What follows belongs to an exercise in optimizing a design on an open flow for small area and a short achievable clock period; a production flow would make more cautious choices.
The RTL was checked by simulation tests, not by an equivalence proof against the original design.
Not every run is shown, and edits may drop behaviour that the tests do not exercise.

## flow/config.mk

```make
export PLATFORM = sky130hd
export DESIGN_NAME = mips
export DESIGN_NICKNAME = mips
export VERILOG_FILES = /design/flow/design.v
export SDC_FILE = /design/flow/constraint.sdc
export NUM_CORES = 4
export LEC_CHECK = 0
export CAP_MARGIN = 20
export CORE_MARGIN = 2
export CORE_UTILIZATION = 40
export SETUP_SLACK_MARGIN = 5
export SLEW_MARGIN = 20
```

## flow/constraint.sdc

```tcl
create_clock -name core_clock -period 200.0 [get_ports {clk}]
set_input_delay 40.0000 -clock core_clock [delete_from_list [all_inputs] [get_ports {clk}]]
set_output_delay 40.0000 -clock core_clock [all_outputs]
set_load 0.01 [all_outputs]
```

## flow/design.v

```verilog
`timescale 1ns / 1ps
`timescale 1ns / 1ps
 `timescale 1ns / 1ps
module ALU(
    input wire [31:0] SrcA,
    input wire [31:0] SrcB,
    input wire [3:0] ALUOp,
    output reg [31:0] ALURes,
    output reg overflow
    );
    integer i;
    reg [32:0] temp;
    always @(*)begin
      overflow = 1'b0;
      temp = 33'b0;
        case (ALUOp)
            4'b10:begin
                temp = {SrcA[31],SrcA} + {SrcB[31], SrcB};
                if (temp[32] != temp[31])begin  
                  overflow = 1'b1;
                  ALURes = 32'b0;
                end
                else begin
                  overflow = 1'b0;
                  ALURes = SrcA+SrcB;
                end
            end
            4'b110:begin
                temp = {SrcA[31], SrcA} - {SrcB[31], SrcB};
                if (temp[32] != temp[31])begin  
                  overflow = 1'b1;
                  ALURes = 32'b0;
                end
                else begin
                  overflow = 1'b0;
                  ALURes = SrcA-SrcB;
                end
            end
            4'b1:ALURes = SrcA | SrcB;
            4'b0:ALURes = SrcA & SrcB;
            4'b11:ALURes = SrcB << 16;  
            4'b101:ALURes = ($signed(SrcA) < $signed(SrcB)) ? $signed(32'b1) : $signed(32'b0);
            4'b111:ALURes = ($unsigned(SrcA) < $unsigned(SrcB)) ? $unsigned(32'b1) : $unsigned(32'b0);
            default:ALURes = 32'b0;
        endcase
    end
endmodule
`timescale 1ns / 1ps
module BRIDGE(
    input wire [31:0] PR_addr,
    input wire [31:0] PR_WD,
    input wire [3:0] PR_byteen,
    output wire [31:0] PR_RD,
    output wire [31:0] DEV_addr,
    input wire [31:0] DM_RD,
    input wire [31:0] TC0_RD,
    input wire [31:0] TC1_RD,
    output wire [3:0] DM_byteen,
    output wire TC0_enable,
    output wire TC1_enable,
    output wire [3:0] INT_byteen
);
    assign DEV_addr = PR_addr;
    assign DM_byteen = (PR_addr >= 32'h0000_0000 && PR_addr <= 32'h0000_2FFF) ? PR_byteen : 4'b0;
    assign TC0_enable = (PR_addr >= 32'h0000_7F00 && PR_addr <= 32'h0000_7f0B) ?  (|PR_byteen) : 1'b0;
    assign TC1_enable = (PR_addr >= 32'h0000_7F10 && PR_addr <= 32'h0000_7f1B) ?  (|PR_byteen) : 1'b0;
    assign INT_byteen = (PR_addr >= 32'h0000_7F20 && PR_addr <= 32'h0000_7f23) ? PR_byteen : 4'b0;
    assign PR_RD = (PR_addr >= 32'h0000_0000 && PR_addr <= 32'h0000_2FFF) ? DM_RD :
                   (PR_addr >= 32'h0000_7F00 && PR_addr <= 32'h0000_7f0B) ? TC0_RD :
                   (PR_addr >= 32'h0000_7F10 && PR_addr <= 32'h0000_7f1B) ? TC1_RD :
                    32'b0;
endmodule
`timescale 1ns / 1ps
 `timescale 1ns / 1ps
module CMP(
    input wire [31:0] A,
    input wire [31:0] B,
    input wire [3:0] CMPControl,
    output zero
    );
    reg [31:0] a_cnt;
    reg [31:0] b_cnt;
    integer i;
    always @(*)begin
        a_cnt = 0;
        b_cnt = 0;
        for (i=0;i<32;i=i+1)begin
            if (A[i] == 1)begin
                a_cnt = a_cnt + 1;
            end
            else begin
                a_cnt = a_cnt;
            end
            if (B[i] == 1)begin
                b_cnt = b_cnt + 1;
            end
            else begin
                b_cnt = b_cnt;
            end
        end
    end
    assign zero = (CMPControl == 4'b0000)  ? (A == B) :
                  (CMPControl == 4'b0001) ? (A >= 32'b0):
                  (CMPControl == 4'b0010) ? (A > 32'b0) :
                  (CMPControl == 4'b0011) ? (A <= 32'b0) :
                  (CMPControl == 4'b0100) ? (A < 32'b0) :
                  (CMPControl == 4'b0101)  ? (A != B) :
                  (CMPControl == 4'b1000) ? (a_cnt == b_cnt) : 
                  1'b0;
endmodule
module CP0(
    input wire clk,  
    input wire reset,  
    input wire enable,  
    input wire [4:0] CP0_addr,  
    input wire [31:0] CP0_in,  
    output wire [31:0] CP0_out,  
    input wire [31:0] VPC,  
    input wire BD_in,  
    input wire [4:0] ExcCode_in,  
    input wire [5:0] HW_Int,  
    input wire EXL_clr,  
    output wire [31:0] EPC_out,  
    output wire Req,  
    output wire [31:0] macroscopic_pc
);
    reg [31:0] SR;  
    reg [31:0] Cause;  
    reg [31:0] EPC;  
    always @(posedge clk)begin
        if (reset)begin
            SR <= 32'b0;
            Cause <= 32'b0;
            EPC <= 32'b0;
        end
        else begin
            Cause[15:10] <= HW_Int & SR[15:10];
            if (EXL_clr)begin
                SR[1] <= 1'b0;
            end
            if (Req)begin
                SR[1] <= 1'b1;
                Cause[31] <= BD_in;
                Cause[6:2] <= (IntReq) ? 5'd0 : ExcCode_in;
                EPC <= (BD_in == 1) ? (VPC - 32'D4) : VPC;
            end
            else if (enable)begin
                if (CP0_addr == 5'd12)begin
                    SR <= CP0_in;
                end
                else if (CP0_addr == 5'd14)begin
                    EPC <= CP0_in;
                end
                else begin
                end
            end
        end
    end
    wire ExcReq;
    wire IntReq;
    assign ExcReq = (SR[1] == 1'b0 && ExcCode_in != 5'b0) ? 1 : 0;
    assign IntReq = (SR[1] == 1'b0 && SR[0] == 1'b1 && (|(SR[15:10] & HW_Int))) ? 1 : 0;
    assign Req = (ExcReq || IntReq) ? 1 : 0;
    assign CP0_out = (CP0_addr == 5'd12) ? SR :
                     (CP0_addr == 5'd13) ? Cause :
                     (CP0_addr == 5'd14) ? EPC :
                     32'b0;
    assign EPC_out = EPC;
    assign macroscopic_pc = VPC;
endmodule
`timescale 1ns / 1ps
 `timescale 1ns / 1ps
module CTRL(
    input wire [31:0] instr,
    input wire zero,
    output wire Branch,
    output wire Jal,
    output Jr,
    output Eret,
    output ExtControl,
    output Sel_ID_WD,
    output [4:0] ID_A3,
    output [1:0] ID_A1_USE,
    output [1:0] ID_A2_USE,
    output [3:0] CMPControl,
    output ID_MD,
    output [3:0] ID_OP,
    output ri,
    output SYSCALL,
    output [3:0] ALUOp,
    output ALU_A_Sel,
    output ALU_B_Sel,
    output WD_Sel,
    output [1:0] EX_NEW,
    output [2:0] MULT_DIV_OP,
    output MULT_DIV_START,
    output MFLO,
    output MFHI,
    output MTHI,
    output MTLO,
    output MTC0,
    output wire LOAD,
    output wire STORE,
    output MEM_WE,  
    output MEM_Sel,  
    output CP0_Sel,  
    output [1:0] MEM_A2_NEW,
    output [1:0] MEM_PART,
    output [2:0] MEM_EXT_Control,
    output [4:0] mfc0_rd,
    output CP0_enable,
    output EXL_clr
    );
    wire [5:0] op;
    wire [5:0] funct;
    wire [4:0] rs;
    wire [4:0] rt;
    wire [4:0] rd;
    assign op = instr[31:26];
    assign funct = instr[5:0];
    assign rs = instr[25:21];
    assign rt = instr[20:16];
    assign rd = instr[15:11];
    wire R;
    wire COPO;
    wire add, sub, and_, or_, slt, sltu, nop;
    wire ori, lui, addi, andi;
    wire beq, bgez, bgtz, blez, bltz, bne, bnumeq;
    wire lw, sw, lh, sh, lb, sb;
    wire jal;
    wire jr;
    wire mult, multu, div, divu, mfhi, mflo, mthi, mtlo;
    wire mfc0, mtc0, eret, syscall; 
    assign R =   (op == 6'b0) ? 1 : 0;
    assign add = (R && funct == 6'b100000) ? 1 : 0;
    assign sub = (R && funct == 6'b100010) ? 1 : 0;
    assign jr =  (R && funct == 6'b001000) ? 1 : 0;
    assign nop = (R && funct == 6'b000000) ? 1 : 0;
    assign and_ = (R && funct == 6'b100100) ? 1 : 0;
    assign or_ = (R && funct == 6'b100101) ? 1 : 0;
    assign slt = (R && funct == 6'b101010) ? 1 : 0;
    assign sltu = (R && funct == 6'b101011) ? 1 : 0;
    assign ori = (op == 6'b001101) ? 1 : 0;
    assign lui = (op == 6'b001111) ? 1 : 0;
    assign addi = (op == 6'b001000) ? 1 : 0;
    assign andi = (op == 6'b001100) ? 1 : 0;
    assign mult = (R && funct == 6'b011000) ? 1 : 0;
    assign multu = (R && funct == 6'b011001) ? 1 : 0;
    assign div = (R && funct == 6'b011010) ? 1 : 0;
    assign divu = (R && funct == 6'b011011) ? 1 : 0;
    assign mfhi = (R && funct == 6'b010000) ? 1 : 0;
    assign mflo = (R && funct == 6'b010010) ? 1 : 0;
    assign mthi = (R && funct == 6'b010001) ? 1 : 0;
    assign mtlo = (R && funct == 6'b010011) ? 1 : 0;
    assign beq = (op == 6'b000100) ? 1 : 0;
    assign bgez = (op == 6'b000001 && rt == 5'b00001) ? 1 : 0;
    assign bgtz = (op == 6'b000111) ? 1 : 0;
    assign blez = (op == 6'b000110) ? 1 : 0;
    assign bltz = (op == 6'b000001 && rt == 5'b00000) ? 1 : 0;
    assign bne  = (op == 6'b000101) ? 1 : 0;
    assign bnumeq = (op == 6'b110110) ? 1 : 0;
    assign jal = (op == 6'b000011) ? 1 : 0;
    assign lw =  (op == 6'b100011) ? 1 : 0;
    assign sw =  (op == 6'b101011) ? 1 : 0;
    assign lh = (op == 6'b100001) ? 1 : 0;
    assign sh = (op == 6'b101001) ? 1 : 0;
    assign lb = (op == 6'b100000) ? 1 : 0;
    assign sb = (op == 6'b101000) ? 1 : 0;
    assign COPO = (op == 6'b010000) ? 1 : 0;
    assign eret = (COPO && funct == 6'b011000) ? 1 : 0;
    assign mfc0 = (COPO && rs == 5'b00000) ? 1 : 0;
    assign mtc0 = (COPO && rs == 5'b00100) ? 1 : 0;
    assign syscall = (R && funct == 6'b001100) ? 1 : 0;
    wire cal_r, cal_i, branch, cal_jal, cal_jr, load, store, cal_md, load_md, store_md;
    assign cal_r    = (add | sub | and_ | or_ | slt | sltu);
    assign cal_i    = (ori | lui | addi | andi);
    assign branch   = (beq | bne | bgez | bgtz | blez | bltz | bnumeq);
    assign cal_jal  = jal;
    assign cal_jr   = jr;
    assign load     = (lw | lh | lb);
    assign store    = (sw | sh | sb);
    assign cal_md   = (mult | multu | div | divu);
    assign load_md  = (mfhi | mflo);
    assign store_md = (mthi | mtlo);
    assign Branch = ((beq || bgez || bgtz || blez ||  bltz || bne || bnumeq) & zero)  ? 1 : 0;
    assign Sel_ID_WD = (jal) ? 1'b1 : 1'b0;
    assign Jal = jal ? 1 : 0;
    assign Jr = jr ? 1 : 0;
    assign Eret = eret ? 1 : 0;
    assign ExtControl = (lw || sw || beq || bnumeq || lui || bgez || bgtz || blez ||  
                        bltz || bne || lb || sb || lh || sh || addi) ? 1'b0 :
                        (ori || andi) ? 1'b1 :
                        1'b0;
    assign ID_A3 = (jal) ? 31 : 
                   (add || sub || and_ || or_ || slt || sltu || mflo || mfhi) ? rd : 
                   (lui || ori || lw || lb || lh || addi || andi || mfc0)? rt :
                   0;  
    assign ID_A1_USE = (branch || cal_jr) ? 2'd0 :  
                       (cal_r || cal_i || cal_md || store_md || load || store) ? 2'd1 :  
                       (load_md || cal_jal || eret || mfc0 || mtc0 || syscall) ? 2'd3 :   
                       2'd3; 
    assign ID_A2_USE = (branch) ? 2'd0 :  
                       (cal_r || cal_md) ? 2'd1 :  
                       (store || mtc0) ? 2'd2 :  
                       (cal_jal || cal_i || cal_jr || load_md || load || store_md || eret || mfc0 || syscall) ? 2'd3 :  
                       2'd3;
    assign CMPControl = (beq) ? 4'b0000 :
                        (bgez) ? 4'b0001 :
                        (bgtz) ? 4'b0010 :
                        (blez) ? 4'b0011 :
                        (bltz) ? 4'b0100 :
                        (bne) ? 4'b0101 : 
                        (bnumeq) ? 4'b1000:
                        4'b0;
    assign ID_MD = (mult || multu || div || divu || mfhi || mflo || mthi || mtlo) ? 1 : 0;
    assign ID_OP = (branch) ? 4'b0001 :
                   (jal) ? 4'b0010 :
                   (jr) ? 4'b0011 :
                   4'b0000;
    assign ri = ~(cal_r | cal_i | branch | cal_jal | cal_jr | load | store | cal_md | load_md | store_md | nop | COPO | syscall);
    assign SYSCALL = (syscall) ? 1 : 0;
    assign ALUOp = (add || lw || sw || lb || sb || lh || sh || addi) ? 4'b10 :  
                    (ori || or_) ? 4'b1 :  
                    (sub) ? 4'b110 :  
                    (lui) ? 4'b11 :  
                    (and_ || andi) ? 4'b0 :  
                    (slt) ? 4'b101 :  
                    (sltu) ? 4'b111 :  
                    4'b0;
    assign ALU_A_Sel = 0;
    assign ALU_B_Sel = (ori || lw || sw || lui || lb || sb || lh || sh || addi || andi) ? 1'b1 :
                       (add || sub || and_ || or_ || slt || sltu || mtc0) ?  1'b0 :
                        1'b0;
    assign WD_Sel = (jal) ? 1 : 0;
    assign EX_NEW = (cal_r || cal_i || load_md) ? 2'd1: 
                    (load || mfc0) ? 2'd2 :  
                    (store || cal_jal || cal_jr || cal_md || store_md || branch || syscall || mtc0 || eret) ? 2'd0 :  
                    2'd0;
    assign MULT_DIV_OP = (mult) ? 3'b0 :  
                         (div) ? 3'b1 :  
                         (multu) ? 3'b10 :  
                         (divu) ? 3'b11 :  
                         3'b0;
    assign MULT_DIV_START = (mult || div || multu || divu) ? 1 : 0;
    assign MTHI = (mthi == 1) ? 1 : 0;
    assign MTLO = (mtlo == 1) ? 1 : 0;
    assign MFHI = (mfhi == 1) ? 1 : 0;
    assign MFLO = (mflo == 1) ? 1 : 0;
    assign MTC0 = (mtc0 == 1) ? 1 : 0;
    assign LOAD = (load == 1) ? 1 : 0;
    assign STORE = (store == 1) ? 1 : 0;
    assign MEM_WE = (sw || sh || sb) ? 1 : 0;
    assign MEM_Sel = (lw || lh || lb) ? 1 : 0;
    assign MEM_A2_NEW = (load || mfc0) ? 2'd1 :   
                        (store || cal_r || cal_i || cal_jal || cal_jr || cal_md || load_md || store_md || branch || syscall || mtc0) ? 2'd0 :
                        2'd0;
    assign MEM_PART = (sw || lw) ? 2'b00 :
                      (sh || lh) ? 2'b01 :
                      (sb || lb) ? 2'b10 : 
                      2'b11;
    assign MEM_EXT_Control = (lw) ? 3'b000 :
                             (lh) ? 3'b100 :
                             (lb) ? 3'b010 :
                             3'b0;
    assign CP0_Sel = (mfc0) ? 1 : 0;
    assign mfc0_rd = (mfc0 || mtc0) ? rd : 5'b0;
    assign CP0_enable = (mtc0) ? 1 : 0;
    assign EXL_clr = (eret) ? 1 : 0;
endmodule
`timescale 1ns / 1ps
module EXT(
    input wire [15:0] imm16,
    input wire ExtControl,
    output wire [31:0] imm32
    );
    assign imm32 = (ExtControl == 1'b0) ? {{16{imm16[15]}}, imm16} :
                                          {{16{1'b0}}, imm16};
endmodule
`timescale 1ns / 1ps
 `timescale 1ns / 1ps
module EX(
    input wire clk,
    input wire reset,
    input wire req,
    input wire [31:0] EX_instr,
    input wire [31:0] EX_imm32,
    input wire [31:0] EX_WD,
    input wire [31:0] EX_RD1_forward,
    input wire [31:0] EX_RD2_forward,
    input wire [4:0] EX_ExcCode,
    output wire [31:0] EX_MEM_RES,
    output wire [31:0] EX_MEM_WD,
    output wire [31:0] EX_MEM_RD2,
    output wire [1:0] EX_NEW,
    output wire MULT_DIV_BUSY,
    output wire MULT_DIV_START,
    output wire [4:0] EX_MEM_ExcCode,
    output wire EX_MTC0
    );
    wire [3:0] ALUOp;
    wire ALU_A_Sel;
    wire ALU_B_Sel;
    wire WD_Sel;
    wire [2:0] MULT_DIV_OP;
    wire MTHI;
    wire MTLO;
    wire MFHI;
    wire MFLO;  
    wire MTC0;  
    wire LOAD;
    wire STORE;
    wire [1:0] MEM_PART;
    assign EX_MTC0 = MTC0;
    CTRL ex_control(
        .instr(EX_instr),
        .ALUOp(ALUOp),
        .ALU_A_Sel(ALU_A_Sel),
        .ALU_B_Sel(ALU_B_Sel),
        .WD_Sel(WD_Sel),
        .EX_NEW(EX_NEW),
        .MULT_DIV_OP(MULT_DIV_OP),
        .MULT_DIV_START(MULT_DIV_START),
        .MTHI(MTHI),       
        .MTLO(MTLO),
        .MFHI(MFHI),
        .MFLO(MFLO),
        .MTC0(MTC0),
        .LOAD(LOAD),
        .STORE(STORE),
        .MEM_PART(MEM_PART)
    );
    wire [31:0] SrcA;
    wire [31:0] SrcB;
    wire [31:0] ALURes;
    wire overflow;
    assign SrcA = (ALU_A_Sel == 1) ? EX_RD2_forward :   
                                    EX_RD1_forward;
    assign SrcB = (ALU_B_Sel == 1) ? EX_imm32 : 
                                    EX_RD2_forward;
    ALU alu(
        .SrcA(SrcA),
        .SrcB(SrcB),
        .ALUOp(ALUOp),
        .ALURes(ALURes),
        .overflow(overflow)
    );
    assign EX_MEM_RES = ALURes;
    assign EX_MEM_WD =  (MFHI == 1) ? HI :
                        (MFLO == 1) ? LO :
                        (WD_Sel == 1) ? EX_WD :
                        (MTC0 == 1) ? SrcB :
                        ALURes;
    assign EX_MEM_RD2 = EX_RD2_forward;
    wire busy;
    wire [31:0] HI;
    wire [31:0] LO;
    MULT_DIV mult_div(
        .clk(clk),
        .reset(reset),
        .req(req),
        .A(EX_RD1_forward),
        .B(EX_RD2_forward),
        .start(MULT_DIV_START),
        .MULT_DIV_OP(MULT_DIV_OP),
        .busy(busy),
        .HI(HI),
        .LO(LO),
        .MTHI(MTHI),
        .MTLO(MTLO) 
    );
    assign MULT_DIV_BUSY = busy;
    wire [31:0] addr = ALURes;
    wire NOT_ALIGN = (MEM_PART == 2'b00 && addr[1:0] != 2'b00)
                    || (MEM_PART == 2'b01 && addr[0] != 1'b0);
    wire AdEL =  
                (LOAD && NOT_ALIGN) || 
                (LOAD && (MEM_PART == 2'b01 || MEM_PART == 2'b10) && 
                    ((addr >= 32'h7f00 && addr <= 32'h7f0b) || (addr >= 32'h7f10 && addr <= 32'h7f1b))) ||
                (LOAD && !((addr >= 32'h0000 && addr <= 32'h2fff)
                        || (addr >= 32'h7f00 && addr <= 32'h7f0b) 
                        || (addr >= 32'h7f10 && addr <= 32'h7f1b)
                        || (addr >= 32'h7f20 && addr <= 32'h7f23)) )     ||
                (overflow && LOAD)           
                ? 1 : 0;
    wire AdES =  
                (STORE && NOT_ALIGN) ||
                (STORE && (MEM_PART == 2'b01 || MEM_PART == 2'b10) 
                    && ((addr >= 32'h7f00 && addr <= 32'h7f0b) || (addr >= 32'h7f10 && addr <= 32'h7f1b))) ||
                (STORE && (addr  == 32'h7f08 || addr == 32'h7f18)) ||
                (STORE && !((addr >= 32'h0000 && addr <= 32'h2fff) 
                         || (addr >= 32'h7f00 && addr <= 32'h7f0b) 
                         || (addr >= 32'h7f10 && addr <= 32'h7f1b)
                         || (addr >= 32'h7f20 && addr <= 32'h7f23)))  ||
                (overflow && STORE)
                ? 1 : 0;
    assign EX_MEM_ExcCode = (EX_ExcCode != 5'b0) ? EX_ExcCode :
                            AdEL ? 5'd4 :
                            AdES ? 5'd5 :
                            (overflow) ? 5'd12 :
                            5'd0;
endmodule
`timescale 1ns / 1ps
module EX_MEM(
    input wire clk,
    input wire reset,
    input wire req,
    input wire [31:0] EX_PC,
    input wire [31:0] EX_instr,
    input wire [4:0] EX_A3,
    input wire [31:0] EX_WD,
    input wire [31:0] EX_RES,
    input wire [31:0] EX_RD2,
    input wire EX_BD,
    input wire [4:0] EX_MEM_ExcCode,
    output reg [31:0] MEM_PC,
    output reg [31:0] MEM_instr,
    output reg [4:0] MEM_A3,
    output reg [31:0] MEM_WD,
    output reg [31:0] MEM_RES,
    output reg [31:0] MEM_RD2,
    output reg MEM_BD,
    output reg [4:0] MEM_ExcCode
    );
    always @(posedge clk)begin
        if (reset || req)begin
            MEM_PC <= (req == 1'b1) ?    32'h0000_4180 : 
                                        32'h3000;
            MEM_instr <= 32'b0;
            MEM_A3 <= 5'b0;
            MEM_WD <= 32'b0;
            MEM_RES <= 32'b0;
            MEM_RD2 <= 32'b0;
            MEM_BD <= 1'b0;
            MEM_ExcCode <= 5'b0;
        end
        else begin
            MEM_PC <= EX_PC;
            MEM_instr <= EX_instr;
            MEM_A3 <= EX_A3;
            MEM_WD <= EX_WD;
            MEM_RES <= EX_RES;
            MEM_RD2 <= EX_RD2;
            MEM_BD <= EX_BD;
            MEM_ExcCode <= EX_MEM_ExcCode;
        end
    end
endmodule
`timescale 1ns / 1ps
module GRF(
    input clk,
    input reset,
    input [4:0] A1,
    input [4:0] A2,
    input [4:0] A3,
    input [31:0] WD,
    input [31:0] PC,
    output [31:0] RD1,
    output [31:0] RD2
    );
    reg [31:0] grf[31:0];
    integer i;
    always @(posedge clk)begin
      if (reset)begin
        for (i = 0; i < 32; i=i+1)begin
          grf[i] <= 32'b0;
        end
      end
      else if (A3 != 5'b0)begin
        grf[A3] <= WD;
      end
    end
    assign RD1 = (A1 == A3 && A1 != 0 && !reset) ? WD : grf[A1]; 
    assign RD2 = (A2 == A3 && A2 != 0 && !reset) ? WD : grf[A2];
endmodule
`timescale 1ns / 1ps
module HAZARD_CTRL(
    input wire [31:0] ID_instr,
    input wire [4:0] ID_A1,
    input wire [4:0] ID_A2,
    input wire [31:0] ID_RD1,
    input wire [31:0] ID_RD2,
    input wire [1:0] ID_A1_USE,
    input wire [1:0] ID_A2_USE,
    input wire ID_MD,
    input wire ID_Eret,  
    input wire [31:0] EX_instr,
    input wire [4:0] EX_A1,
    input wire [4:0] EX_A2,
    input wire [31:0] EX_RD1,
    input wire [31:0] EX_RD2,
    input wire [1:0] EX_NEW,
    input wire [4:0] EX_A3,
    input wire [31:0] EX_WD,
    input wire MULT_DIV_BUSY,
    input wire MULT_DIV_START,
    input wire EX_MTC0,  
    input wire [31:0] MEM_instr,
    input wire [4:0] MEM_A2,
    input wire [31:0] MEM_RD2,
    input wire [1:0] MEM_A2_NEW,
    input wire [4:0] MEM_A3,
    input wire [31:0] MEM_WD,
    input wire MEM_MTC0,  
    input wire [4:0] WB_A3,
    input wire [31:0] WB_WD,
    output wire [31:0] ID_RD1_forward,
    output wire [31:0] ID_RD2_forward,
    output wire [31:0] EX_RD1_forward,
    output wire [31:0] EX_RD2_forward,
    output wire [31:0] MEM_RD2_forward,
    output wire Enable_PC,
    output wire Enable_IF_ID,
    output wire Enable_ID_EX,
    output wire Flush_ID_EX
    );
    wire STALL;
    assign STALL =  (ID_A1 == EX_A3 && ID_A1_USE < EX_NEW && EX_A3 != 0)  
                 || (ID_A2 == EX_A3 && ID_A2_USE < EX_NEW && EX_A3 != 0)
                 || (ID_A1 == MEM_A3 && ID_A1_USE < MEM_A2_NEW && MEM_A3 != 0)
                 || (ID_A2 == MEM_A3 && ID_A2_USE < MEM_A2_NEW && MEM_A3 != 0)
                 || (ID_MD && (MULT_DIV_BUSY || MULT_DIV_START))
                 || (ID_Eret && ((EX_MTC0 && EX_instr[15:11] == 5'D14) || (MEM_MTC0 && MEM_instr[15:11] == 5'd14))); 
    assign Enable_PC = !STALL;
    assign Enable_IF_ID = !STALL;
    assign Flush_ID_EX = STALL;
    assign Enable_ID_EX = 1'b1;
    reg [31:0] REG_A3;
    reg [31:0] REG_WD;
    assign ID_RD1_forward = (ID_A1 == 5'b0) ? 0 :
                            (ID_A1 == MEM_A3) ? MEM_WD :
                            (ID_A1 == WB_A3) ? WB_WD :
                            ID_RD1;
    assign ID_RD2_forward = (ID_A2 == 5'b0) ? 0:
                            (ID_A2 == MEM_A3) ? MEM_WD :
                            (ID_A2 == WB_A3) ? WB_WD :
                            ID_RD2;
    assign EX_RD1_forward = (EX_A1 == 5'b0) ? 0:
                            (EX_A1 == MEM_A3) ? MEM_WD :
                            (EX_A1 == WB_A3) ? WB_WD :
                            EX_RD1;
    assign EX_RD2_forward = (EX_A2 == 5'b0 ) ? 0:
                            (EX_A2 == MEM_A3) ? MEM_WD :
                            (EX_A2 == WB_A3) ? WB_WD : 
                            EX_RD2;
    assign MEM_RD2_forward = (MEM_A2 == 5'b0 ) ? 0 :
                            (MEM_A2 == WB_A3) ? WB_WD :
                            MEM_RD2;
endmodule
`timescale 1ns / 1ps
 `timescale 1ns / 1ps
module ID(
    input wire clk,
    input wire reset,
    input wire [31:0] IF_PC,  
    input wire [31:0] ID_PC,  
    input wire [31:0] ID_instr,  
    input wire [31:0] ID_RD1_forward,  
    input wire [31:0] ID_RD2_forward,  
    input wire [4:0] ID_ExcCode,  
    input wire [31:0] WB_WD,  
    input wire [4:0] WB_A3,  
    input wire [31:0] WB_PC,  
    input wire [31:0] EPC_out,  
    output wire [31:0] ID_EX_instr,
    output wire [31:0] ID_RD1,  
    output wire [31:0] ID_RD2,  
    output wire [31:0] ID_IMM32,   
    output wire [4:0] ID_A3,  
    output wire [31:0] ID_WD,  
    output wire [31:0] ID_NPC,  
    output wire [1:0] ID_A1_USE,  
    output wire [1:0] ID_A2_USE,  
    output wire ID_MD,  
    output wire [4:0] ID_EX_ExcCode,  
    output wire [3:0] ID_OP,
    output wire IF_ID_FLUSH,
    output wire ID_Eret  
    );
    wire [15:0] imm16;
    wire ExtControl;
    wire [31:0] imm32;
    assign imm16 = ID_instr[15:0];
    EXT ext(
        .imm16(imm16),
        .ExtControl(ExtControl),
        .imm32(imm32)
    );
    wire [31:0] A;
    wire [31:0] B;
    assign A = ID_RD1_forward;
    assign B = ID_RD2_forward;
    wire zero;
    wire [3:0] CMPControl;
    CMP cmp(
        .A(A),
        .B(B),
        .CMPControl(CMPControl),
        .zero(zero)
    );
    wire [25:0]ID_imm26;
    wire Branch;
    wire Jal;
    wire Jr;
    wire Eret;
    assign ID_Eret = Eret;
    assign ID_imm26 = ID_instr[25:0];
    NPC npc(
        .IF_PC(IF_PC),
        .ID_PC(ID_PC),
        .ID_imm26(ID_imm26),
        .imm32(imm32),
        .Jr_Reg_Data(ID_RD1_forward),  
        .EPC_out(EPC_out),
        .Branch(Branch),  
        .Jal(Jal),
        .Jr(Jr),
        .Eret(Eret),
        .NPC(ID_NPC)  
    );
    wire Sel_ID_WD;
    wire SYSCALL;
    wire ri;
    CTRL ID_CTRL(
        .instr(ID_instr),
        .Branch(Branch),
        .zero(zero),
        .Jal(Jal),
        .Jr(Jr),
        .Eret(Eret),
        .ExtControl(ExtControl),
        .Sel_ID_WD(Sel_ID_WD),
        .ID_A3(ID_A3),
        .ID_A1_USE(ID_A1_USE),
        .ID_A2_USE(ID_A2_USE),
        .CMPControl(CMPControl),
        .ID_MD(ID_MD),
        .ID_OP(ID_OP),
        .ri(ri),
        .SYSCALL(SYSCALL)
    );
    wire [4:0] A1;
    wire [4:0] A2;
    wire [4:0] A3;
    wire [31:0] WD;
    wire [31:0] PC;
    wire [31:0] RD1;
    wire [31:0] RD2;
    assign A1 = ID_instr[25:21];
    assign A2 = ID_instr[20:16];
    assign A3 = WB_A3;
    assign WD = WB_WD;
    assign PC = WB_PC;
    GRF grf(
        .clk(clk),
        .reset(reset),
        .A1(A1),
        .A2(A2),
        .A3(A3),
        .WD(WD),
        .PC(PC),
        .RD1(RD1),
        .RD2(RD2)
    );
    wire[31:0] PC_PLUS_EIGHT;
    assign ID_EX_instr = (ID_ExcCode == 5'b0) ? ID_instr : 32'b0;
    assign PC_PLUS_EIGHT = ID_PC + 32'd8;
    assign ID_RD1 = RD1;
    assign ID_RD2 = RD2;
    assign ID_IMM32 = imm32;
    assign ID_WD = Sel_ID_WD ? PC_PLUS_EIGHT : 32'b0;
    assign ID_EX_ExcCode =  (ID_ExcCode != 5'd0) ? ID_ExcCode : 
                            (ri) ? 5'd10 :
                            (SYSCALL) ? 5'd8 :
                            5'd0; 
    assign IF_ID_FLUSH = (Eret) ? 1 : 0;
endmodule
`timescale 1ns / 1ps
  module ID_EX(
    input wire clk,
    input wire reset,
    input wire enable,
    input wire req,
    input wire flush,  
    input wire [31:0] ID_PC,
    input wire [31:0] ID_instr,
    input wire [31:0] ID_RD1,
    input wire [31:0] ID_RD2,
    input wire [31:0] ID_imm32,
    input wire [4:0] ID_A3,
    input wire [31:0] ID_WD,
    input wire ID_BD,
    input wire [4:0] ID_EX_ExcCode,
    output reg [31:0] EX_PC,
    output reg [31:0] EX_instr,
    output reg [31:0] EX_RD1,
    output reg [31:0] EX_RD2,
    output reg [31:0] EX_imm32,
    output reg [4:0] EX_A3,
    output reg [31:0] EX_WD,
    output reg EX_BD,
    output reg [4:0] EX_ExcCode
    );
    always @(posedge clk)begin
      if (reset)begin
        EX_PC <= 32'h3000;
        EX_instr <= 32'b0;
        EX_RD1 <= 32'b0;
        EX_RD2 <= 32'b0;
        EX_imm32 <= 32'b0;
        EX_A3 <= 5'b0;
        EX_WD <= 32'b0;
        EX_BD <= 1'b0;
        EX_ExcCode <= 5'b0;
      end
      else if (req) begin
        EX_PC <= 32'h0000_4180;
        EX_instr <= 32'b0;
        EX_RD1 <= 32'b0;
        EX_RD2 <= 32'b0;
        EX_imm32 <= 32'b0;
        EX_A3 <= 5'b0;
        EX_WD <= 32'b0;
        EX_BD <= 1'b0;
        EX_ExcCode <= 5'b0;
      end
      else if (enable) begin
        if (flush)begin
          EX_PC <= ID_PC;
          EX_instr <= 32'b0;
          EX_RD1 <= 32'b0;
          EX_RD2 <= 32'b0;
          EX_imm32 <= 32'b0;
          EX_A3 <= 5'b0;
          EX_WD <= 32'b0;
          EX_BD <= ID_BD;
          EX_ExcCode <= 5'b0;    
        end
        else begin
          EX_PC <= ID_PC;
          EX_instr <= ID_instr;
          EX_RD1 <= ID_RD1;
          EX_RD2 <= ID_RD2;
          EX_imm32 <= ID_imm32;
          EX_A3 <= ID_A3;
          EX_WD <= ID_WD;
          EX_BD <= ID_BD;
          EX_ExcCode <= ID_EX_ExcCode;
        end
      end
    end
endmodule
`timescale 1ns / 1ps
 `timescale 1ns / 1ps
module IF(
    input wire clk,  
    input wire reset,    
    input wire req,  
    input wire enablePC,  
    input wire [31:0] NPC,  
    input wire [3:0] ID_OP,  
    output wire [31:0] IF_PC,  
    output wire IF_BD,  
    output wire [4:0] IF_ExcCode  
    );
    PC pc(
        .clk(clk),
        .reset(reset),
        .req(req),
        .enable(enablePC),
        .NPC(NPC),  
        .PC(IF_PC)  
    );
    assign IF_BD = (ID_OP != 4'b0000) ? 1 : 0;
    assign IF_ExcCode = (IF_PC[1:0] != 2'b00 || (IF_PC > 32'h6ffc || IF_PC < 32'h3000)) ? 5'd4 : 5'd0;
endmodule
`timescale 1ns / 1ps
module IF_ID(
    input wire clk,
    input wire reset,
    input wire enable,  
    input wire req,  
    input wire flush,  
    input wire [31:0] IF_PC,  
    input wire [31:0] IF_instr,  
    input wire [4:0] IF_ExcCode,  
    input wire IF_BD,  
    output reg [31:0] ID_PC,  
    output reg [31:0] ID_instr,  
    output reg [4:0] ID_ExcCode,  
    output reg ID_BD  
    );
    always @(posedge clk)begin
        if (reset)begin
            ID_PC <= 32'h3000;
            ID_instr <= 32'h0;
            ID_ExcCode <= 5'b0;
            ID_BD <= 1'b0;
        end
        else if (req)begin
            ID_PC <= 32'h4180;  
            ID_instr <= 32'b0;  
            ID_ExcCode <= 5'b0;
            ID_BD <= 1'b0;
        end
        else if (enable)begin
            if (flush)begin
                ID_PC <= ID_PC;
                ID_instr <= 32'h0;
                ID_ExcCode <= 5'b0;
                ID_BD <= 1'b0;
            end
            else begin
                ID_PC <= IF_PC;
                ID_instr <= IF_instr;
                ID_ExcCode <= IF_ExcCode;
                ID_BD <= IF_BD;
            end
        end
    end
endmodule
`timescale 1ns / 1ps
 `timescale 1ns / 1ps
module MEM(
    input wire clk,
    input wire reset,
    input wire req,
    input wire [31:0] MEM_PC,  
    input wire [31:0] MEM_instr,  
    input wire [31:0] MEM_WD,  
    input wire [31:0] MEM_RES,  
    input wire [31:0] MEM_RD2_forward,  
    input wire [4:0] MEM_A3,  
    input wire [31:0] RD,  
    input wire [4:0] MEM_ExcCode,
    input wire [31:0] CP0_out,  
    output [4:0] MEM_WB_A3,  
    output wire [31:0] MEM_WB_WD, 
    output wire [1:0] MEM_A2_NEW,  
    output wire [3:0] MEM_BYTE_EN,  
    output wire [31:0] MEM_WRITE_DATA,  
    output wire [31:0] MEM_DATA_ADDR,  
    output wire [31:0] MEM_INST_ADDR,  
    output wire [4:0] MEM_WB_ExcCode,
    output wire CP0_enable,
    output wire [4:0] mfc0_rd,
    output wire EXL_clr,
    output wire MEM_MTC0
    );
    wire WE;
    wire MEM_Sel;
    wire [1:0] MEM_PART;
    wire [2:0] MEM_EXT_Control;
    wire CP0_Sel;
    CTRL mem_ctrl(
        .instr(MEM_instr),
        .MEM_WE(WE),  
        .MEM_Sel(MEM_Sel),
        .MEM_A2_NEW(MEM_A2_NEW),
        .MEM_PART(MEM_PART),
        .MEM_EXT_Control(MEM_EXT_Control),
        .CP0_Sel(CP0_Sel),
        .mfc0_rd(mfc0_rd),
        .CP0_enable(CP0_enable),
        .EXL_clr(EXL_clr),
        .MTC0(MEM_MTC0)
    );
    assign MEM_WB_A3 = (req || CP0_enable) ? 5'd0 : MEM_A3;
    wire [31:0] LOAD_DATA;
    MEM_EXT mem_ext(
        .A(addr[1:0]),
        .Din(RD),
        .Op(MEM_EXT_Control),
        .Dout(LOAD_DATA)
    );
    assign MEM_WB_WD =  (CP0_Sel == 1) ? CP0_out :
                        (MEM_Sel == 1) ? LOAD_DATA : 
                        MEM_WD;  
    wire half;
    wire [1:0] byte_sel;
    wire [31:0] addr;
    assign addr = MEM_RES;    
    assign half = addr[1];
    assign byte_sel = addr[1:0];
    assign MEM_BYTE_EN =    (req) ? 4'b0000 :
                            (WE == 0) ? 4'b0000 :
                            (MEM_PART == 2'b00) ? 4'b1111 :
                            (MEM_PART == 2'b01 && half == 0) ? 4'b0011 :
                            (MEM_PART == 2'b01 && half == 1) ? 4'b1100 :
                            (MEM_PART == 2'b10 && byte_sel == 2'b00) ? 4'b0001 : 
                            (MEM_PART == 2'b10 && byte_sel == 2'b01) ? 4'b0010 : 
                            (MEM_PART == 2'b10 && byte_sel == 2'b10) ? 4'b0100 : 
                            (MEM_PART == 2'b10 && byte_sel == 2'b11) ? 4'b1000 :
                            4'b0000;
    assign MEM_WRITE_DATA = (WE== 0) ? 32'b0 :
                            (MEM_PART == 2'b00) ? MEM_RD2_forward:
                            (MEM_PART == 2'b01 && half == 0) ? MEM_RD2_forward :
                            (MEM_PART == 2'b01 && half == 1) ? {MEM_RD2_forward[15:0], 16'b0} :
                            (MEM_PART == 2'b10 && byte_sel == 2'b00) ? MEM_RD2_forward : 
                            (MEM_PART == 2'b10 && byte_sel == 2'b01) ? {16'b0, MEM_RD2_forward[7:0], 8'b0} : 
                            (MEM_PART == 2'b10 && byte_sel == 2'b10) ? {8'b0, MEM_RD2_forward[7:0], 16'b0} : 
                            (MEM_PART == 2'b10 && byte_sel == 2'b11) ? {MEM_RD2_forward[7:0], 24'b0} :
                            32'b0;
    assign MEM_DATA_ADDR = MEM_RES;
    assign MEM_INST_ADDR = MEM_PC;
    assign MEM_WB_ExcCode = MEM_ExcCode;
endmodule
`timescale 1ns / 1ps
 `timescale 1ns / 1ps
module MEM_EXT(
    input wire [1:0] A,
    input wire [31:0] Din,
    input wire [2:0] Op,
    output wire [31:0] Dout
);
    wire [1:0] byte_sel;
    wire half;
    assign byte_sel = A;
    assign half = A[1];
    assign Dout = (Op == 3'b000) ? Din :
                  (Op == 3'b001) ? {24'b0, Din[8*byte_sel+:8]} :
                  (Op == 3'b010) ? {{24{Din[8*byte_sel+7]}}, Din[8*byte_sel+:8]}:
                  (Op == 3'b011) ? {16'b0, Din[16*half+:16]} :
                  (Op == 3'b100) ? {{16{Din[16*half+15]}}, Din[16*half+:16]} :
                  32'b0;
endmodule
`timescale 1ns / 1ps
module MEM_WB(
    input wire clk,
    input wire reset,
    input wire req,
    input wire [31:0] MEM_PC,
    input wire [31:0] MEM_instr,
    input wire [4:0] MEM_A3,
    input wire [31:0] MEM_WD,
    output reg [31:0] WB_PC,
    output reg [31:0] WB_instr,
    output reg [4:0] WB_A3,
    output reg [31:0] WB_WD
    );
    always @(posedge clk)begin
        if (reset || req)begin
            WB_PC <= (req == 1) ? 32'h4180 : 32'h3000;
            WB_instr <= 32'b0;
            WB_A3 <= 5'b0;
            WB_WD <= 32'b0;
        end
        else begin
            WB_PC <= MEM_PC;
            WB_instr <= MEM_instr;
            WB_A3 <= MEM_A3;
            WB_WD <= MEM_WD;
        end
    end
endmodule
`timescale 1ns / 1ps
 `timescale 1ns / 1ps
module MULT_DIV(
    input wire clk,
    input wire reset,
    input wire req,
    input wire [31:0] A,
    input wire [31:0] B,
    input wire start,
    input wire [2:0] MULT_DIV_OP,  
    input wire MTHI,   
    input wire MTLO,       
    output reg busy,
    output reg [31:0] HI,
    output reg [31:0] LO
    );
    reg[31:0] hi;
    reg[31:0] lo;
    integer cnt;
    wire is_signed = (MULT_DIV_OP == 3'b0) || (MULT_DIV_OP == 3'b1);
    wire signed [32:0] mul_a = {is_signed & A[31], A};
    wire signed [32:0] mul_b = {is_signed & B[31], B};
    wire signed [65:0] mul_p = mul_a * mul_b;
    wire a_neg = is_signed & A[31];
    wire b_neg = is_signed & B[31];
    wire [31:0] div_n = a_neg ? (~A + 32'd1) : A;
    wire [31:0] div_d = b_neg ? (~B + 32'd1) : B;
    reg [32:0] div_r;
    reg [31:0] div_q;
    integer k;
    always @(*) begin
        div_r = 33'b0;
        div_q = div_n;
        for (k = 0; k < 32; k = k + 1) begin
            div_r = {div_r[31:0], div_q[31]};
            div_q = {div_q[30:0], 1'b0};
            if (div_r >= {1'b0, div_d}) begin
                div_r = div_r - {1'b0, div_d};
                div_q[0] = 1'b1;
            end
        end
    end
    wire [31:0] div_lo = (B == 32'b0) ? 32'hffffffff :
                         (a_neg ^ b_neg) ? (~div_q + 32'd1) : div_q;
    wire [31:0] div_hi = (B == 32'b0) ? A :
                         a_neg ? (~div_r[31:0] + 32'd1) : div_r[31:0];
    always @(posedge clk)begin
        if (reset)begin
            hi <= 32'b0;
            lo <= 32'b0;
            cnt <= 0;
            busy <= 0;
            HI <= 32'b0;
            LO <= 32'b0;
        end
        else if (cnt==0)begin
            if (MTHI == 1 && req == 0)begin
              HI <= A;
            end
            else if (MTLO == 1 && req == 0)begin
              LO <= A;
            end
            else if (start == 1 && req == 0)begin
                busy <= 1;
                if (MULT_DIV_OP == 3'b0 || MULT_DIV_OP == 3'b10)begin
                    {hi, lo} <= mul_p[63:0];
                    cnt <= 5;
                end
                else if (MULT_DIV_OP == 3'b1 || MULT_DIV_OP == 3'b11)begin
                    hi <= div_hi;
                    lo <= div_lo;
                    cnt <= 10;
                end
            end
        end
        else if (cnt == 1)begin
            HI <= hi;
            LO <= lo;
            cnt <= 0;
            busy <= 0;
        end
        else begin
            cnt <= cnt - 1;
        end
    end
endmodule
`timescale 1ns / 1ps
module NPC(
    input wire [31:0] IF_PC,
    input wire [31:0] ID_PC,
    input wire [25:0] ID_imm26,
    input wire [31:0] imm32,
    input wire [31:0] Jr_Reg_Data,
    input wire [31:0] EPC_out,
    input wire Branch,
    input wire Jal,
    input wire Jr,
    input wire Eret,
    output wire [31:0] NPC
    );
    wire [31:0] PC_PLUS_FOUR;
    assign PC_PLUS_FOUR = ID_PC + 4;
    assign NPC = (Branch == 1) ? PC_PLUS_FOUR + (imm32 << 2) :
                 (Jal == 1) ? {PC_PLUS_FOUR[31:28], ID_imm26, 2'b0} :
                 (Jr == 1) ? Jr_Reg_Data :
                 (Eret == 1) ? EPC_out : 
                 IF_PC + 4;
endmodule
`timescale 1ns / 1ps
module PC(
    input wire clk,
    input wire reset,
    input wire enable,
    input wire req,
    input wire [31:0] NPC,
    output wire [31:0] PC
    );
    reg [31:0] reg_pc;
    always @(posedge clk)begin
		if (reset) begin
			reg_pc<=32'h3000 ; 
		end
		else if (req)begin
			reg_pc <= 32'h4180;  
		end
		else if (enable) begin
			reg_pc<=NPC;
		end
    end
    assign PC = reg_pc;
endmodule
`timescale 1ns / 1ps
module TC(
    input wire clk,
    input wire reset,
    input wire [31:2] Addr,
    input wire WE,
    input wire [31:0] Din,
    output wire [31:0] Dout,
    output wire IRQ
    );
	reg [1:0] state;
	reg [31:0] mem [2:0];
	reg _IRQ;
	assign IRQ = mem[0][3] & _IRQ;
	assign Dout = mem[Addr[3:2]];
	wire [31:0] load = Addr[3:2] == 0 ? {28'h0, Din[3:0]} : Din;
	integer i;
	always @(posedge clk) begin
		if(reset) begin
			state <= 0; 
			for(i = 0; i < 3; i = i+1) mem[i] <= 0;
			_IRQ <= 0;
		end
		else if(WE) begin
			mem[Addr[3:2]] <= load;
		end
		else begin
			case(state)
				2'b00 : if(mem[0][0]) begin
					state <= 2'b01;
					_IRQ <= 1'b0;
				end
				2'b01 : begin
					mem[2] <= mem[1];
					state <= 2'b10;
				end
				2'b10  : 
					if(mem[0][0]) begin
						if(mem[2] > 1) mem[2] <= mem[2]-1;
						else begin
							mem[2] <= 0;
							state <= 2'b11;
							_IRQ <= 1'b1;
						end
					end
					else state <= 2'b00;
				default : begin
					if(mem[0][2:1] == 2'b00) mem[0][0] <= 1'b0;
					else _IRQ <= 1'b0;
					state <= 2'b00;
				end
			endcase
		end
	end
endmodule
module CPU(
    input wire clk,
    input wire reset,
    input wire [5:0] HW_Int,
    output wire [31:0] i_inst_addr,
    input wire [31:0] i_inst_rdata,
    output wire [31:0] m_data_addr,
    input wire [31:0] m_data_rdata,
    output wire [31:0] m_data_wdata,
    output wire [3:0] m_data_byteen,
    output wire [31:0] m_inst_addr,
    output wire w_grf_we,
    output wire [4:0] w_grf_addr,
    output wire [31:0] w_grf_wdata,
    output wire [31:0] w_inst_addr,  
    output wire [31:0] macroscopic_pc
);
    wire MEM_BD;
    wire EXL_clr;
    wire Enable_PC;
    wire [31:0] IF_instr;
    wire [31:0] IF_PC;
    wire [31:0] ID_NPC;  
    assign i_inst_addr = IF_PC;  
    assign IF_instr = i_inst_rdata;  
    wire IF_BD;
    wire [4:0] IF_ExcCode;
    wire [3:0] ID_OP;
    wire req;
    IF uvv1(
        .clk(clk),  
        .reset(reset),  
        .req(req),
        .enablePC(Enable_PC),  
        .NPC(ID_NPC),  
        .ID_OP(ID_OP),
        .IF_PC(IF_PC),  
        .IF_BD(IF_BD),
        .IF_ExcCode(IF_ExcCode)
    );
    wire [31:0] ID_PC;
    wire [31:0] ID_instr;
    wire Enable_IF_ID;
    wire ID_BD;
    wire [4:0] ID_ExcCode;
    wire IF_ID_FLUSH;
    IF_ID uvv2(
        .clk(clk),  
        .reset(reset),  
        .req(req),  
        .flush(IF_ID_FLUSH),
        .enable(Enable_IF_ID),  
        .IF_PC(IF_PC),   
        .IF_instr(IF_instr),  
        .IF_BD(IF_BD),
        .IF_ExcCode(IF_ExcCode),
        .ID_PC(ID_PC),  
        .ID_instr(ID_instr),  
        .ID_BD(ID_BD),
        .ID_ExcCode(ID_ExcCode)
    );
    wire [31:0] ID_RD1_forward;
    wire [31:0] ID_RD2_forward;
    wire [31:0] WB_WD;
    wire [4:0] WB_A3;
    wire [31:0] WB_PC;
    wire [31:0] ID_EX_instr;
    wire [31:0] ID_RD1;
    wire [31:0] ID_RD2;
    wire [31:0] ID_IMM32;
    wire [4:0] ID_A3; 
    wire [31:0] ID_WD;  
    wire [1:0] ID_A1_USE; 
    wire [1:0] ID_A2_USE; 
    wire ID_MD;
    wire [4:0] ID_EX_ExcCode;
    wire [31:0] EPC_out;
    wire ID_Eret;
    ID uvv3(
        .clk(clk),
        .reset(reset),
        .IF_PC(IF_PC),  
        .ID_PC(ID_PC),  
        .ID_instr(ID_instr),  
        .ID_RD1_forward(ID_RD1_forward),  
        .ID_RD2_forward(ID_RD2_forward),  
        .ID_ExcCode(ID_ExcCode),
        .WB_WD(WB_WD),  
        .WB_A3(WB_A3),  
        .WB_PC(WB_PC),  
        .EPC_out(EPC_out),
        .ID_EX_instr(ID_EX_instr),
        .ID_RD1(ID_RD1),  
        .ID_RD2(ID_RD2),  
        .ID_IMM32(ID_IMM32),  
        .ID_A3(ID_A3),  
        .ID_WD(ID_WD),  
        .ID_NPC(ID_NPC),  
        .ID_A1_USE(ID_A1_USE),  
        .ID_A2_USE(ID_A2_USE),  
        .ID_MD(ID_MD),
        .ID_EX_ExcCode(ID_EX_ExcCode),
        .ID_OP(ID_OP),
        .IF_ID_FLUSH(IF_ID_FLUSH),
        .ID_Eret(ID_Eret)
    );
    wire Enable_ID_EX;
    wire Flush_ID_EX;  
    wire [31:0] EX_PC;
    wire [31:0] EX_instr;
    wire [31:0] EX_RD1;
    wire [31:0] EX_RD2;
    wire [31:0] EX_imm32;
    wire [4:0] EX_A3;
    wire [31:0] EX_WD;
    wire EX_BD;
    wire [4:0] EX_ExcCode;
    ID_EX uvv4(
        .clk(clk),
        .reset(reset),
        .enable(Enable_ID_EX),
        .req(req),
        .flush(Flush_ID_EX),  
        .ID_PC(ID_PC),
        .ID_instr(ID_EX_instr),
        .ID_RD1(ID_RD1_forward),
        .ID_RD2(ID_RD2_forward),
        .ID_imm32(ID_IMM32),
        .ID_A3(ID_A3),
        .ID_WD(ID_WD),
        .ID_BD(ID_BD),
        .ID_EX_ExcCode(ID_EX_ExcCode),
        .EX_PC(EX_PC),
        .EX_instr(EX_instr),
        .EX_RD1(EX_RD1),
        .EX_RD2(EX_RD2),
        .EX_imm32(EX_imm32),
        .EX_A3(EX_A3),
        .EX_WD(EX_WD),
        .EX_BD(EX_BD),
        .EX_ExcCode(EX_ExcCode)
    );
    wire [31:0] EX_RD1_forward;
    wire [31:0] EX_RD2_forward;
    wire [31:0] EX_MEM_RES;
    wire [31:0] EX_MEM_WD;
    wire [31:0] EX_MEM_RD2;
    wire [1:0] EX_NEW;
    wire MULT_DIV_BUSY;
    wire MULT_DIV_START;
    wire [4:0] EX_MEM_ExcCode;
    wire EX_MTC0;
    EX uvv5(
        .clk(clk),
        .reset(reset),
        .req(req),
        .EX_instr(EX_instr),  
        .EX_imm32(EX_imm32),  
        .EX_WD(EX_WD),  
        .EX_RD1_forward(EX_RD1_forward),  
        .EX_RD2_forward(EX_RD2_forward),  
        .EX_ExcCode(EX_ExcCode),
        .EX_MEM_RES(EX_MEM_RES),  
        .EX_MEM_WD(EX_MEM_WD),  
        .EX_MEM_RD2(EX_MEM_RD2),  
        .EX_NEW(EX_NEW),  
        .MULT_DIV_BUSY(MULT_DIV_BUSY),
        .MULT_DIV_START(MULT_DIV_START),
        .EX_MEM_ExcCode(EX_MEM_ExcCode),
        .EX_MTC0(EX_MTC0)
    );
    wire [31:0] MEM_PC;
    wire [31:0] MEM_instr;
    wire [4:0] MEM_A3;
    wire [31:0] MEM_WD;
    wire [31:0] MEM_RES;
    wire [31:0] MEM_RD2;
    wire [4:0] MEM_ExcCode;
    EX_MEM uvv6(
        .clk(clk),
        .reset(reset),
        .req(req),
        .EX_PC(EX_PC),  
        .EX_instr(EX_instr),
        .EX_A3(EX_A3),
        .EX_RES(EX_MEM_RES),
        .EX_RD2(EX_MEM_RD2),
        .EX_WD(EX_MEM_WD),
        .EX_BD(EX_BD),
        .EX_MEM_ExcCode(EX_MEM_ExcCode),
        .MEM_PC(MEM_PC),
        .MEM_instr(MEM_instr),
        .MEM_A3(MEM_A3),
        .MEM_WD(MEM_WD),
        .MEM_RES(MEM_RES),
        .MEM_RD2(MEM_RD2),
        .MEM_BD(MEM_BD),
        .MEM_ExcCode(MEM_ExcCode)
    );
    wire [31:0] MEM_RD2_forward;
    wire [4:0] MEM_WB_A3;
    wire [31:0] MEM_WB_WD;
    wire [1:0] MEM_A2_NEW;
    wire [3:0] MEM_BYTE_EN;
    wire [4:0] MEM_WB_ExcCode;
    wire CP0_enable;
    wire [4:0] mfc0_rd;
    wire [31:0] CP0_out;
    wire MEM_MTC0;
    MEM uvv7(
        .clk(clk),
        .reset(reset),
        .req(req),
        .MEM_PC(MEM_PC),
        .MEM_instr(MEM_instr),
        .MEM_RES(MEM_RES),
        .MEM_RD2_forward(MEM_RD2_forward),
        .MEM_A3(MEM_A3),
        .RD(m_data_rdata),
        .MEM_ExcCode(MEM_ExcCode),
        .MEM_WD(MEM_WD),
        .CP0_out(CP0_out),
        .MEM_WB_A3(MEM_WB_A3),
        .MEM_WB_WD(MEM_WB_WD),
        .MEM_A2_NEW(MEM_A2_NEW),
        .MEM_BYTE_EN(m_data_byteen),
        .MEM_WRITE_DATA(m_data_wdata),
        .MEM_DATA_ADDR(m_data_addr),
        .MEM_INST_ADDR(m_inst_addr),
        .MEM_WB_ExcCode(MEM_WB_ExcCode),
        .mfc0_rd(mfc0_rd),
        .CP0_enable(CP0_enable),
        .EXL_clr(EXL_clr),
        .MEM_MTC0(MEM_MTC0)
    );
    wire [31:0] WB_instr;
    assign w_grf_we = 1;
    assign w_grf_addr = WB_A3;
    assign w_grf_wdata = WB_WD;
    assign w_inst_addr = WB_PC;
    MEM_WB uvv8(
        .clk(clk),
        .reset(reset),
        .req(req),
        .MEM_PC(MEM_PC),
        .MEM_instr(MEM_instr),
        .MEM_A3(MEM_WB_A3),
        .MEM_WD(MEM_WB_WD),
        .WB_PC(WB_PC),
        .WB_instr(WB_instr),
        .WB_A3(WB_A3),
        .WB_WD(WB_WD)
    );
    wire [4:0] ID_A1;
    wire [4:0] ID_A2;
    assign ID_A1 = ID_instr[25:21];
    assign ID_A2 = ID_instr[20:16];
    wire [4:0] EX_A1;
    wire [4:0] EX_A2;
    assign EX_A1 = EX_instr[25:21];
    assign EX_A2 = EX_instr[20:16];
    wire [4:0] MEM_A2;
    assign MEM_A2 = MEM_instr[20:16];
    HAZARD_CTRL uvv9(
        .ID_instr(ID_instr),
        .ID_A1(ID_A1),
        .ID_A2(ID_A2),
        .ID_RD1(ID_RD1),
        .ID_RD2(ID_RD2),
        .ID_A1_USE(ID_A1_USE),
        .ID_A2_USE(ID_A2_USE),
        .ID_MD(ID_MD),
        .ID_Eret(ID_Eret),
        .EX_instr(EX_instr),
        .EX_A1(EX_A1),
        .EX_A2(EX_A2),
        .EX_RD1(EX_RD1),
        .EX_RD2(EX_RD2),
        .EX_NEW(EX_NEW),
        .EX_A3(EX_A3),
        .EX_WD(EX_WD),
        .MULT_DIV_BUSY(MULT_DIV_BUSY),
        .MULT_DIV_START(MULT_DIV_START),
        .EX_MTC0(EX_MTC0),
        .MEM_instr(MEM_instr),
        .MEM_A2(MEM_A2),
        .MEM_RD2(MEM_RD2),
        .MEM_A2_NEW(MEM_A2_NEW),
        .MEM_A3(MEM_A3),
        .MEM_WD(MEM_WD),
        .MEM_MTC0(MEM_MTC0),
        .WB_A3(WB_A3),
        .WB_WD(WB_WD),
        .ID_RD1_forward(ID_RD1_forward),
        .ID_RD2_forward(ID_RD2_forward),
        .EX_RD1_forward(EX_RD1_forward),
        .EX_RD2_forward(EX_RD2_forward),
        .MEM_RD2_forward(MEM_RD2_forward),
        .Enable_PC(Enable_PC),
        .Enable_IF_ID(Enable_IF_ID),
        .Enable_ID_EX(Enable_ID_EX),
        .Flush_ID_EX(Flush_ID_EX)
    );
    CP0 cp0(
        .clk(clk),
        .reset(reset),
        .enable(CP0_enable),
        .CP0_addr(mfc0_rd),
        .CP0_in(MEM_RD2_forward),
        .CP0_out(CP0_out),  
        .VPC(MEM_PC),
        .BD_in(MEM_BD),
        .ExcCode_in(MEM_WB_ExcCode),
        .HW_Int(HW_Int),
        .EXL_clr(ID_Eret),
        .EPC_out(EPC_out),
        .Req(req),
        .macroscopic_pc(macroscopic_pc)
    );
endmodule
`timescale 1ns / 1ps
`default_nettype none
module mips(
    input wire clk,  
    input wire reset,  
    input wire interrupt,  
    output wire [31:0] macroscopic_pc,  
    output wire [31:0] i_inst_addr,  
    input wire [31:0] i_inst_rdata,  
    output wire [31:0] m_data_addr,  
    input wire [31:0] m_data_rdata,  
    output wire [31:0] m_data_wdata,  
    output wire [3 :0] m_data_byteen,  
    output wire [31:0] m_int_addr,  
    output wire [3:0] m_int_byteen,  
    output wire [31:0] m_inst_addr,  
    output wire w_grf_we,  
    output wire [4:0] w_grf_addr,  
    output wire [31:0] w_grf_wdata,  
    output wire [31:0] w_inst_addr  
    );
    wire [5:0] HW_Int;
    wire IRQ0;
    wire IRQ1;
    assign HW_Int = {3'b0, interrupt, IRQ1, IRQ0}; 
    wire [3:0] tmp_m_data_byteen;
    wire [31:0] PR_RD;
    CPU cpu(
        .clk(clk),
        .reset(reset),
        .HW_Int(HW_Int),
        .i_inst_addr(i_inst_addr),
        .i_inst_rdata(i_inst_rdata),
        .m_data_addr(m_data_addr),
        .m_data_rdata(PR_RD),
        .m_data_wdata(m_data_wdata),
        .m_data_byteen(tmp_m_data_byteen),
        .m_inst_addr(m_inst_addr),
        .w_grf_we(w_grf_we),
        .w_grf_addr(w_grf_addr),
        .w_grf_wdata(w_grf_wdata),
        .w_inst_addr(w_inst_addr),
        .macroscopic_pc(macroscopic_pc)
    );
    wire [31:0] DEV_addr;
    wire TC0_enable;
    wire TC1_enable;
    wire [31:0] TC0_RD;
    wire [31:0] TC1_RD;
    BRIDGE bridge(
        .PR_addr(m_data_addr),
        .PR_WD(m_data_wdata),
        .PR_byteen(tmp_m_data_byteen),
        .DEV_addr(DEV_addr),
        .DM_RD(m_data_rdata),
        .TC0_RD(TC0_RD),
        .TC1_RD(TC1_RD),
        .DM_byteen(m_data_byteen),
        .TC0_enable(TC0_enable),
        .TC1_enable(TC1_enable),
        .INT_byteen(m_int_byteen),
        .PR_RD(PR_RD)
    );
    TC tc0(
        .clk(clk),
        .reset(reset),
        .Addr(DEV_addr[31:2]),
        .WE(TC0_enable),
        .Din(m_data_wdata),
        .Dout(TC0_RD),
        .IRQ(IRQ0)
    );
    TC tc1(
        .clk(clk),
        .reset(reset),
        .Addr(DEV_addr[31:2]),
        .WE(TC1_enable),
        .Din(m_data_wdata),
        .Dout(TC1_RD),
        .IRQ(IRQ1)
    );
    assign m_int_addr = DEV_addr;
endmodule
```

## flow/run.sh

```bash
#!/bin/bash
# synth_recipe.tcl (not shown) runs the flow's synth.tcl, then flattens the netlist and writes it again
# the make line also repeats each setting of config.mk as NAME=value (left out here)
make -C /OpenROAD-flow-scripts/flow DESIGN_CONFIG=/design/flow/config.mk WORK_HOME=/design/flow/orfs CLKGATE_MAP_FILE= SYNTH_SCRIPT=/design/flow/synth_recipe.tcl finish
```

==> results.py, run 1 <==
metrics = {
    "timing": {
        "setup_viol": 0,
    },
    "job": {
        "maxCapViolations": 0,
    },
    "min_path": {
        "hold_path_class": "reg2reg",
    },
    "yosys": {
        "synth_edf_count": 1280,
        "synth_cell_types": 131,
        "async_flop_share": 0,
        "synth-xor-area-share": 0.05537,
    },
    "final_layout": {
        "multiInputGateArea_mm2": 0.1507,
        "syn2layout_area_growth_pct": 10.86,
        "fillers": 51417,
        "largest_reg_flops": 1024,
    },
    "worst_setup_path": {
        "r2r_start": "cpu.uvv6.MEM_A3[1]",
        "worstRegToRegCells": 894,
        "required_ns": 200.83,
        "crit_path_frequent_cell": "o21ai_0",
        "cp.arrival_ns": 178.97,
        "criticalPathCategory": "reg2reg",
        "critPathMaxFanout": 42,
        "path_buf_inv": 57,
        "endpoint": "cpu.uvv5.mult_div.lo[28]",
        "max_stage_delay_ns": 0.69,
    },
    "clock_tree": {
        "cts_root_buf": "clkbuf_16",
        "cts_buffer_depth": 4,
    },
    "floorplan": {
        "die_h_um": 735.7,
    },
    "routing": {
        "avgViaCountPerCell": 6.138,
        "drc": 0,
        "drt_iter0_markers": 22324,
    },
    "grt": {
        "grt_first_pass_wirelength_um": 1347000,
    },
    "outcome": {
        "status": "complete, no violations",
    },
}
-- run 1: kinds of logic after synthesis --
group,Yosys count
compound gates,4547
buf+inv,3325
xor+xnor,1330
fa+ha+maj,2573
other cells,2
simple gates,8198
mux,1732
flops,2037
-- run 1: per-layer routing --
| metal | vias to the layer above | global-route usage | routed length (um) |
|---|---|---|---|
| met4 | 50 | 0.2525 | 85950 |
| met2 | 10957 | 0.5403 | 427900 |
| met5 | - | 0 | 316 |
| met1 | 93414 | 0.4123 | 351800 |
| met3 | 3215 | 0.07714 | 94950 |
| li1 | 83238 | - | - |
-- run 1: per-stage QoR --
step / setup WS, ns / utilization / hold WS (ns) / instance area [um^2]
4_1_cts: 8.838 / 0.4430 / 0.4392 / 236100
3_5_place_dp: 10.05 / 0.4287 / 0.4109 / 228400
2_1_floorplan: 26.59 / - / 0.3996 / 214700
5_1_grt: 4.624 / 0.4453 / 0.4553 / 237300
6_report: 21.87 / 0.4456 / 0.4414 / 237400
3_3_place_gp: 11.42 / 0.4286 / 0.4161 / 228400
-- run 1: what timing repair did --
action	in CTS	in global routing
setup buffers	0	51
resized for setup	0	222
setup endpoints to repair	0	64
-- run 1: final cells by class --
| type | instances | area share |
|---|---|---|
| antenna | 64 | 0.0006746 |
| clock buffer | 291 | 0.02635 |
| clock inverter | 125 | 0.005839 |
| inverter | 1957 | 0.03107 |
| multi-input combinational | 18536 | 0.6346 |
| sequential | 2037 | 0.2261 |
| tap | 7020 | 0.03700 |
| timing repair buffer | 1068 | 0.03838 |
-- run 1: cell usage in the layout (no fill, tap or decap), drive strengths merged, types with 102 or more instances in the layout --
cell and count:
o21a 110, or3 102, a21o 431, clkdlybuf4s50 334, nand2b 170, nand2 2559
nor4 121, nand3 308, a21boi 305, xor2 443, o21bai 140, a211oi 278
edfxtp 1280, ha 1414, mux2 594, nor2b 215, fa 1159, xnor2 872
nand4 267, and3 244, dfxtp 757, mux2i 434, and2 1062, buf 732
nor2 2428, conb 153, a31oi 121, a21oi 1153, mux4 704, o21ai 1109
inv 1960, nor3 449, clkbuf 293
Run 1, clock nets:
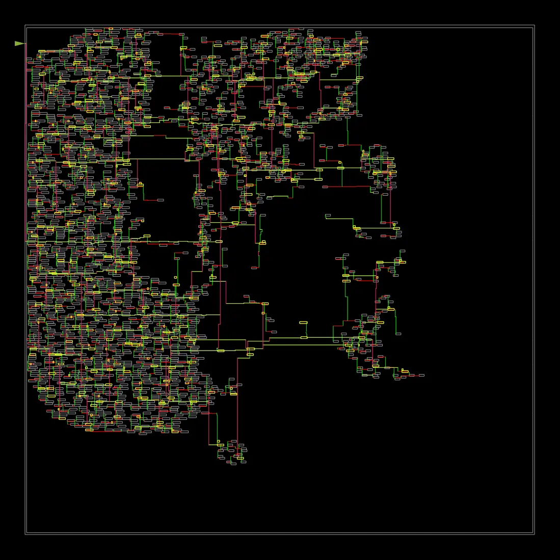
Clock Latency Late Sink: 0.99 ns
clk_skew: 0.08485 ns
number of clock buffers in the layout: 291

Run 1, wire density map:
Drawn at 0.5 px/um. 37 x 37 tiles, from white (low) to dark blue (high), scaled to the fullest tile. Values are wire area over tile area, all layers added.
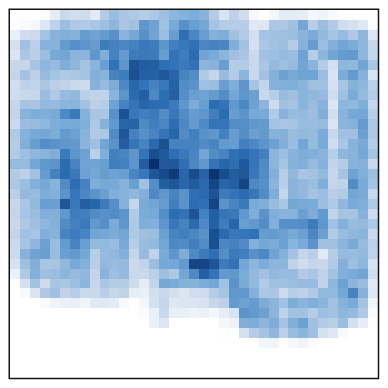
mean over tiles = 0.31
fullest tile = 0.80
tiles over half the peak = 33%
nearly empty tiles = 16%
densest ninth of the die = centre
emptiest ninth of the die = lower left
drt wl/cell: 30.90 um
via count: 190,874
DRT Wirelength: 960,900 um

Run 1, register map, names as in the netlist:
Drawn at 1 px/um. Other sequential cells in the stronger grey, the rest of the logic in the fainter grey.
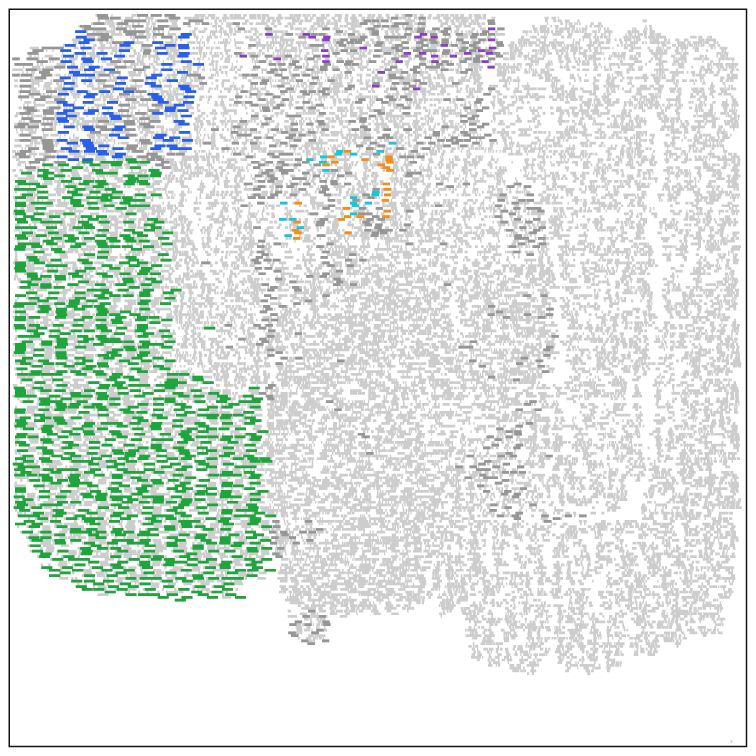
blue -> tc0.mem  # placed flops 128, where upper left
purple -> cpu.uvv4.EX_PC  # placed flops 32, where top centre
cyan -> cpu.uvv6.MEM_instr  # placed flops 21, where top centre
orange -> cpu.uvv4.EX_instr  # placed flops 27, where top centre
green -> cpu.uvv3.grf.grf  # placed flops 1,024

Run 1, finished layout with every layer on:
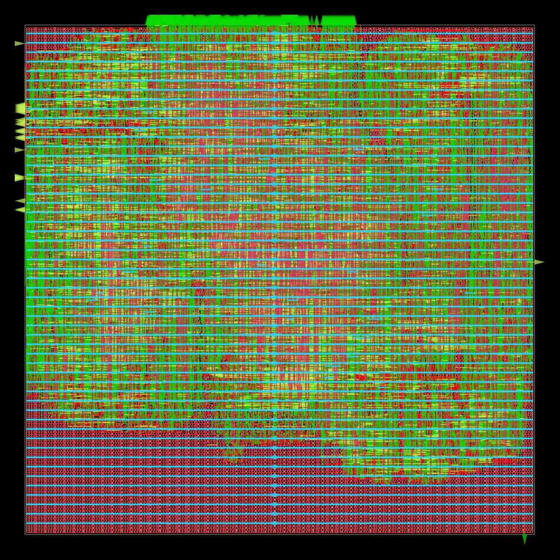

--- run 2: outline of the changes from run 1 ---
flow/design.v: 1643 -> 1706 lines; modules unchanged: 5
  RCA: new, 9 lines
  INC: new, 7 lines
  ALU: edited, 44 -> 31 lines
  POPCNT32: new, 25 lines
  CMP: edited, 36 -> 20 lines
  CP0: edited, 60 -> 67 lines
  CTRL: edited, 197 -> 197 lines
  EX: edited, 121 -> 123 lines
  EX_MEM: edited, 45 -> 42 lines
  GRF: edited, 26 -> 32 lines
  HAZARD_CTRL: edited, 73 -> 68 lines
  ID: edited, 126 -> 122 lines
  ID_EX: edited, 74 -> 58 lines
  IF: edited, 22 -> 22 lines
  IF_ID: edited, 44 -> 44 lines
  MEM: edited, 84 -> 94 lines
  MULT_DIV: edited, 84 -> 136 lines
  NPC: edited, 21 -> 25 lines
  TC: edited, 54 -> 66 lines
  CPU: edited, 320 -> 306 lines
  mips: edited, 81 -> 81 lines
==> module ALU as of run 2 <==
module ALU(
    input wire [31:0] SrcA,
    input wire [31:0] SrcB,
    input wire [3:0] ALUOp,
    output reg [31:0] ALURes,
    output reg overflow
    );
    wire inv = (ALUOp == 4'b110) || (ALUOp == 4'b101) || (ALUOp == 4'b111);
    wire [31:0] bx = SrcB ^ {32{inv}};
    wire [31:0] sum;
    wire co;
    RCA #(32) add(.a(SrcA), .b(bx), .ci(inv), .s(sum), .co(co));
    wire ov = (SrcA[31] == bx[31]) && (sum[31] != SrcA[31]);
    wire lt = sum[31] ^ ov;    
    wire ltu = ~co;            
    always @(*) begin
        overflow = 1'b0;
        case (ALUOp)
            4'b10, 4'b110: begin
                overflow = ov;
                ALURes = ov ? 32'b0 : sum;
            end
            4'b1:   ALURes = SrcA | SrcB;
            4'b0:  ALURes = SrcA & SrcB;
            4'b11:  ALURes = {SrcB[15:0], 16'b0};
            4'b101:  ALURes = {31'b0, lt};
            4'b111: ALURes = {31'b0, ltu};
            default:  ALURes = 32'b0;
        endcase
    end
endmodule
==> module RCA as of run 2 <==
module RCA #(parameter W = 32) (
    input wire [W-1:0] a,
    input wire [W-1:0] b,
    input wire ci,
    output wire [W-1:0] s,
    output wire co
    );
    assign {co, s} = a + b + ci;
endmodule
==> module CTRL as of run 2 <==
module CTRL(
    input wire [31:0] instr,
    input wire zero,
    output wire Branch,
    output wire Jal,
    output Jr,
    output Eret,
    output ExtControl,
    output Sel_ID_WD,
    output [4:0] ID_A3,
    output [1:0] ID_A1_USE,
    output [1:0] ID_A2_USE,
    output [3:0] CMPControl,
    output ID_MD,
    output [3:0] ID_OP,
    output ri,
    output SYSCALL,
    output [3:0] ALUOp,
    output ALU_A_Sel,
    output ALU_B_Sel,
    output WD_Sel,
    output [1:0] EX_NEW,
    output [2:0] MULT_DIV_OP,
    output MULT_DIV_START,
    output MFLO,
    output MFHI,
    output MTHI,
    output MTLO,
    output MTC0,
    output wire LOAD,
    output wire STORE,
    output MEM_WE,  
    output MEM_Sel,  
    output CP0_Sel,  
    output [1:0] MEM_A2_NEW,
    output [1:0] MEM_PART,
    output [2:0] MEM_EXT_Control,
    output [4:0] mfc0_rd,
    output CP0_enable,
    output EXL_clr
    );
    wire [5:0] op;
    wire [5:0] funct;
    wire [4:0] rs;
    wire [4:0] rt;
    wire [4:0] rd;
    assign op = instr[31:26];
    assign funct = instr[5:0];
    assign rs = instr[25:21];
    assign rt = instr[20:16];
    assign rd = instr[15:11];
    wire R;
    wire COPO;
    wire add, sub, and_, or_, slt, sltu, nop;
    wire ori, lui, addi, andi;
    wire beq, bgez, bgtz, blez, bltz, bne, bnumeq;
    wire lw, sw, lh, sh, lb, sb;
    wire jal;
    wire jr;
    wire mult, multu, div, divu, mfhi, mflo, mthi, mtlo;
    wire mfc0, mtc0, eret, syscall; 
    assign R =   (op == 6'b0) ? 1 : 0;
    assign add = (R && funct == 6'b100000) ? 1 : 0;
    assign sub = (R && funct == 6'b100010) ? 1 : 0;
    assign jr =  (R && funct == 6'b001000) ? 1 : 0;
    assign nop = (R && funct == 6'b000000) ? 1 : 0;
    assign and_ = (R && funct == 6'b100100) ? 1 : 0;
    assign or_ = (R && funct == 6'b100101) ? 1 : 0;
    assign slt = (R && funct == 6'b101010) ? 1 : 0;
    assign sltu = (R && funct == 6'b101011) ? 1 : 0;
    assign ori = (op == 6'b001101) ? 1 : 0;
    assign lui = (op == 6'b001111) ? 1 : 0;
    assign addi = (op == 6'b001000) ? 1 : 0;
    assign andi = (op == 6'b001100) ? 1 : 0;
    assign mult = (R && funct == 6'b011000) ? 1 : 0;
    assign multu = (R && funct == 6'b011001) ? 1 : 0;
    assign div = (R && funct == 6'b011010) ? 1 : 0;
    assign divu = (R && funct == 6'b011011) ? 1 : 0;
    assign mfhi = (R && funct == 6'b010000) ? 1 : 0;
    assign mflo = (R && funct == 6'b010010) ? 1 : 0;
    assign mthi = (R && funct == 6'b010001) ? 1 : 0;
    assign mtlo = (R && funct == 6'b010011) ? 1 : 0;
    assign beq = (op == 6'b000100) ? 1 : 0;
    assign bgez = (op == 6'b000001 && rt == 5'b00001) ? 1 : 0;
    assign bgtz = (op == 6'b000111) ? 1 : 0;
    assign blez = (op == 6'b000110) ? 1 : 0;
    assign bltz = (op == 6'b000001 && rt == 5'b00000) ? 1 : 0;
    assign bne  = (op == 6'b000101) ? 1 : 0;
    assign bnumeq = (op == 6'b110110) ? 1 : 0;
    assign jal = (op == 6'b000011) ? 1 : 0;
    assign lw =  (op == 6'b100011) ? 1 : 0;
    assign sw =  (op == 6'b101011) ? 1 : 0;
    assign lh = (op == 6'b100001) ? 1 : 0;
    assign sh = (op == 6'b101001) ? 1 : 0;
    assign lb = (op == 6'b100000) ? 1 : 0;
    assign sb = (op == 6'b101000) ? 1 : 0;
    assign COPO = (op == 6'b010000) ? 1 : 0;
    assign eret = (COPO && funct == 6'b011000) ? 1 : 0;
    assign mfc0 = (COPO && rs == 5'b00000) ? 1 : 0;
    assign mtc0 = (COPO && rs == 5'b00100) ? 1 : 0;
    assign syscall = (R && funct == 6'b001100) ? 1 : 0;
    wire cal_r, cal_i, branch, cal_jal, cal_jr, load, store, cal_md, load_md, store_md;
    assign cal_r    = (add | sub | and_ | or_ | slt | sltu);
    assign cal_i    = (ori | lui | addi | andi);
    assign branch   = (beq | bne | bgez | bgtz | blez | bltz | bnumeq);
    assign cal_jal  = jal;
    assign cal_jr   = jr;
    assign load     = (lw | lh | lb);
    assign store    = (sw | sh | sb);
    assign cal_md   = (mult | multu | div | divu);
    assign load_md  = (mfhi | mflo);
    assign store_md = (mthi | mtlo);
    assign Branch = ((beq || bgez || bgtz || blez ||  bltz || bne || bnumeq) & zero)  ? 1 : 0;
    assign Sel_ID_WD = (jal) ? 1'b1 : 1'b0;
    assign Jal = jal ? 1 : 0;
    assign Jr = jr ? 1 : 0;
    assign Eret = eret ? 1 : 0;
    assign ExtControl = (lw || sw || beq || bnumeq || lui || bgez || bgtz || blez ||  
                        bltz || bne || lb || sb || lh || sh || addi) ? 1'b0 :
                        (ori || andi) ? 1'b1 :
                        1'b0;
    assign ID_A3 = (jal) ? 31 : 
                   (add || sub || and_ || or_ || slt || sltu || mflo || mfhi) ? rd : 
                   (lui || ori || lw || lb || lh || addi || andi || mfc0)? rt :
                   0;  
    assign ID_A1_USE = (branch || cal_jr) ? 2'd0 :  
                       (cal_r || cal_i || cal_md || store_md || load || store) ? 2'd1 :  
                       (load_md || cal_jal || eret || mfc0 || mtc0 || syscall) ? 2'd3 :   
                       2'd3; 
    assign ID_A2_USE = (branch) ? 2'd0 :  
                       (cal_r || cal_md) ? 2'd1 :  
                       (store || mtc0) ? 2'd2 :  
                       (cal_jal || cal_i || cal_jr || load_md || load || store_md || eret || mfc0 || syscall) ? 2'd3 :  
                       2'd3;
    assign CMPControl = (beq) ? 4'b0000 :
                        (bgez) ? 4'b0001 :
                        (bgtz) ? 4'b0010 :
                        (blez) ? 4'b0011 :
                        (bltz) ? 4'b0100 :
                        (bne) ? 4'b0101 : 
                        (bnumeq) ? 4'b1000:
                        4'b0;
    assign ID_MD = (mult || multu || div || divu || mfhi || mflo || mthi || mtlo) ? 1 : 0;
    assign ID_OP = (branch) ? 4'b0001 :
                   (jal) ? 4'b0010 :
                   (jr) ? 4'b0011 :
                   4'b0000;
    assign ri = ~(cal_r | cal_i | branch | cal_jal | cal_jr | load | store | cal_md | load_md | store_md | nop | COPO | syscall);
    assign SYSCALL = (syscall) ? 1 : 0;
    assign ALUOp = (add || lw || sw || lb || sb || lh || sh || addi) ? 4'b10 :  
                    (ori || or_) ? 4'b1 :  
                    (sub) ? 4'b110 :  
                    (lui) ? 4'b11 : 
                    (and_ || andi) ? 4'b0 : 
                    (slt) ? 4'b101 :  
                    (sltu) ? 4'b111 :  
                    4'b0;
    assign ALU_A_Sel = 0;
    assign ALU_B_Sel = (ori || lw || sw || lui || lb || sb || lh || sh || addi || andi) ? 1'b1 :
                       (add || sub || and_ || or_ || slt || sltu || mtc0) ?  1'b0 :
                        1'b0;
    assign WD_Sel = (jal) ? 1 : 0;
    assign EX_NEW = (cal_r || cal_i || load_md) ? 2'd1: 
                    (load || mfc0) ? 2'd2 :  
                    (store || cal_jal || cal_jr || cal_md || store_md || branch || syscall || mtc0 || eret) ? 2'd0 : 
                    2'd0;
    assign MULT_DIV_OP = (mult) ? 3'b0 :  
                         (div) ? 3'b1 :  
                         (multu) ? 3'b10 :  
                         (divu) ? 3'b11 :  
                         3'b0;
    assign MULT_DIV_START = (mult || div || multu || divu) ? 1 : 0;
    assign MTHI = (mthi == 1) ? 1 : 0;
    assign MTLO = (mtlo == 1) ? 1 : 0;
    assign MFHI = (mfhi == 1) ? 1 : 0;
    assign MFLO = (mflo == 1) ? 1 : 0;
    assign MTC0 = (mtc0 == 1) ? 1 : 0;
    assign LOAD = (load == 1) ? 1 : 0;
    assign STORE = (store == 1) ? 1 : 0;
    assign MEM_WE = (sw || sh || sb) ? 1 : 0;
    assign MEM_Sel = (lw || lh || lb) ? 1 : 0;
    assign MEM_A2_NEW = (load || mfc0) ? 2'd1 :   
                        (store || cal_r || cal_i || cal_jal || cal_jr || cal_md || load_md || store_md || branch || syscall || mtc0) ? 2'd0 :
                        2'd0;
    assign MEM_PART = (sw || lw) ? 2'b00 :
                      (sh || lh) ? 2'b01 :
                      (sb || lb) ? 2'b10 : 
                      2'b11;
    assign MEM_EXT_Control = (lw) ? 3'b000 :
                             (lh) ? 3'b100 :
                             (lb) ? 3'b010 :
                             3'b0;
    assign CP0_Sel = (mfc0) ? 1 : 0;
    assign mfc0_rd = (mfc0 || mtc0) ? rd : 5'b0;
    assign CP0_enable = (mtc0) ? 1 : 0;
    assign EXL_clr = (eret) ? 1 : 0;
endmodule
==> module CP0 as of run 2 <==
module CP0(
    input wire clk, 
    input wire reset, 
    input wire enable, 
    input wire [4:0] CP0_addr, 
    input wire [31:0] CP0_in,  
    output wire [31:0] CP0_out,  
    input wire [31:0] VPC,  
    input wire BD_in, 
    input wire [4:0] ExcCode_in, 
    input wire [5:0] HW_Int, 
    input wire EXL_clr,  
    output wire [31:0] EPC_out,  
    output wire Req, 
    output wire [31:0] macroscopic_pc
);
    reg [31:0] SR;  
    reg BD;
    reg [2:0] IP;
    reg [4:0] ExcCode;
    reg [31:0] EPC;  
    wire [31:0] Cause = {BD, 15'b0, 3'b0, IP, 3'b0, ExcCode, 2'b0};
    wire [29:0] vpc_m4_hi;
    wire [29:0] vpc_neg;
    INC #(30) dec(.a(~VPC[31:2]), .ci(1'b1), .s(vpc_neg));
    assign vpc_m4_hi = ~vpc_neg;
    wire ExcReq;
    wire IntReq;
    always @(posedge clk)begin
        if (reset)begin
            SR <= 32'b0;
            BD <= 1'b0;
            IP <= 3'b0;
            ExcCode <= 5'b0;
            EPC <= 32'b0;
        end
        else begin
            IP <= HW_Int[2:0] & SR[12:10];
            if (EXL_clr)begin
                SR[1] <= 1'b0;
            end
            if (Req)begin
                SR[1] <= 1'b1;
                BD <= BD_in;
                ExcCode <= (IntReq) ? 5'd0 : ExcCode_in;
                EPC <= (BD_in == 1) ? {vpc_m4_hi, VPC[1:0]} : VPC;
            end
            else if (enable)begin
                if (CP0_addr == 5'd12)begin
                    SR <= CP0_in;
                end
                else if (CP0_addr == 5'd14)begin
                    EPC <= CP0_in;
                end
            end
        end
    end
    assign ExcReq = (SR[1] == 1'b0 && ExcCode_in != 5'b0) ? 1 : 0;
    assign IntReq = (SR[1] == 1'b0 && SR[0] == 1'b1 && (|(SR[15:10] & HW_Int))) ? 1 : 0;
    assign Req = (ExcReq || IntReq) ? 1 : 0;
    assign CP0_out = (CP0_addr == 5'd12) ? SR :
                     (CP0_addr == 5'd13) ? Cause :
                     (CP0_addr == 5'd14) ? EPC :
                     32'b0;
    assign EPC_out = EPC;
    assign macroscopic_pc = VPC;
endmodule
==> module MEM as of run 2 <==
module MEM(
    input wire clk,
    input wire reset,
    input wire req,
    input wire [31:0] MEM_PC,  
    input wire [31:0] MEM_instr,  
    input wire [31:0] MEM_RD2,  
    output wire [31:0] MEM_WD,  
    input wire [31:0] MEM_RES,  
    input wire [31:0] MEM_RD2_forward,  
    input wire [4:0] MEM_A3,  
    input wire [31:0] RD,  
    input wire [4:0] MEM_ExcCode,
    input wire [31:0] CP0_out,  
    output [4:0] MEM_WB_A3,  
    output wire [31:0] MEM_WB_WD, 
    output wire [1:0] MEM_A2_NEW,  
    output wire [3:0] MEM_BYTE_EN,  
    output wire [31:0] MEM_WRITE_DATA,  
    output wire [31:0] MEM_DATA_ADDR,  
    output wire [31:0] MEM_INST_ADDR,  
    output wire [4:0] MEM_WB_ExcCode,
    output wire CP0_enable,
    output wire [4:0] mfc0_rd,
    output wire EXL_clr,
    output wire MEM_MTC0
    );
    wire WE;
    wire MEM_Sel;
    wire [1:0] MEM_PART;
    wire [2:0] MEM_EXT_Control;
    wire CP0_Sel;
    wire MFHI, MFLO, JAL;
    CTRL mem_ctrl(
        .instr(MEM_instr),
        .MEM_WE(WE),  
        .MEM_Sel(MEM_Sel),
        .MEM_A2_NEW(MEM_A2_NEW),
        .MEM_PART(MEM_PART),
        .MEM_EXT_Control(MEM_EXT_Control),
        .CP0_Sel(CP0_Sel),
        .MFHI(MFHI),
        .MFLO(MFLO),
        .Jal(JAL),
        .mfc0_rd(mfc0_rd),
        .CP0_enable(CP0_enable),
        .EXL_clr(EXL_clr),
        .MTC0(MEM_MTC0)
    );
    wire [28:0] pc8_hi;
    INC #(29) pc8(.a(MEM_PC[31:3]), .ci(1'b1), .s(pc8_hi));
    assign MEM_WD = (MFHI || MFLO || MEM_MTC0) ? MEM_RD2 :
                    JAL ? {pc8_hi, MEM_PC[2:0]} :
                    MEM_RES;
    assign MEM_WB_A3 = (req || CP0_enable) ? 5'd0 : MEM_A3;
    wire [31:0] LOAD_DATA;
    MEM_EXT mem_ext(
        .A(addr[1:0]),
        .Din(RD),
        .Op(MEM_EXT_Control),
        .Dout(LOAD_DATA)
    );
    assign MEM_WB_WD =  (CP0_Sel == 1) ? CP0_out :
                        (MEM_Sel == 1) ? LOAD_DATA : 
                        MEM_WD;  
    wire half;
    wire [1:0] byte_sel;
    wire [31:0] addr;
    assign addr = MEM_RES;    
    assign half = addr[1];
    assign byte_sel = addr[1:0];
    assign MEM_BYTE_EN =    (req) ? 4'b0000 :
                            (WE == 0) ? 4'b0000 :
                            (MEM_PART == 2'b00) ? 4'b1111 :
                            (MEM_PART == 2'b01 && half == 0) ? 4'b0011 :
                            (MEM_PART == 2'b01 && half == 1) ? 4'b1100 :
                            (MEM_PART == 2'b10 && byte_sel == 2'b00) ? 4'b0001 : 
                            (MEM_PART == 2'b10 && byte_sel == 2'b01) ? 4'b0010 : 
                            (MEM_PART == 2'b10 && byte_sel == 2'b10) ? 4'b0100 : 
                            (MEM_PART == 2'b10 && byte_sel == 2'b11) ? 4'b1000 :
                            4'b0000;
    assign MEM_WRITE_DATA = (WE== 0) ? 32'b0 :
                            (MEM_PART == 2'b00) ? MEM_RD2_forward:
                            (MEM_PART == 2'b01 && half == 0) ? MEM_RD2_forward :
                            (MEM_PART == 2'b01 && half == 1) ? {MEM_RD2_forward[15:0], 16'b0} :
                            (MEM_PART == 2'b10 && byte_sel == 2'b00) ? MEM_RD2_forward : 
                            (MEM_PART == 2'b10 && byte_sel == 2'b01) ? {16'b0, MEM_RD2_forward[7:0], 8'b0} : 
                            (MEM_PART == 2'b10 && byte_sel == 2'b10) ? {8'b0, MEM_RD2_forward[7:0], 16'b0} : 
                            (MEM_PART == 2'b10 && byte_sel == 2'b11) ? {MEM_RD2_forward[7:0], 24'b0} :
                            32'b0;
    assign MEM_DATA_ADDR = MEM_RES;
    assign MEM_INST_ADDR = MEM_PC;
    assign MEM_WB_ExcCode = MEM_ExcCode;
endmodule
==> module POPCNT32 as of run 2 <==
module POPCNT32(
    input wire [31:0] x,
    output wire [5:0] n
    );
    wire [1:0] l1 [15:0];
    wire [2:0] l2 [7:0];
    wire [3:0] l3 [3:0];
    wire [4:0] l4 [1:0];
    genvar i;
    generate
        for (i = 0; i < 16; i = i + 1) begin : g1
            assign l1[i] = {1'b0, x[2*i]} + {1'b0, x[2*i+1]};
        end
        for (i = 0; i < 8; i = i + 1) begin : g2
            assign l2[i] = {1'b0, l1[2*i]} + {1'b0, l1[2*i+1]};
        end
        for (i = 0; i < 4; i = i + 1) begin : g3
            assign l3[i] = {1'b0, l2[2*i]} + {1'b0, l2[2*i+1]};
        end
        for (i = 0; i < 2; i = i + 1) begin : g4
            assign l4[i] = {1'b0, l3[2*i]} + {1'b0, l3[2*i+1]};
        end
    endgenerate
    assign n = {1'b0, l4[0]} + {1'b0, l4[1]};
endmodule
==> flow/flow/run.sh (new file) <==
#!/bin/bash
# Own layout flow: the standard ORFS flow (standard.sh) with two changes
# to synthesis, both in the combinational logic only (registers untouched):
#   - adders' carry chains ($lcu) mapped as ripple carry (flow/lcu_ripple.v)
#     instead of Kogge-Stone
#   - ABC maps with an area-oriented script (flow/abc_own.script)
# Everything after synthesis is the standard flow. Each tool's output goes to
# the ORFS logs under orfs/logs; this script's own output goes to own_flow.log.
set -euo pipefail
W=$(pwd)
F=$W/flow
exec > >(tee -a "$W/own_flow.log") 2>&1

{
  echo "set ::own_lcu {$F/lcu_ripple.v}"
  echo "set ::own_abc {$F/abc_own.script}"
  cat <<'EOT'
proc synth {args} {
  set a {}
  foreach x $args {
    if {[string match *lcu_kogge_stone.v $x]} { lappend a $::own_lcu } else { lappend a $x }
  }
  yosys synth -nofsm -noshare {*}$a
}
proc abc {args} {
  set i [lsearch -exact $args -script]
  if {$i >= 0} { lset args [expr {$i + 1}] $::own_abc }
  puts "own flow: abc [lrange $args 0 1]"
  yosys abc {*}$args
}
EOT
  # The standard flow's synthesis script without its first line (its own synth proc)
  tail -n +2 "$W/synth_recipe.tcl"
} > "$W/own_synth.tcl"

sed "s#SYNTH_SCRIPT=[^ ]*#SYNTH_SCRIPT=$W/own_synth.tcl#" "$W/standard.sh" > "$W/own_standard.sh"
grep -q "SYNTH_SCRIPT=$W/own_synth.tcl" "$W/own_standard.sh"
bash "$W/own_standard.sh"
==> flow/flow/abc_own.script (new file) <==
&get -n
&st
&synch2
&dch
&nf -R 1000
&put
topo
==> flow/flow/lcu_ripple.v (new file) <==
// Ripple-carry lookahead unit: maps Yosys's $lcu (the carry chain of every
// adder and comparator) as a plain carry chain instead of Kogge-Stone.
(* techmap_celltype = "$lcu" *)
module _80_lcu_ripple (P, G, CI, CO);
	parameter WIDTH = 2;

	(* force_downto *)
	input [WIDTH-1:0] P, G;
	input CI;

	(* force_downto *)
	output [WIDTH-1:0] CO;

	genvar i;
	generate
		for (i = 0; i < WIDTH; i = i + 1) begin : c
			if (i == 0) begin : f
				assign CO[i] = G[i] | (P[i] & CI);
			end else begin : n
				assign CO[i] = G[i] | (P[i] & CO[i-1]);
			end
		end
	endgenerate
endmodule
==> flow/standard.sh (new file) <==
#!/bin/bash
# synth_recipe.tcl (not shown) runs the flow's synth.tcl, then flattens the netlist and writes it again
# the make line also repeats each setting of config.mk as NAME=value (left out here)
make -C /OpenROAD-flow-scripts/flow DESIGN_CONFIG=/design/flow/config.mk WORK_HOME=/design/flow/orfs CLKGATE_MAP_FILE= SYNTH_SCRIPT=/design/flow/synth_recipe.tcl "${@:-finish}"
--- a/flow/config.mk
+++ b/flow/config.mk
@@ -6,4 +6,5 @@
 export NUM_CORES = 4
 export LEC_CHECK = 0
+export ABC_AREA = 1
 export CAP_MARGIN = 20
 export CORE_MARGIN = 2
removed: flow/run.sh
Run 2, finished layout with every layer on:
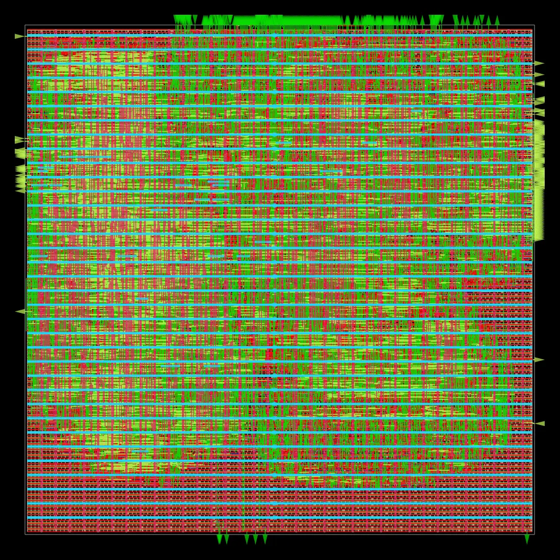
IO Pins: 337
final instance area: 0.1112 mm^2

Run 2, PDN straps and rails:
Pins as bars on the die edge.
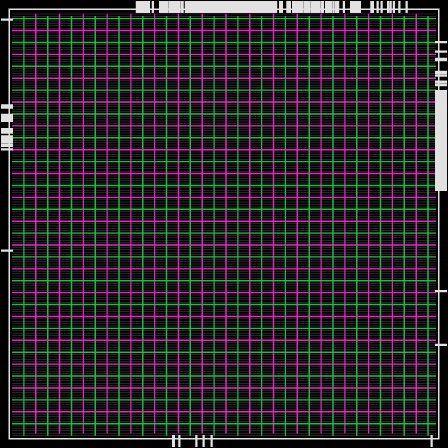
magenta -> VDD
green -> VSS
rows = 177
met4 straps = 35
met1 rails = 178
met5 straps = 35
overall die height: 488.6 um
width of the die: 488.6 um
Core Area: 0.2330 mm^2

==> run 2 against run 1 <==
Non-clock buffer count is 345 lower; core utilization grew 3.2 points; first-iteration DRC count shrank 31%; count of clock-buffer cells in the layout shrank 50; synthesized cell count is 63% lower; hold slack got worse by 0.027 ns; maximum frequency grew 110%; critical path depth fell by 881; flip-flop and latch count decreased by 280; wire length down 52%; final cell count decreased by 59%; sequential share of layout area is 18 points higher.
==> results.py, run 2 <==
metrics = {
    "outcome": {
        "status": "complete, no violations",
    },
    "final_layout": {
        "syn2layout_area_growth_pct": 18.37,
        "largest-register": "cpu.uvv3.grf.grf",
        "largest_reg_flops": 992,
        "finalNetCount": 10169,
        "mostFrequentLayoutCell": "edfxtp_1",
        "layout_common_cells": "edfxtp_1 (1,039), nor2_1 (934), dfxtp_1 (716)",
        "fillers": 21507,
        "stdcell_count": 12817,
        "top_regs": "cpu.uvv3.grf.grf: 992 flops, cpu.uvv5.mult_div.M: 33 flops",
    },
    "worst_setup_path": {
        "max_stage_delay_ns": 0.80,
        "crit_chain": "clkdlybuf4s50_1 > nand2_1 > a311oi_1 > or2_2 > nor2_1 > o211ai_1 > nor2_1 > clkdlybuf4s50_1",
        "criticalPathCategory": "in2out",
        "required_ns": 160.00,
        "critPathMaxFanout": 34,
        "cp.arrival_ns": 43.11,
        "critPathLaunchType": "primary input",
    },
    "grt": {
        "grt.total_usage": 0.3775,
        "overflow": 0,
        "grt_first_pass_wirelength_um": 640400,
        "grt_pass1_vias": 82507,
    },
    "yosys": {
        "synth-simple-area-share": 0.1261,
        "synth_compound_area_frac": 0.2107,
        "synth_common_cells": "edfxtp_1 (1,039), nor2_1 (1,011), dfxtp_1 (718)",
        "synth_cell_types": 68,
        "yosys_warnings": 11,
        "ys_ff_latch": 1757,
        "synth-xor-area-share": 0.02723,
        "synth_largest_area_cell": "edfxtp_1",
        "async_flop_share": 0,
        "synth_edf_count": 1039,
    },
    "routing": {
        "vias": 87317,
        "wl_per_cell_um": 36.22,
        "avgViaCountPerCell": 6.813,
        "drc": 0,
        "routed_wl_um": 464200,
        "drt_iter0_markers": 15381,
    },
    "min_path": {
        "hold_path_class": "reg2reg",
    },
    "clock_tree": {
        "cts_resized": 0,
        "cts_buffer_depth": 3,
        "cts_setup_buffers": 0,
        "cts_root_buf": "clkbuf_16",
        "clock_latency_ns": 0.88,
        "clkTransAtPathRegs_ns": 0.06,
        "cts_tree": "yes",
        "holdBufCountCts": 0,
    },
    "place": {
        "port_buffers": 335,
        "dp_hpwl_um": 312200,
        "gp_congestion": 1.007,
    },
    "timing": {
        "rsz0062_at_grt": "no",
        "setup_viol": 0,
        "fin_skew_ns": 0.05228,
        "relSlewSlack": 0.1272,
        "fmax_mhz": 12.03,
        "fin_crit_sh": 0.4156,
        "fin_tns_setup_ns": 0,
        "worst_hold_slack_ns": 0.4148,
    },
    "floorplan": {
        "rows": 177,
    },
    "job": {
        "maxCapViolations": 0,
    },
}
Run 2, cells coloured by class:
Drawn at 1 px/um. Fill, decap, tap and diode cells in grey.
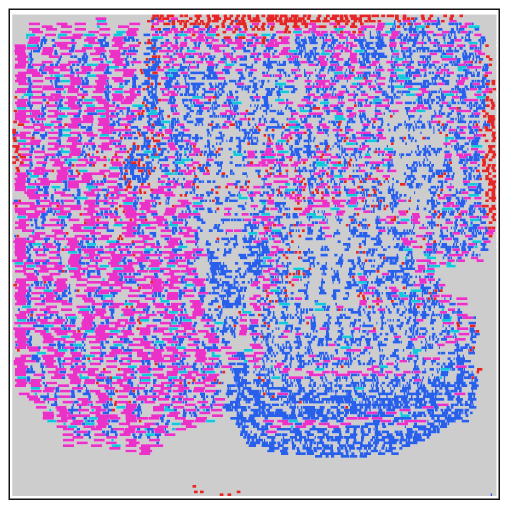
magenta -> registers  # cells 1,757
cyan -> clock drivers and dummy loads  # cells 340
blue -> remaining logic cells  # cells 6,851
red -> remaining buffers and delay cells  # cells 723
sequential share of cell area: 0.4099
final core occ: 0.4772

run 2: cell families after synthesis:
kind of cell | Yosys count
AO/OA/AOI/OAI | 2792
XOR/XNOR | 292
adder cells (fa/ha/maj) | 584
buffers and inverters | 477
flip-flops | 1757
multiplexers | 192
other | 1
AND/OR/NAND/NOR | 2578
run 2: path summary, 6_finish.rpt:
kind / startpoint / endpoint / cells after the start
min reg2reg: cpu.uvv4.EX_PC[6] / cpu.uvv6.MEM_PC[6] / 1
max reg2reg: cpu.uvv5.mult_div.LO[31] / cpu.uvv5.mult_div.HI[0] / 146
max: interrupt / m_int_byteen[2] / 8
min: cpu.uvv4.EX_PC[6] / cpu.uvv6.MEM_PC[6] / 1
run 2: per-layer routing:
metal,up-vias,share of wire,GRT usage,wire (um)
met1,42734,0.35,0.4599,162800
met3,1828,0.13,0.1131,59510
met4,48,0.078,0.2401,35980
met2,7081,0.44,0.5826,205600
li1,35626,-,-,-
met5,-,0.00076,0,354
run 2: cell type report:
cell class / count / area, um^2 / share of cell area
flip-flops and latches: 1757 / 45580 / 0.4099
multi-input cells: 6439 / 47510 / 0.4273
clock inverters: 99 / 1210 / 0.01088
diodes: 14 / 35.03 / 0.0003151
repair buffers: 723 / 6301 / 0.05667
inverters: 412 / 1546 / 0.01391
clock buffers: 241 / 5086 / 0.04574
well taps: 3132 / 3919 / 0.03524
run 2: critical path, delay by kind of cell:
family                 cells  cell delay, ns
buffers and inverters      2            1.00
and+or+nand+nor            4            1.25
AOI/OAI and AO/OA          2            0.86
run 2: per-stage QoR:
step | worst slack (ns) | util | instance area, um^2
2_1_floorplan | 117.81 | - | 93930
3_3_place_gp | 116.93 | 0.4498 | 104800
3_5_place_dp | 116.90 | 0.4498 | 104800
4_1_cts | 116.90 | 0.4769 | 111100
5_1_grt | 116.66 | 0.4771 | 111200
6_report | 116.89 | 0.4772 | 111200
Run 2, register map, names as in the netlist:
Drawn at 1 px/um. Other sequential cells in the stronger grey, the rest of the logic in the fainter grey.
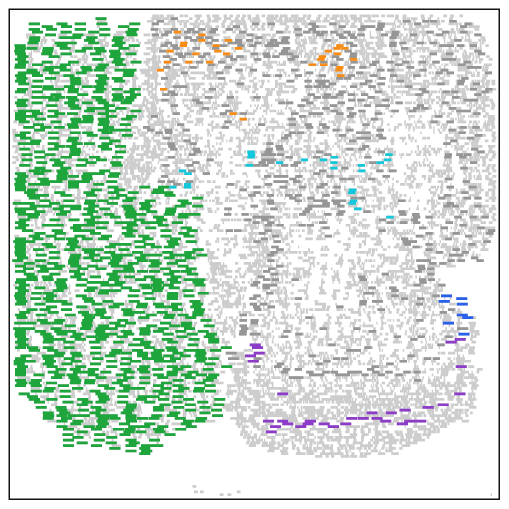

==> inputs of run 3 (changes only) <==
--- a/flow/design.v
+++ b/flow/design.v
@@ -1094,49 +1094,34 @@
     wire [31:0] nout;
     INC #(32) neg(.a(~nin), .ci(1'b1), .s(nout));
+    wire div_step = is_div && (cnt >= 4'd3);
     wire [8:0] bw = {Lx, q};
     wire [35:0] m1 = {{3{M[32]}}, M};
     wire [35:0] m2 = {{2{M[32]}}, M, 1'b0};
-    wire [41:0] S0 = {{8{Hx[1]}}, Hx, HI};
-    wire [41:0] S1, S2, S3, S4;
+    wire [35:0] sum0, sum1, sum2, sum3;
+    wire [3:0] qb;
     genvar j;
     generate
-        for (j = 0; j < 4; j = j + 1) begin : brow
+        for (j = 0; j < 4; j = j + 1) begin : row
+            wire [35:0] prev = (j == 0) ? 36'b0 : (j == 1) ? sum0 : (j == 2) ? sum1 : sum2;
+            wire rneg = (j == 0) ? Hx[0] : prev[35];
+            wire [35:0] x_mul = (j == 0) ? {{2{Hx[1]}}, Hx, HI} : {{2{prev[35]}}, prev[35:2]};
+            wire [35:0] x_div = (j == 0) ? {{2{Hx[0]}}, Hx[0], HI, LO[31]} : {{2{prev[32]}}, prev[32:0], LO[31-j]};
+            wire [35:0] x = div_step ? x_div : x_mul;
             wire b0 = bw[2*j], b1 = bw[2*j+1], b2 = bw[2*j+2];
-            wire sel1 = b1 ^ b0;
-            wire sel2 = (b2 & ~b1 & ~b0) | (~b2 & b1 & b0);
-            wire ng = b2 & ~(b1 & b0);
+            wire sel1 = !is_div ? (b1 ^ b0) : div_step ? 1'b1 : rneg;
+            wire sel2 = !is_div && ((b2 & ~b1 & ~b0) | (~b2 & b1 & b0));
+            wire ng = !is_div ? (b2 & ~(b1 & b0)) : div_step ? (rneg ^ ~q) : q;
             wire [35:0] p = (m1 & {36{sel1}}) | (m2 & {36{sel2}});
-            wire [41:0] sin = (j == 0) ? S0 : (j == 1) ? S1 : (j == 2) ? S2 : S3;
             wire [35:0] sum;
             wire co;
-            RCA #(36) add(.a(sin[2*j+35:2*j]), .b(p ^ {36{ng}}), .ci(ng), .s(sum), .co(co));
-            if (j == 0) begin : o0 assign S1 = {{6{sum[35]}}, sum}; end
-            if (j == 1) begin : o1 assign S2 = {{4{sum[35]}}, sum, S1[1:0]}; end
-            if (j == 2) begin : o2 assign S3 = {{2{sum[35]}}, sum, S2[3:0]}; end
-            if (j == 3) begin : o3 assign S4 = {sum, S3[5:0]}; end
+            RCA #(36) add(.a(x), .b(p ^ {36{ng}}), .ci(ng), .s(sum), .co(co));
+            assign qb[3-j] = ~sum[35];
+            if (j == 0) begin : o0 assign sum0 = sum; end
+            if (j == 1) begin : o1 assign sum1 = sum; end
+            if (j == 2) begin : o2 assign sum2 = sum; end
+            if (j == 3) begin : o3 assign sum3 = sum; end
         end
     endgenerate
-    wire [41:0] S = S4;
-    wire [31:0] R0 = HI;
-    wire [31:0] R1, R2, R3, R4;
-    wire [3:0] qb;
-    genvar k;
-    generate
-        for (k = 0; k < 4; k = k + 1) begin : drow
-            wire [31:0] rin = (k == 0) ? R0 : (k == 1) ? R1 : (k == 2) ? R2 : R3;
-            wire [32:0] t = {rin, LO[31-k]};
-            wire [32:0] d;
-            wire co;
-            RCA #(33) sub(.a(t), .b(M), .ci(~q), .s(d), .co(co));
-            wire [31:0] rout = co ? d[31:0] : t[31:0];
-            assign qb[3-k] = co;
-            if (k == 0) begin : o0 assign R1 = rout; end
-            if (k == 1) begin : o1 assign R2 = rout; end
-            if (k == 2) begin : o2 assign R3 = rout; end
-            if (k == 3) begin : o3 assign R4 = rout; end
-        end
-    endgenerate
-    wire [31:0] r = R4;
-    wire [31:0] qv = {LO[27:0], qb};
+    wire [41:0] S = {sum3, sum2[1:0], sum1[1:0], sum0[1:0]};
     always @(posedge clk) begin
         if (reset) begin
@@ -1157,6 +1142,7 @@
                     cnt <= 4'd10;
                     HI <= 32'b0;
+                    Hx <= 2'b0;
                     LO <= a_neg ? nout : A;
-                    M <= {1'b1, b_neg ? B : ~B};
+                    M <= {b_neg, B};
                     q <= b_neg;
                     negq <= (a_neg ^ b_neg) & (B != 32'b0);
@@ -1177,19 +1163,21 @@
             cnt <= cnt - 4'd1;
             if (!is_div) begin
-                HI <= S[39:8];
-                Hx <= S[41:40];
-                LO <= {S[7:0], LO[31:8]};
-                Lx <= LO[7:0];
-                q <= Lx[7];
                 if (cnt == 4'd1) begin
                     HI <= S[31:0];
-                    LO <= LO;
+                end
+                else begin
+                    HI <= S[39:8];
+                    Hx <= S[41:40];
+                    LO <= {S[7:0], LO[31:8]};
+                    Lx <= LO[7:0];
+                    q <= Lx[7];
                 end
             end
             else if (cnt >= 4'd3) begin
-                HI <= r;
-                LO <= qv;
+                {Hx, HI} <= sum3[33:0];
+                LO <= {LO[27:0], qb};
             end
             else if (cnt == 4'd2) begin
+                HI <= sum0[31:0];
                 if (negq) LO <= nout;
             end
--- a/flow/flow/run.sh
+++ b/flow/flow/run.sh
@@ -5,5 +5,7 @@
 #     instead of Kogge-Stone
 #   - ABC maps with an area-oriented script (flow/abc_own.script)
-# Everything after synthesis is the standard flow. Each tool's output goes to
+# After synthesis it is the standard flow, except that the port buffers that
+# global placement puts on every input and output are buf_2 cells instead of
+# the delay buffer buffer_ports picks by default. Each tool's output goes to
 # the ORFS logs under orfs/logs; this script's own output goes to own_flow.log.
 set -euo pipefail
@@ -36,3 +38,3 @@
 sed "s#SYNTH_SCRIPT=[^ ]*#SYNTH_SCRIPT=$W/own_synth.tcl#" "$W/standard.sh" > "$W/own_standard.sh"
 grep -q "SYNTH_SCRIPT=$W/own_synth.tcl" "$W/own_standard.sh"
-bash "$W/own_standard.sh"
+bash "$W/own_standard.sh" "BUFFER_PORTS_ARGS=-buffer_cell sky130_fd_sc_hd__buf_2" "${@:-finish}"
--- a/flow/config.mk
+++ b/flow/config.mk
@@ -7,7 +7,9 @@
 export LEC_CHECK = 0
 export ABC_AREA = 1
-export CAP_MARGIN = 20
+export CAP_MARGIN = 10
 export CORE_MARGIN = 2
-export CORE_UTILIZATION = 40
+export CORE_UTILIZATION = 30
+export CTS_BUF_LIST = sky130_fd_sc_hd__clkbuf_8
+export PLACE_DENSITY = 0.4
 export SETUP_SLACK_MARGIN = 5
-export SLEW_MARGIN = 20
+export SLEW_MARGIN = 10
Run 3, register map, names as in the netlist:
Drawn at 1 px/um. Other sequential cells in the stronger grey, the rest of the logic in the fainter grey.
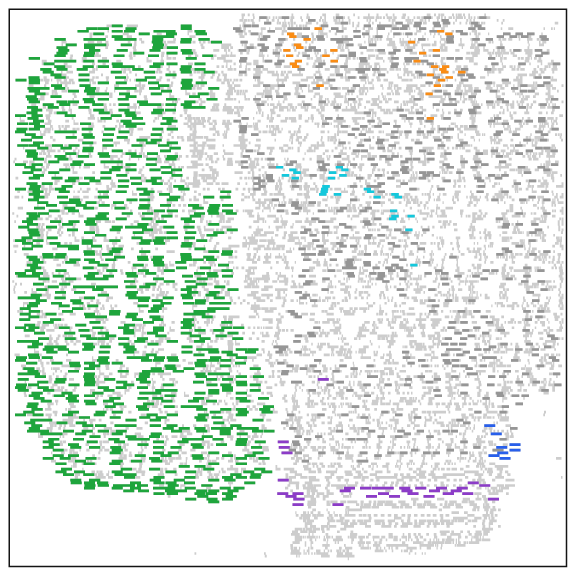
green -> cpu.uvv3.grf.grf  # placed flops 992
blue -> cpu.uvv5.mult_div.Lx  # placed flops 8, where lower right
orange -> cpu.uvv4.EX_PC  # placed flops 32
purple -> cpu.uvv5.mult_div.M  # placed flops 33
cyan -> cpu.uvv6.MEM_instr  # placed flops 26
final core occ: 0.3577

Run 3, clock nets:
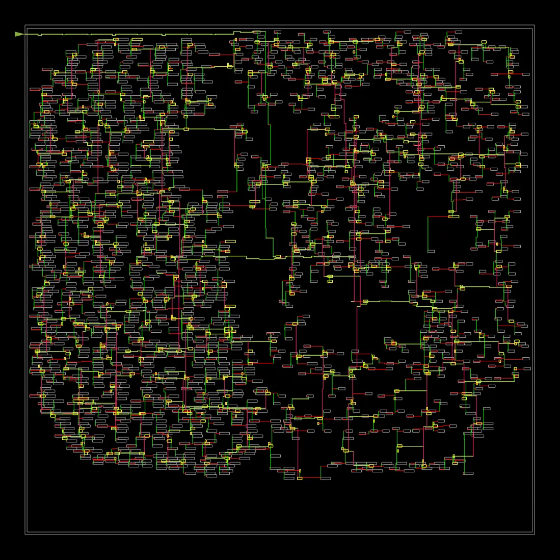
layout sequential cell count: 1,757
clk_skew: 0.1015 ns

Run 3, finished layout with every layer on:
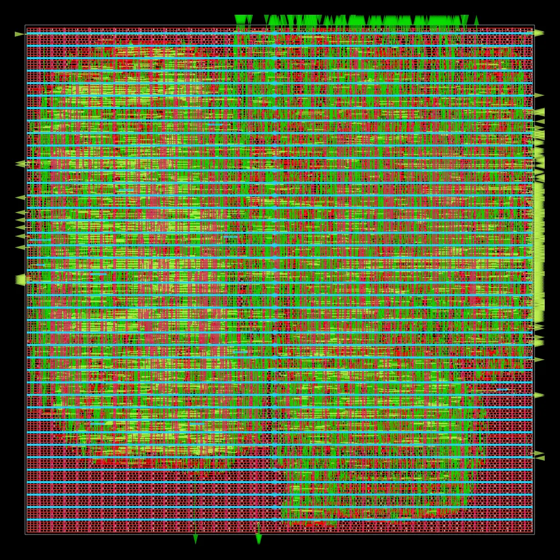
final instance area: 0.1083 mm^2
non-filler cells, final: 13,798
DRT Wirelength: 530,700 um

==> run 3 against run 2 <==
Flip-flop and latch count did not move; critical endpoint unchanged; largest cell class is now sequential cells; non-clock buffer count up 34; area after synthesis fell by 2.8%; final area fell by 2.6%; critical path type unchanged; wire length is 14% higher.
==> results.py, run 3 <==
metrics = {
    "outcome": {
        "status": "complete, no violations",
    },
    "routing": {
        "vias": 86542,
        "avgViaCountPerCell": 6.272,
        "wl_met1_um": 204600,
        "dr_wl_met2_um": 241400,
        "drc": 0,
    },
    "final_layout": {
        "top_regs": "cpu.uvv3.grf.grf: 992 flops, cpu.uvv5.mult_div.M: 33 flops",
        "seq_area_mm2": 0.04558,
        "syn2layout_area_growth_pct": 18.58,
        "fillers": 30676,
        "multiInputGateArea_mm2": 0.04542,
        "mostFrequentLayoutCell": "edfxtp_1",
    },
    "clock_tree": {
        "clkTransAtPathRegs_ns": 0.06,
        "cts_buffer_depth": 4,
        "cts_root_buf": "clkbuf_8",
    },
    "grt": {
        "overflow": 0,
        "grt.total_usage": 0.3314,
        "grt_first_pass_wirelength_um": 714100,
    },
    "worst_setup_path": {
        "cp.arrival_ns": 41.65,
        "critPathLaunchType": "primary input",
        "critPathMaxFanout": 5,
        "criticalPathCategory": "in2out",
    },
    "timing": {
        "setup_viol": 0,
        "relSlewSlack": 0.02926,
        "rsz0062_at_grt": "no",
        "fin_tns_setup_ns": 0,
    },
    "place": {
        "port_buffers": 335,
        "gp_congestion": 0.9711,
    },
    "yosys": {
        "synth_cell_types": 62,
        "synth_largest_area_cell": "edfxtp_1",
        "async_flop_share": 0,
        "synth_edf_count": 1039,
        "synth_common_cells": "edfxtp_1 (1,039), nor2_1 (939), nand2_1 (720)",
    },
    "floorplan": {
        "chipWidth_um": 555.7,
        "rows": 202,
    },
    "job": {
        "maxCapViolations": 0,
    },
    "min_path": {
        "hold_path_class": "reg2reg",
    },
}
==> run 3: cell types whose count changed in the layout (fill, tap and decap cells not counted), moves of 68 or more <==
cell,previous run,this run
clkbuf_8,20,359
clkbuf_16,187,0
clkinv_1,429,338
nand3_1,58,126
buf_2,1,334
clkdlybuf4s50_1,334,0
fa_1,379,251
inv_1,0,96
nor2_1,934,865
and2_0,126,39
a221oi_1,99,270
a22o_1,87,221
a222oi_1,394,233
==> run 3: worst paths after layout <==
| check | startpoint | end | slack (ns) | depth (start not counted) |
|---|---|---|---|---|
| hold / removal | cpu.uvv4.EX_PC[12] | cpu.uvv6.MEM_PC[12] | 0.43 | 2 |
| hold reg to reg | cpu.uvv4.EX_PC[12] | cpu.uvv6.MEM_PC[12] | 0.43 | 2 |
| setup / recovery | interrupt | m_int_byteen[2] | 118.35 | 8 |
| setup reg to reg | cpu.uvv5.mult_div.is_div | cpu.uvv5.mult_div.HI[31] | 137.10 | 168 |
==> run 3: stage by stage <==
step           std cells  instance area [um^2]  hold WS, ns  setup WS, ns
3_5_place_dp       13187                101900       0.4159        118.34
2_1_floorplan       8517                 91330       0.4036        115.98
4_1_cts            13776                108200       0.4205        118.34
6_report           13798                108300       0.4307        118.35
5_1_grt            13779                108200       0.4384        118.21
3_3_place_gp       13187                101900       0.4132        118.36
==> run 3: logic make-up after synthesis <==
kind of cell,share of synthesized area
other cells,0.00004106
mux,0.02085
flops,0.4990
fa+ha+maj,0.08256
xor+xnor,0.02618
compound gates,0.2299
simple gates,0.1243
buf+inv,0.01718
==> run 3: layout make-up <==
| type | instances | area share |
|---|---|---|
| diodes | 22 | 0.0005084 |
| clock buffers | 359 | 0.04563 |
| clock inverters | 230 | 0.01251 |
| inverters | 288 | 0.01003 |
| multi-input cells | 6407 | 0.4194 |
| flip-flops and latches | 1757 | 0.4209 |
| well taps | 3978 | 0.04596 |
| repair buffers | 757 | 0.04506 |
==> run 3: metal layers <==
metal  global-route usage  up-vias
met3              0.06844     1521
met2               0.5289     5675
met1               0.4160    43453
met5                    0        -
li1                     -    35873
met4               0.1880       20
==> run 3: critical path, cell delays in order <==
cell and delay [ns]:
buf_2 0.12, nand2_1 0.09, a311oi_1 0.17, or2_2 0.36, nor2_1 0.36, o211ai_1 0.25
nor2_1 0.16, buf_2 0.15
Run 3, wire density map:
Drawn at 0.5 px/um. 28 x 28 tiles, from white (low) to dark blue (high), scaled to the fullest tile. Values are wire area over tile area, all layers added.
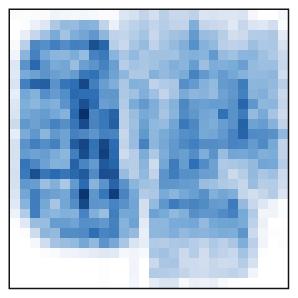

==> inputs of run 4 (changes only) <==
--- a/flow/flow/run.sh
+++ b/flow/flow/run.sh
@@ -6,5 +6,5 @@
 #   - ABC maps with an area-oriented script (flow/abc_own.script)
 # After synthesis it is the standard flow, except that the port buffers that
-# global placement puts on every input and output are buf_2 cells instead of
+# global placement puts on every input and output are buf_1 cells instead of
 # the delay buffer buffer_ports picks by default. Each tool's output goes to
 # the ORFS logs under orfs/logs; this script's own output goes to own_flow.log.
@@ -38,3 +38,3 @@
 sed "s#SYNTH_SCRIPT=[^ ]*#SYNTH_SCRIPT=$W/own_synth.tcl#" "$W/standard.sh" > "$W/own_standard.sh"
 grep -q "SYNTH_SCRIPT=$W/own_synth.tcl" "$W/own_standard.sh"
-bash "$W/own_standard.sh" "BUFFER_PORTS_ARGS=-buffer_cell sky130_fd_sc_hd__buf_2" "${@:-finish}"
+bash "$W/own_standard.sh" "BUFFER_PORTS_ARGS=-buffer_cell sky130_fd_sc_hd__buf_1" "${@:-finish}"
--- a/flow/config.mk
+++ b/flow/config.mk
@@ -8,8 +8,12 @@
 export ABC_AREA = 1
 export CAP_MARGIN = 10
+export CELL_PAD_IN_SITES_DETAIL_PLACEMENT = 1
+export CELL_PAD_IN_SITES_GLOBAL_PLACEMENT = 1
 export CORE_MARGIN = 2
-export CORE_UTILIZATION = 30
-export CTS_BUF_LIST = sky130_fd_sc_hd__clkbuf_8
-export PLACE_DENSITY = 0.4
+export CORE_UTILIZATION = 25
+export CTS_BUF_LIST = sky130_fd_sc_hd__clkbuf_16
+export CTS_CLUSTER_DIAMETER = 100
+export CTS_CLUSTER_SIZE = 16
+export PLACE_DENSITY = 0.5
 export SETUP_SLACK_MARGIN = 5
 export SLEW_MARGIN = 10
Run 4, wire density map:
Drawn at 0.5 px/um. 30 x 30 tiles, from white (low) to dark blue (high), scaled to the fullest tile. Values are wire area over tile area, all layers added.
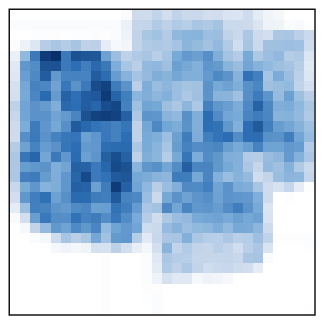
tiles over half the peak = 35%
nearly empty tiles = 23%
mean over tiles = 0.25

Run 4, cells coloured by class:
Drawn at 1 px/um. Fill, decap, tap and diode cells in grey.
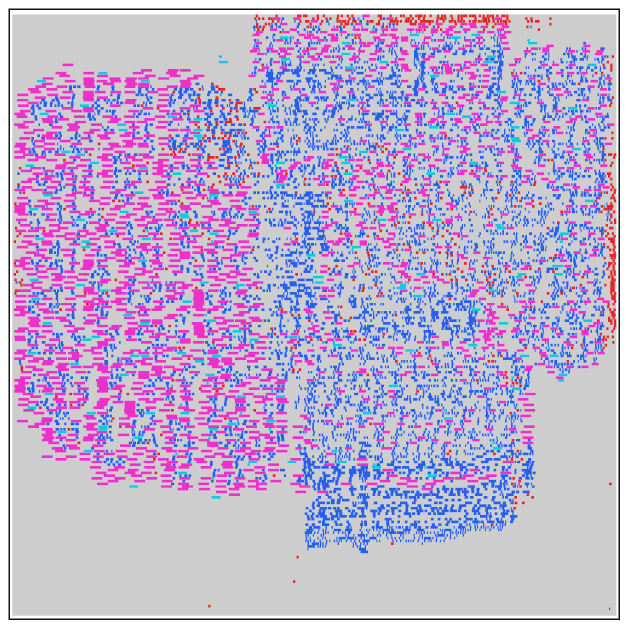
magenta -> registers  # cells 1,757
red -> remaining buffers and delay cells  # cells 759
blue -> remaining logic cells  # cells 6,695
cyan -> clock drivers and dummy loads  # cells 194
sequential share of cell area: 0.4272
final core occ: 0.2938
Site Rows: 221
final instance area: 0.1067 mm^2

Run 4, register map, names as in the netlist:
Drawn at 1 px/um. Other sequential cells in the stronger grey, the rest of the logic in the fainter grey.
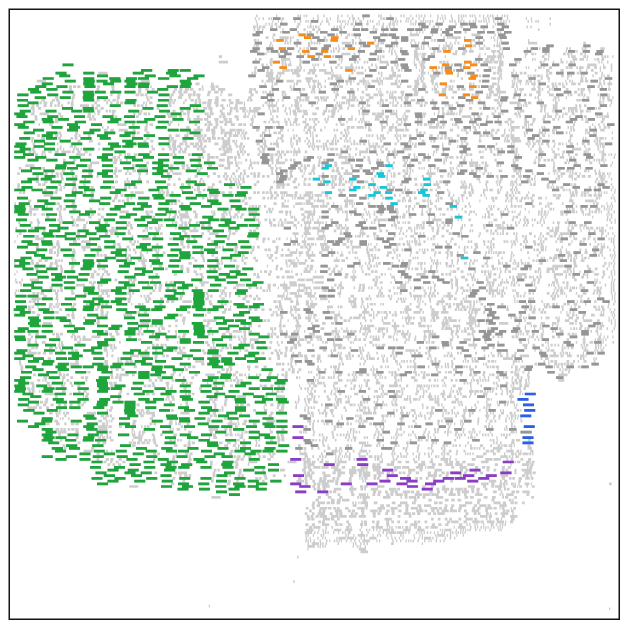
green -> cpu.uvv3.grf.grf  # placed flops 992
cyan -> cpu.uvv6.MEM_instr  # placed flops 26
blue -> cpu.uvv5.mult_div.Lx  # placed flops 8
purple -> cpu.uvv5.mult_div.M  # placed flops 33
orange -> cpu.uvv4.EX_PC  # placed flops 32

==> run 4 against run 3 <==
Flip-flop and latch count unchanged; first-iteration DRC count down 7.2%; final area down 1.5%; die area up 20%; critical path type unchanged.
==> results.py, run 4 <==
metrics = {
    "grt": {
        "antenna_found_initial": 41,
        "overflow": 0,
        "grt.total_usage": 0.2817,
        "grt_first_pass_wirelength_um": 736800,
    },
    "timing": {
        "setup_viol": 0,
        "relSlewSlack": 0.08048,
        "worst_hold_slack_ns": 0.4386,
        "rsz0062_at_grt": "no",
        "fin_tns_setup_ns": 0,
        "fin_skew_ns": 0.09010,
    },
    "worst_setup_path": {
        "criticalPathCategory": "in2out",
        "reg2reg_slack_ns": 136.80,
        "crit_path_start": "interrupt",
        "critPathLaunchType": "primary input",
        "cp.arrival_ns": 41.79,
        "r2r_start": "cpu.uvv5.mult_div.is_div",
        "critPathMaxFanout": 5,
    },
    "min_path": {
        "min-delay-start": "cpu.uvv4.EX_PC[12]",
        "hold_path_class": "reg2reg",
    },
    "yosys": {
        "async_flop_share": 0,
        "synth-xor-area-share": 0.02618,
        "synth_top_family_by_area": "compound AO/OA/AOI/OAI gates",
        "muxShareOfSynthArea": 0.02085,
        "synth_largest_area_cell": "edfxtp_1",
        "synth-simple-area-share": 0.1243,
        "synth-adder-area-share": 0.08256,
        "synth_common_cells": "edfxtp_1 (1,039), nor2_1 (939), nand2_1 (720)",
        "synth_compound_area_frac": 0.2299,
        "synth_edf_count": 1039,
        "synth_cell_types": 62,
    },
    "floorplan": {
        "chipWidth_um": 608.4,
        "coreArea_mm2": 0.3631,
    },
    "place": {
        "gp_congestion": 0.9537,
        "port_buffers": 335,
        "place_area_mm2": 0.1026,
        "dp.cells": 14004,
        "dp_slack_ns": 118.21,
    },
    "final_layout": {
        "syn2layout_area_growth_pct": 16.82,
        "mostFrequentLayoutCell": "edfxtp_1",
        "stdcell_count": 14211,
        "fillers": 40693,
        "layout_common_cells": "edfxtp_1 (1,039), nor2_1 (865), dfxtp_1 (716)",
        "multiInputGateArea_mm2": 0.04543,
        "seq_area_mm2": 0.04558,
    },
    "clock_tree": {
        "cts_buffer_depth": 4,
        "cts_root_buf": "clkbuf_16",
    },
    "job": {
        "maxCapViolations": 0,
    },
    "routing": {
        "vias": 86765,
        "wl_per_cell_um": 38.24,
        "drc": 0,
        "avgViaCountPerCell": 6.105,
        "routed_wl_um": 543400,
    },
    "outcome": {
        "status": "complete, no violations",
    },
}
-- run 4: cell counts after synthesis --
No cell type changed its count.
-- run 4: area by class of cell --
| cell class | instances | share of cell area |
|---|---|---|
| clock inverters | 47 | 0.003378 |
| multi-input cells | 6407 | 0.4259 |
| inverters | 288 | 0.01018 |
| diodes | 12 | 0.0002815 |
| clock buffers | 147 | 0.03448 |
| flip-flops and latches | 1757 | 0.4272 |
| repair buffers | 759 | 0.04236 |
| well taps | 4794 | 0.05622 |
-- run 4: cells by family (layout without fill, tap and decap cells) --
kind of cell	Yosys count	in the layout
compound gates	2966	2966
simple gates	2525	2525
flops	1757	1757
fa+ha+maj	452	452
buf+inv	353	1241
xor+xnor	273	273
mux	190	190
other cells	1	13
-- run 4: worst max-delay path, cell delays in order --
cell and delay [ns]:
buf_1 0.13, nand2_1 0.12, a311oi_1 0.19, or2_2 0.38, nor2_1 0.37, o211ai_1 0.23
nor2_1 0.19, buf_1 0.17
-- run 4: routing by layer --
| layer | GRT usage | up-vias | wire length (um) |
|---|---|---|---|
| li1 | - | 35304 | - |
| met1 | 0.3588 | 45046 | 214000 |
| met2 | 0.4593 | 5045 | 249200 |
| met3 | 0.04919 | 1356 | 47140 |
| met4 | 0.1398 | 14 | 33010 |
| met5 | 0 | - | 91 |
-- run 4: final timing paths --
kind / end / depth (start not counted)
worst max-delay path: m_data_byteen[2] / 8
worst min-delay path: cpu.uvv6.MEM_PC[12] / 2
worst max register to register: cpu.uvv5.mult_div.HI[31] / 168
worst min register to register: cpu.uvv6.MEM_PC[12] / 2
Run 4, clock nets:
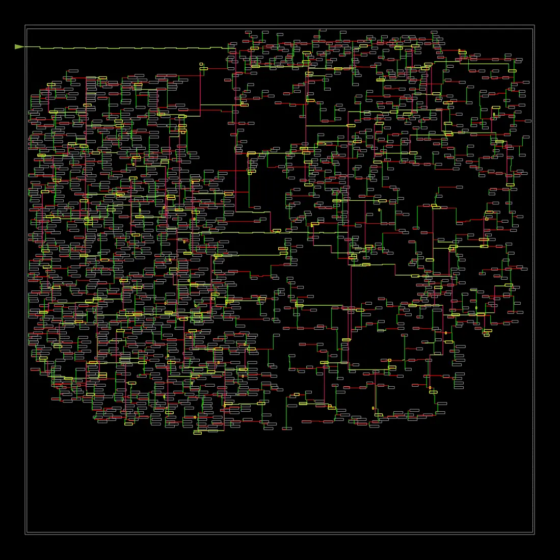

==> inputs of run 5 (changes only) <==
==> flow/config.mk (replaced) <==
export PLATFORM = sky130hd
export DESIGN_NAME = mips
export DESIGN_NICKNAME = mips
export VERILOG_FILES = /design/flow/design.v
export SDC_FILE = /design/flow/constraint.sdc
export NUM_CORES = 4
export LEC_CHECK = 0
export ABC_AREA = 1
export CAP_MARGIN = 5
export CELL_PAD_IN_SITES_DETAIL_PLACEMENT = 1
export CELL_PAD_IN_SITES_GLOBAL_PLACEMENT = 1
export CORE_MARGIN = 2
export CORE_UTILIZATION = 25
export CTS_BUF_LIST = sky130_fd_sc_hd__clkbuf_8
export CTS_CLUSTER_DIAMETER = 100
export CTS_CLUSTER_SIZE = 12
export PLACE_DENSITY = 0.5
export SETUP_SLACK_MARGIN = 5
export SLEW_MARGIN = 5
Run 5, clock nets:
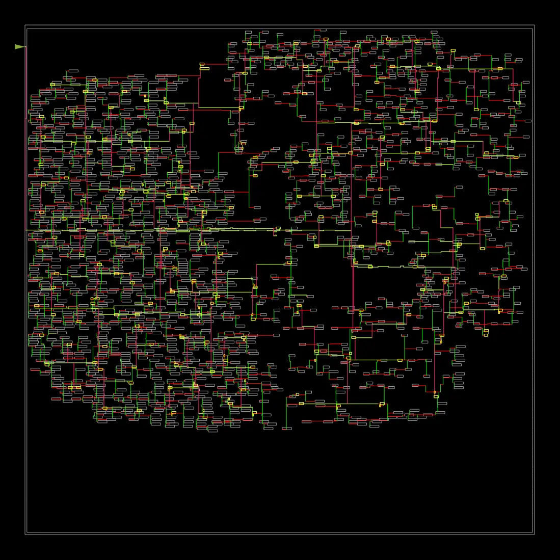
CTS sink cnt: 1,757
clk_skew: 0.1248 ns
Clock Latency Late Sink: 1.07 ns
clock buffer count from CTS: 177

Run 5, finished layout with every layer on:
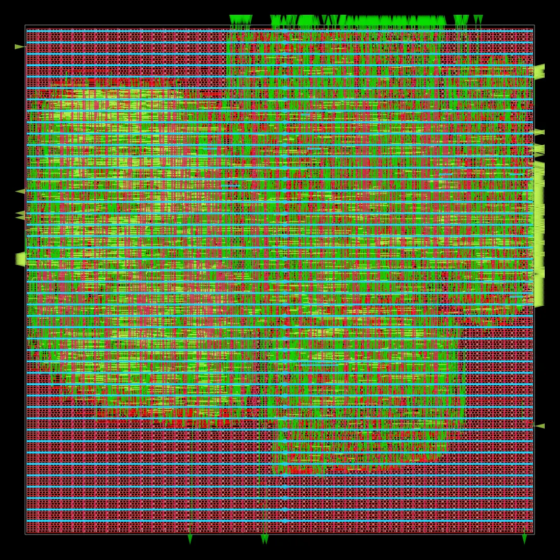
die area: 0.3702 mm^2
final core occ: 0.2904
DRT Wirelength: 544,300 um

==> run 5 against run 4 <==
Worst setup slack got worse by 0.023 ns; critical path depth did not move; flip-flop and latch count did not move; clock skew rose by 0.035 ns; critical path type unchanged; largest cell class unchanged.
==> results.py, run 5 <==
metrics = {
    "clock_tree": {
        "clkTransAtPathRegs_ns": 0.10,
        "cts_root_buf": "clkbuf_8",
        "holdBufCountCts": 0,
        "cts-htree-levels": 4,
        "cts_buffer_depth": 4,
    },
    "yosys": {
        "synth_top_area_share": 0.3416,
        "synth_largest_area_cell": "edfxtp_1",
        "synth_cells": 8517,
        "synth_cell_types": 62,
        "synth_common_cells": "edfxtp_1 (1,039), nor2_1 (939), nand2_1 (720)",
        "async_flop_share": 0,
        "synth_edf_count": 1039,
        "avgSynthCellArea_um2": 10.72,
        "post_synth_instance_area_mm2": 0.09133,
    },
    "routing": {
        "drt_iter0_markers": 12165,
        "ant_nets": 0,
        "vias": 86839,
        "drc": 0,
        "avgViaCountPerCell": 6.091,
    },
    "final_layout": {
        "mostFrequentLayoutCell": "edfxtp_1",
        "syn2layout_area_growth_pct": 15.45,
        "fin_area_mm2": 0.1054,
        "layout_common_cells": "edfxtp_1 (1,039), nor2_1 (865), dfxtp_1 (716)",
        "fillers": 40870,
    },
    "timing": {
        "rsz0062_at_grt": "no",
        "setup_viol": 0,
        "relSlewSlack": 0.09175,
        "worst_hold_slack_ns": 0.4431,
        "fin_tns_setup_ns": 0,
        "worst_pin_slew_ns": 1.350,
    },
    "place": {
        "dp_hpwl_um": 364300,
        "place_area_mm2": 0.1026,
        "gp_congestion": 0.9537,
        "port_buffers": 335,
    },
    "worst_setup_path": {
        "criticalPathCategory": "in2out",
        "critPathLaunchType": "primary input",
        "critPathMaxFanout": 5,
        "cp.arrival_ns": 41.81,
    },
    "job": {
        "maxCapViolations": 0,
    },
    "floorplan": {
        "rows": 221,
        "chipWidth_um": 608.4,
        "start_util": 0.2515,
        "coreArea_mm2": 0.3631,
    },
    "grt": {
        "overflow": 0,
        "grt_max_degree": 141,
        "antenna_found_initial": 37,
        "grt_first_pass_wirelength_um": 737800,
    },
    "outcome": {
        "status": "complete, no violations",
    },
    "min_path": {
        "hold_path_class": "reg2reg",
    },
}
Run 5, wire density map:
Drawn at 0.5 px/um. 30 x 30 tiles, from white (low) to dark blue (high), scaled to the fullest tile. Values are wire area over tile area, all layers added.
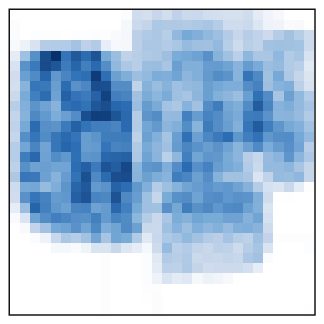
nearly empty tiles = 24%
mean over tiles = 0.25
fullest tile = 0.70
tiles over half the peak = 34%
Total GRT Usage: 0.2821
drt wl/cell: 38.18 um

## run 5: cell counts after synthesis
No cell type changed its count.
## run 5: kinds of logic after synthesis
kind of cell | count (synthesis) | synth area share
flip-flops | 1757 | 0.4990
other | 1 | 0.00004106
XOR/XNOR | 273 | 0.02618
AO/OA/AOI/OAI | 2966 | 0.2299
buffers and inverters | 353 | 0.01718
adder cells (fa/ha/maj) | 452 | 0.08256
AND/OR/NAND/NOR | 2525 | 0.1243
multiplexers | 190 | 0.02085
## run 5: worst max-delay path: stages
cell	delay, ns
buf_1	0.13
nand2_1	0.12
a311oi_1	0.18
or2_2	0.38
nor2_1	0.38
o211ai_1	0.23
nor2_1	0.19
buf_1	0.18
## run 5: worst paths after layout
| kind | cells past startpoint | slack, ns | to | start |
|---|---|---|---|---|
| setup / recovery | 8 | 118.19 | m_data_byteen[2] | interrupt |
| hold / removal | 2 | 0.44 | cpu.uvv6.MEM_PC[13] | cpu.uvv4.EX_PC[13] |
| setup reg to reg | 168 | 136.81 | cpu.uvv5.mult_div.HI[31] | cpu.uvv5.mult_div.is_div |
| hold reg to reg | 2 | 0.44 | cpu.uvv6.MEM_PC[13] | cpu.uvv4.EX_PC[13] |
## run 5: layout make-up
type,instances,area [um^2],share of cell area
clock inverters,57,301.5,0.002860
diodes,16,40.04,0.0003797
well taps,4794,5998,0.05689
multi-input cells,6407,45430,0.4309
flip-flops and latches,1757,45580,0.4323
clock buffers,181,2491,0.02363
inverters,288,1086,0.01030
repair buffers,758,4512,0.04279
## run 5: per-stage QoR
step	setup WS (ns)	instances	utilization
after floorplan	115.98	8517	-
final	118.19	14258	0.2904
after CTS	118.21	14242	0.2903
after global routing	118.11	14246	0.2903
after detailed placement	118.21	14004	0.2826
after global placement	118.26	14004	0.2826
## run 5: layer usage
layer  routed length (um)  track usage  vias up
met3                46340      0.05087     1375
met5                  139            0        -
li1                     -            -    35326
met1               215500       0.3588    45015
met4                32240       0.1408       16
met2               250100       0.4587     5107

## re-timing with driven ports
In the flow no input, the clock included, has a driving cell. The finished layouts below were timed again as built, in two steps. Step 1 sets driving cells, clkbuf_16 on the clock port and buf_2 on the other inputs (assumed; they add their load-dependent delay and slew). Step 2 also shifts input and output timing later by t, the mid clock arrival at the registers, as if the neighbouring blocks saw the same clock. Three values: ideal, step 1, step 2; two values: the first two.
| run | t, ns | slack for setup (ns) | clock arrival spread, ns | worst slew at a driven data input, ns |
|---|---|---|---|---|
| run 1 | 1.064 | 21.866 / 21.866 / 21.866 | 0.088 / 0.088 | 0.09 |
| run 2 | 0.953 | 116.886 / 116.846 / 116.846 | 0.075 / 0.074 | 0.07 |
| run 3 | 1.085 | 118.346 / 118.321 / 118.321 | 0.120 / 0.121 | 0.15 |
| run 4 | 0.948 | 118.215 / 118.189 / 118.189 | 0.090 / 0.091 | 0.04 |
| run 5 | 1.110 | 118.192 / 118.166 / 118.166 | 0.127 / 0.127 | 0.04 |
After both steps setup and hold are still met in every run listed. The setup slack of run 2, which loses most, moves by -0.040 ns with the drivers and by -0.040 ns with both steps.
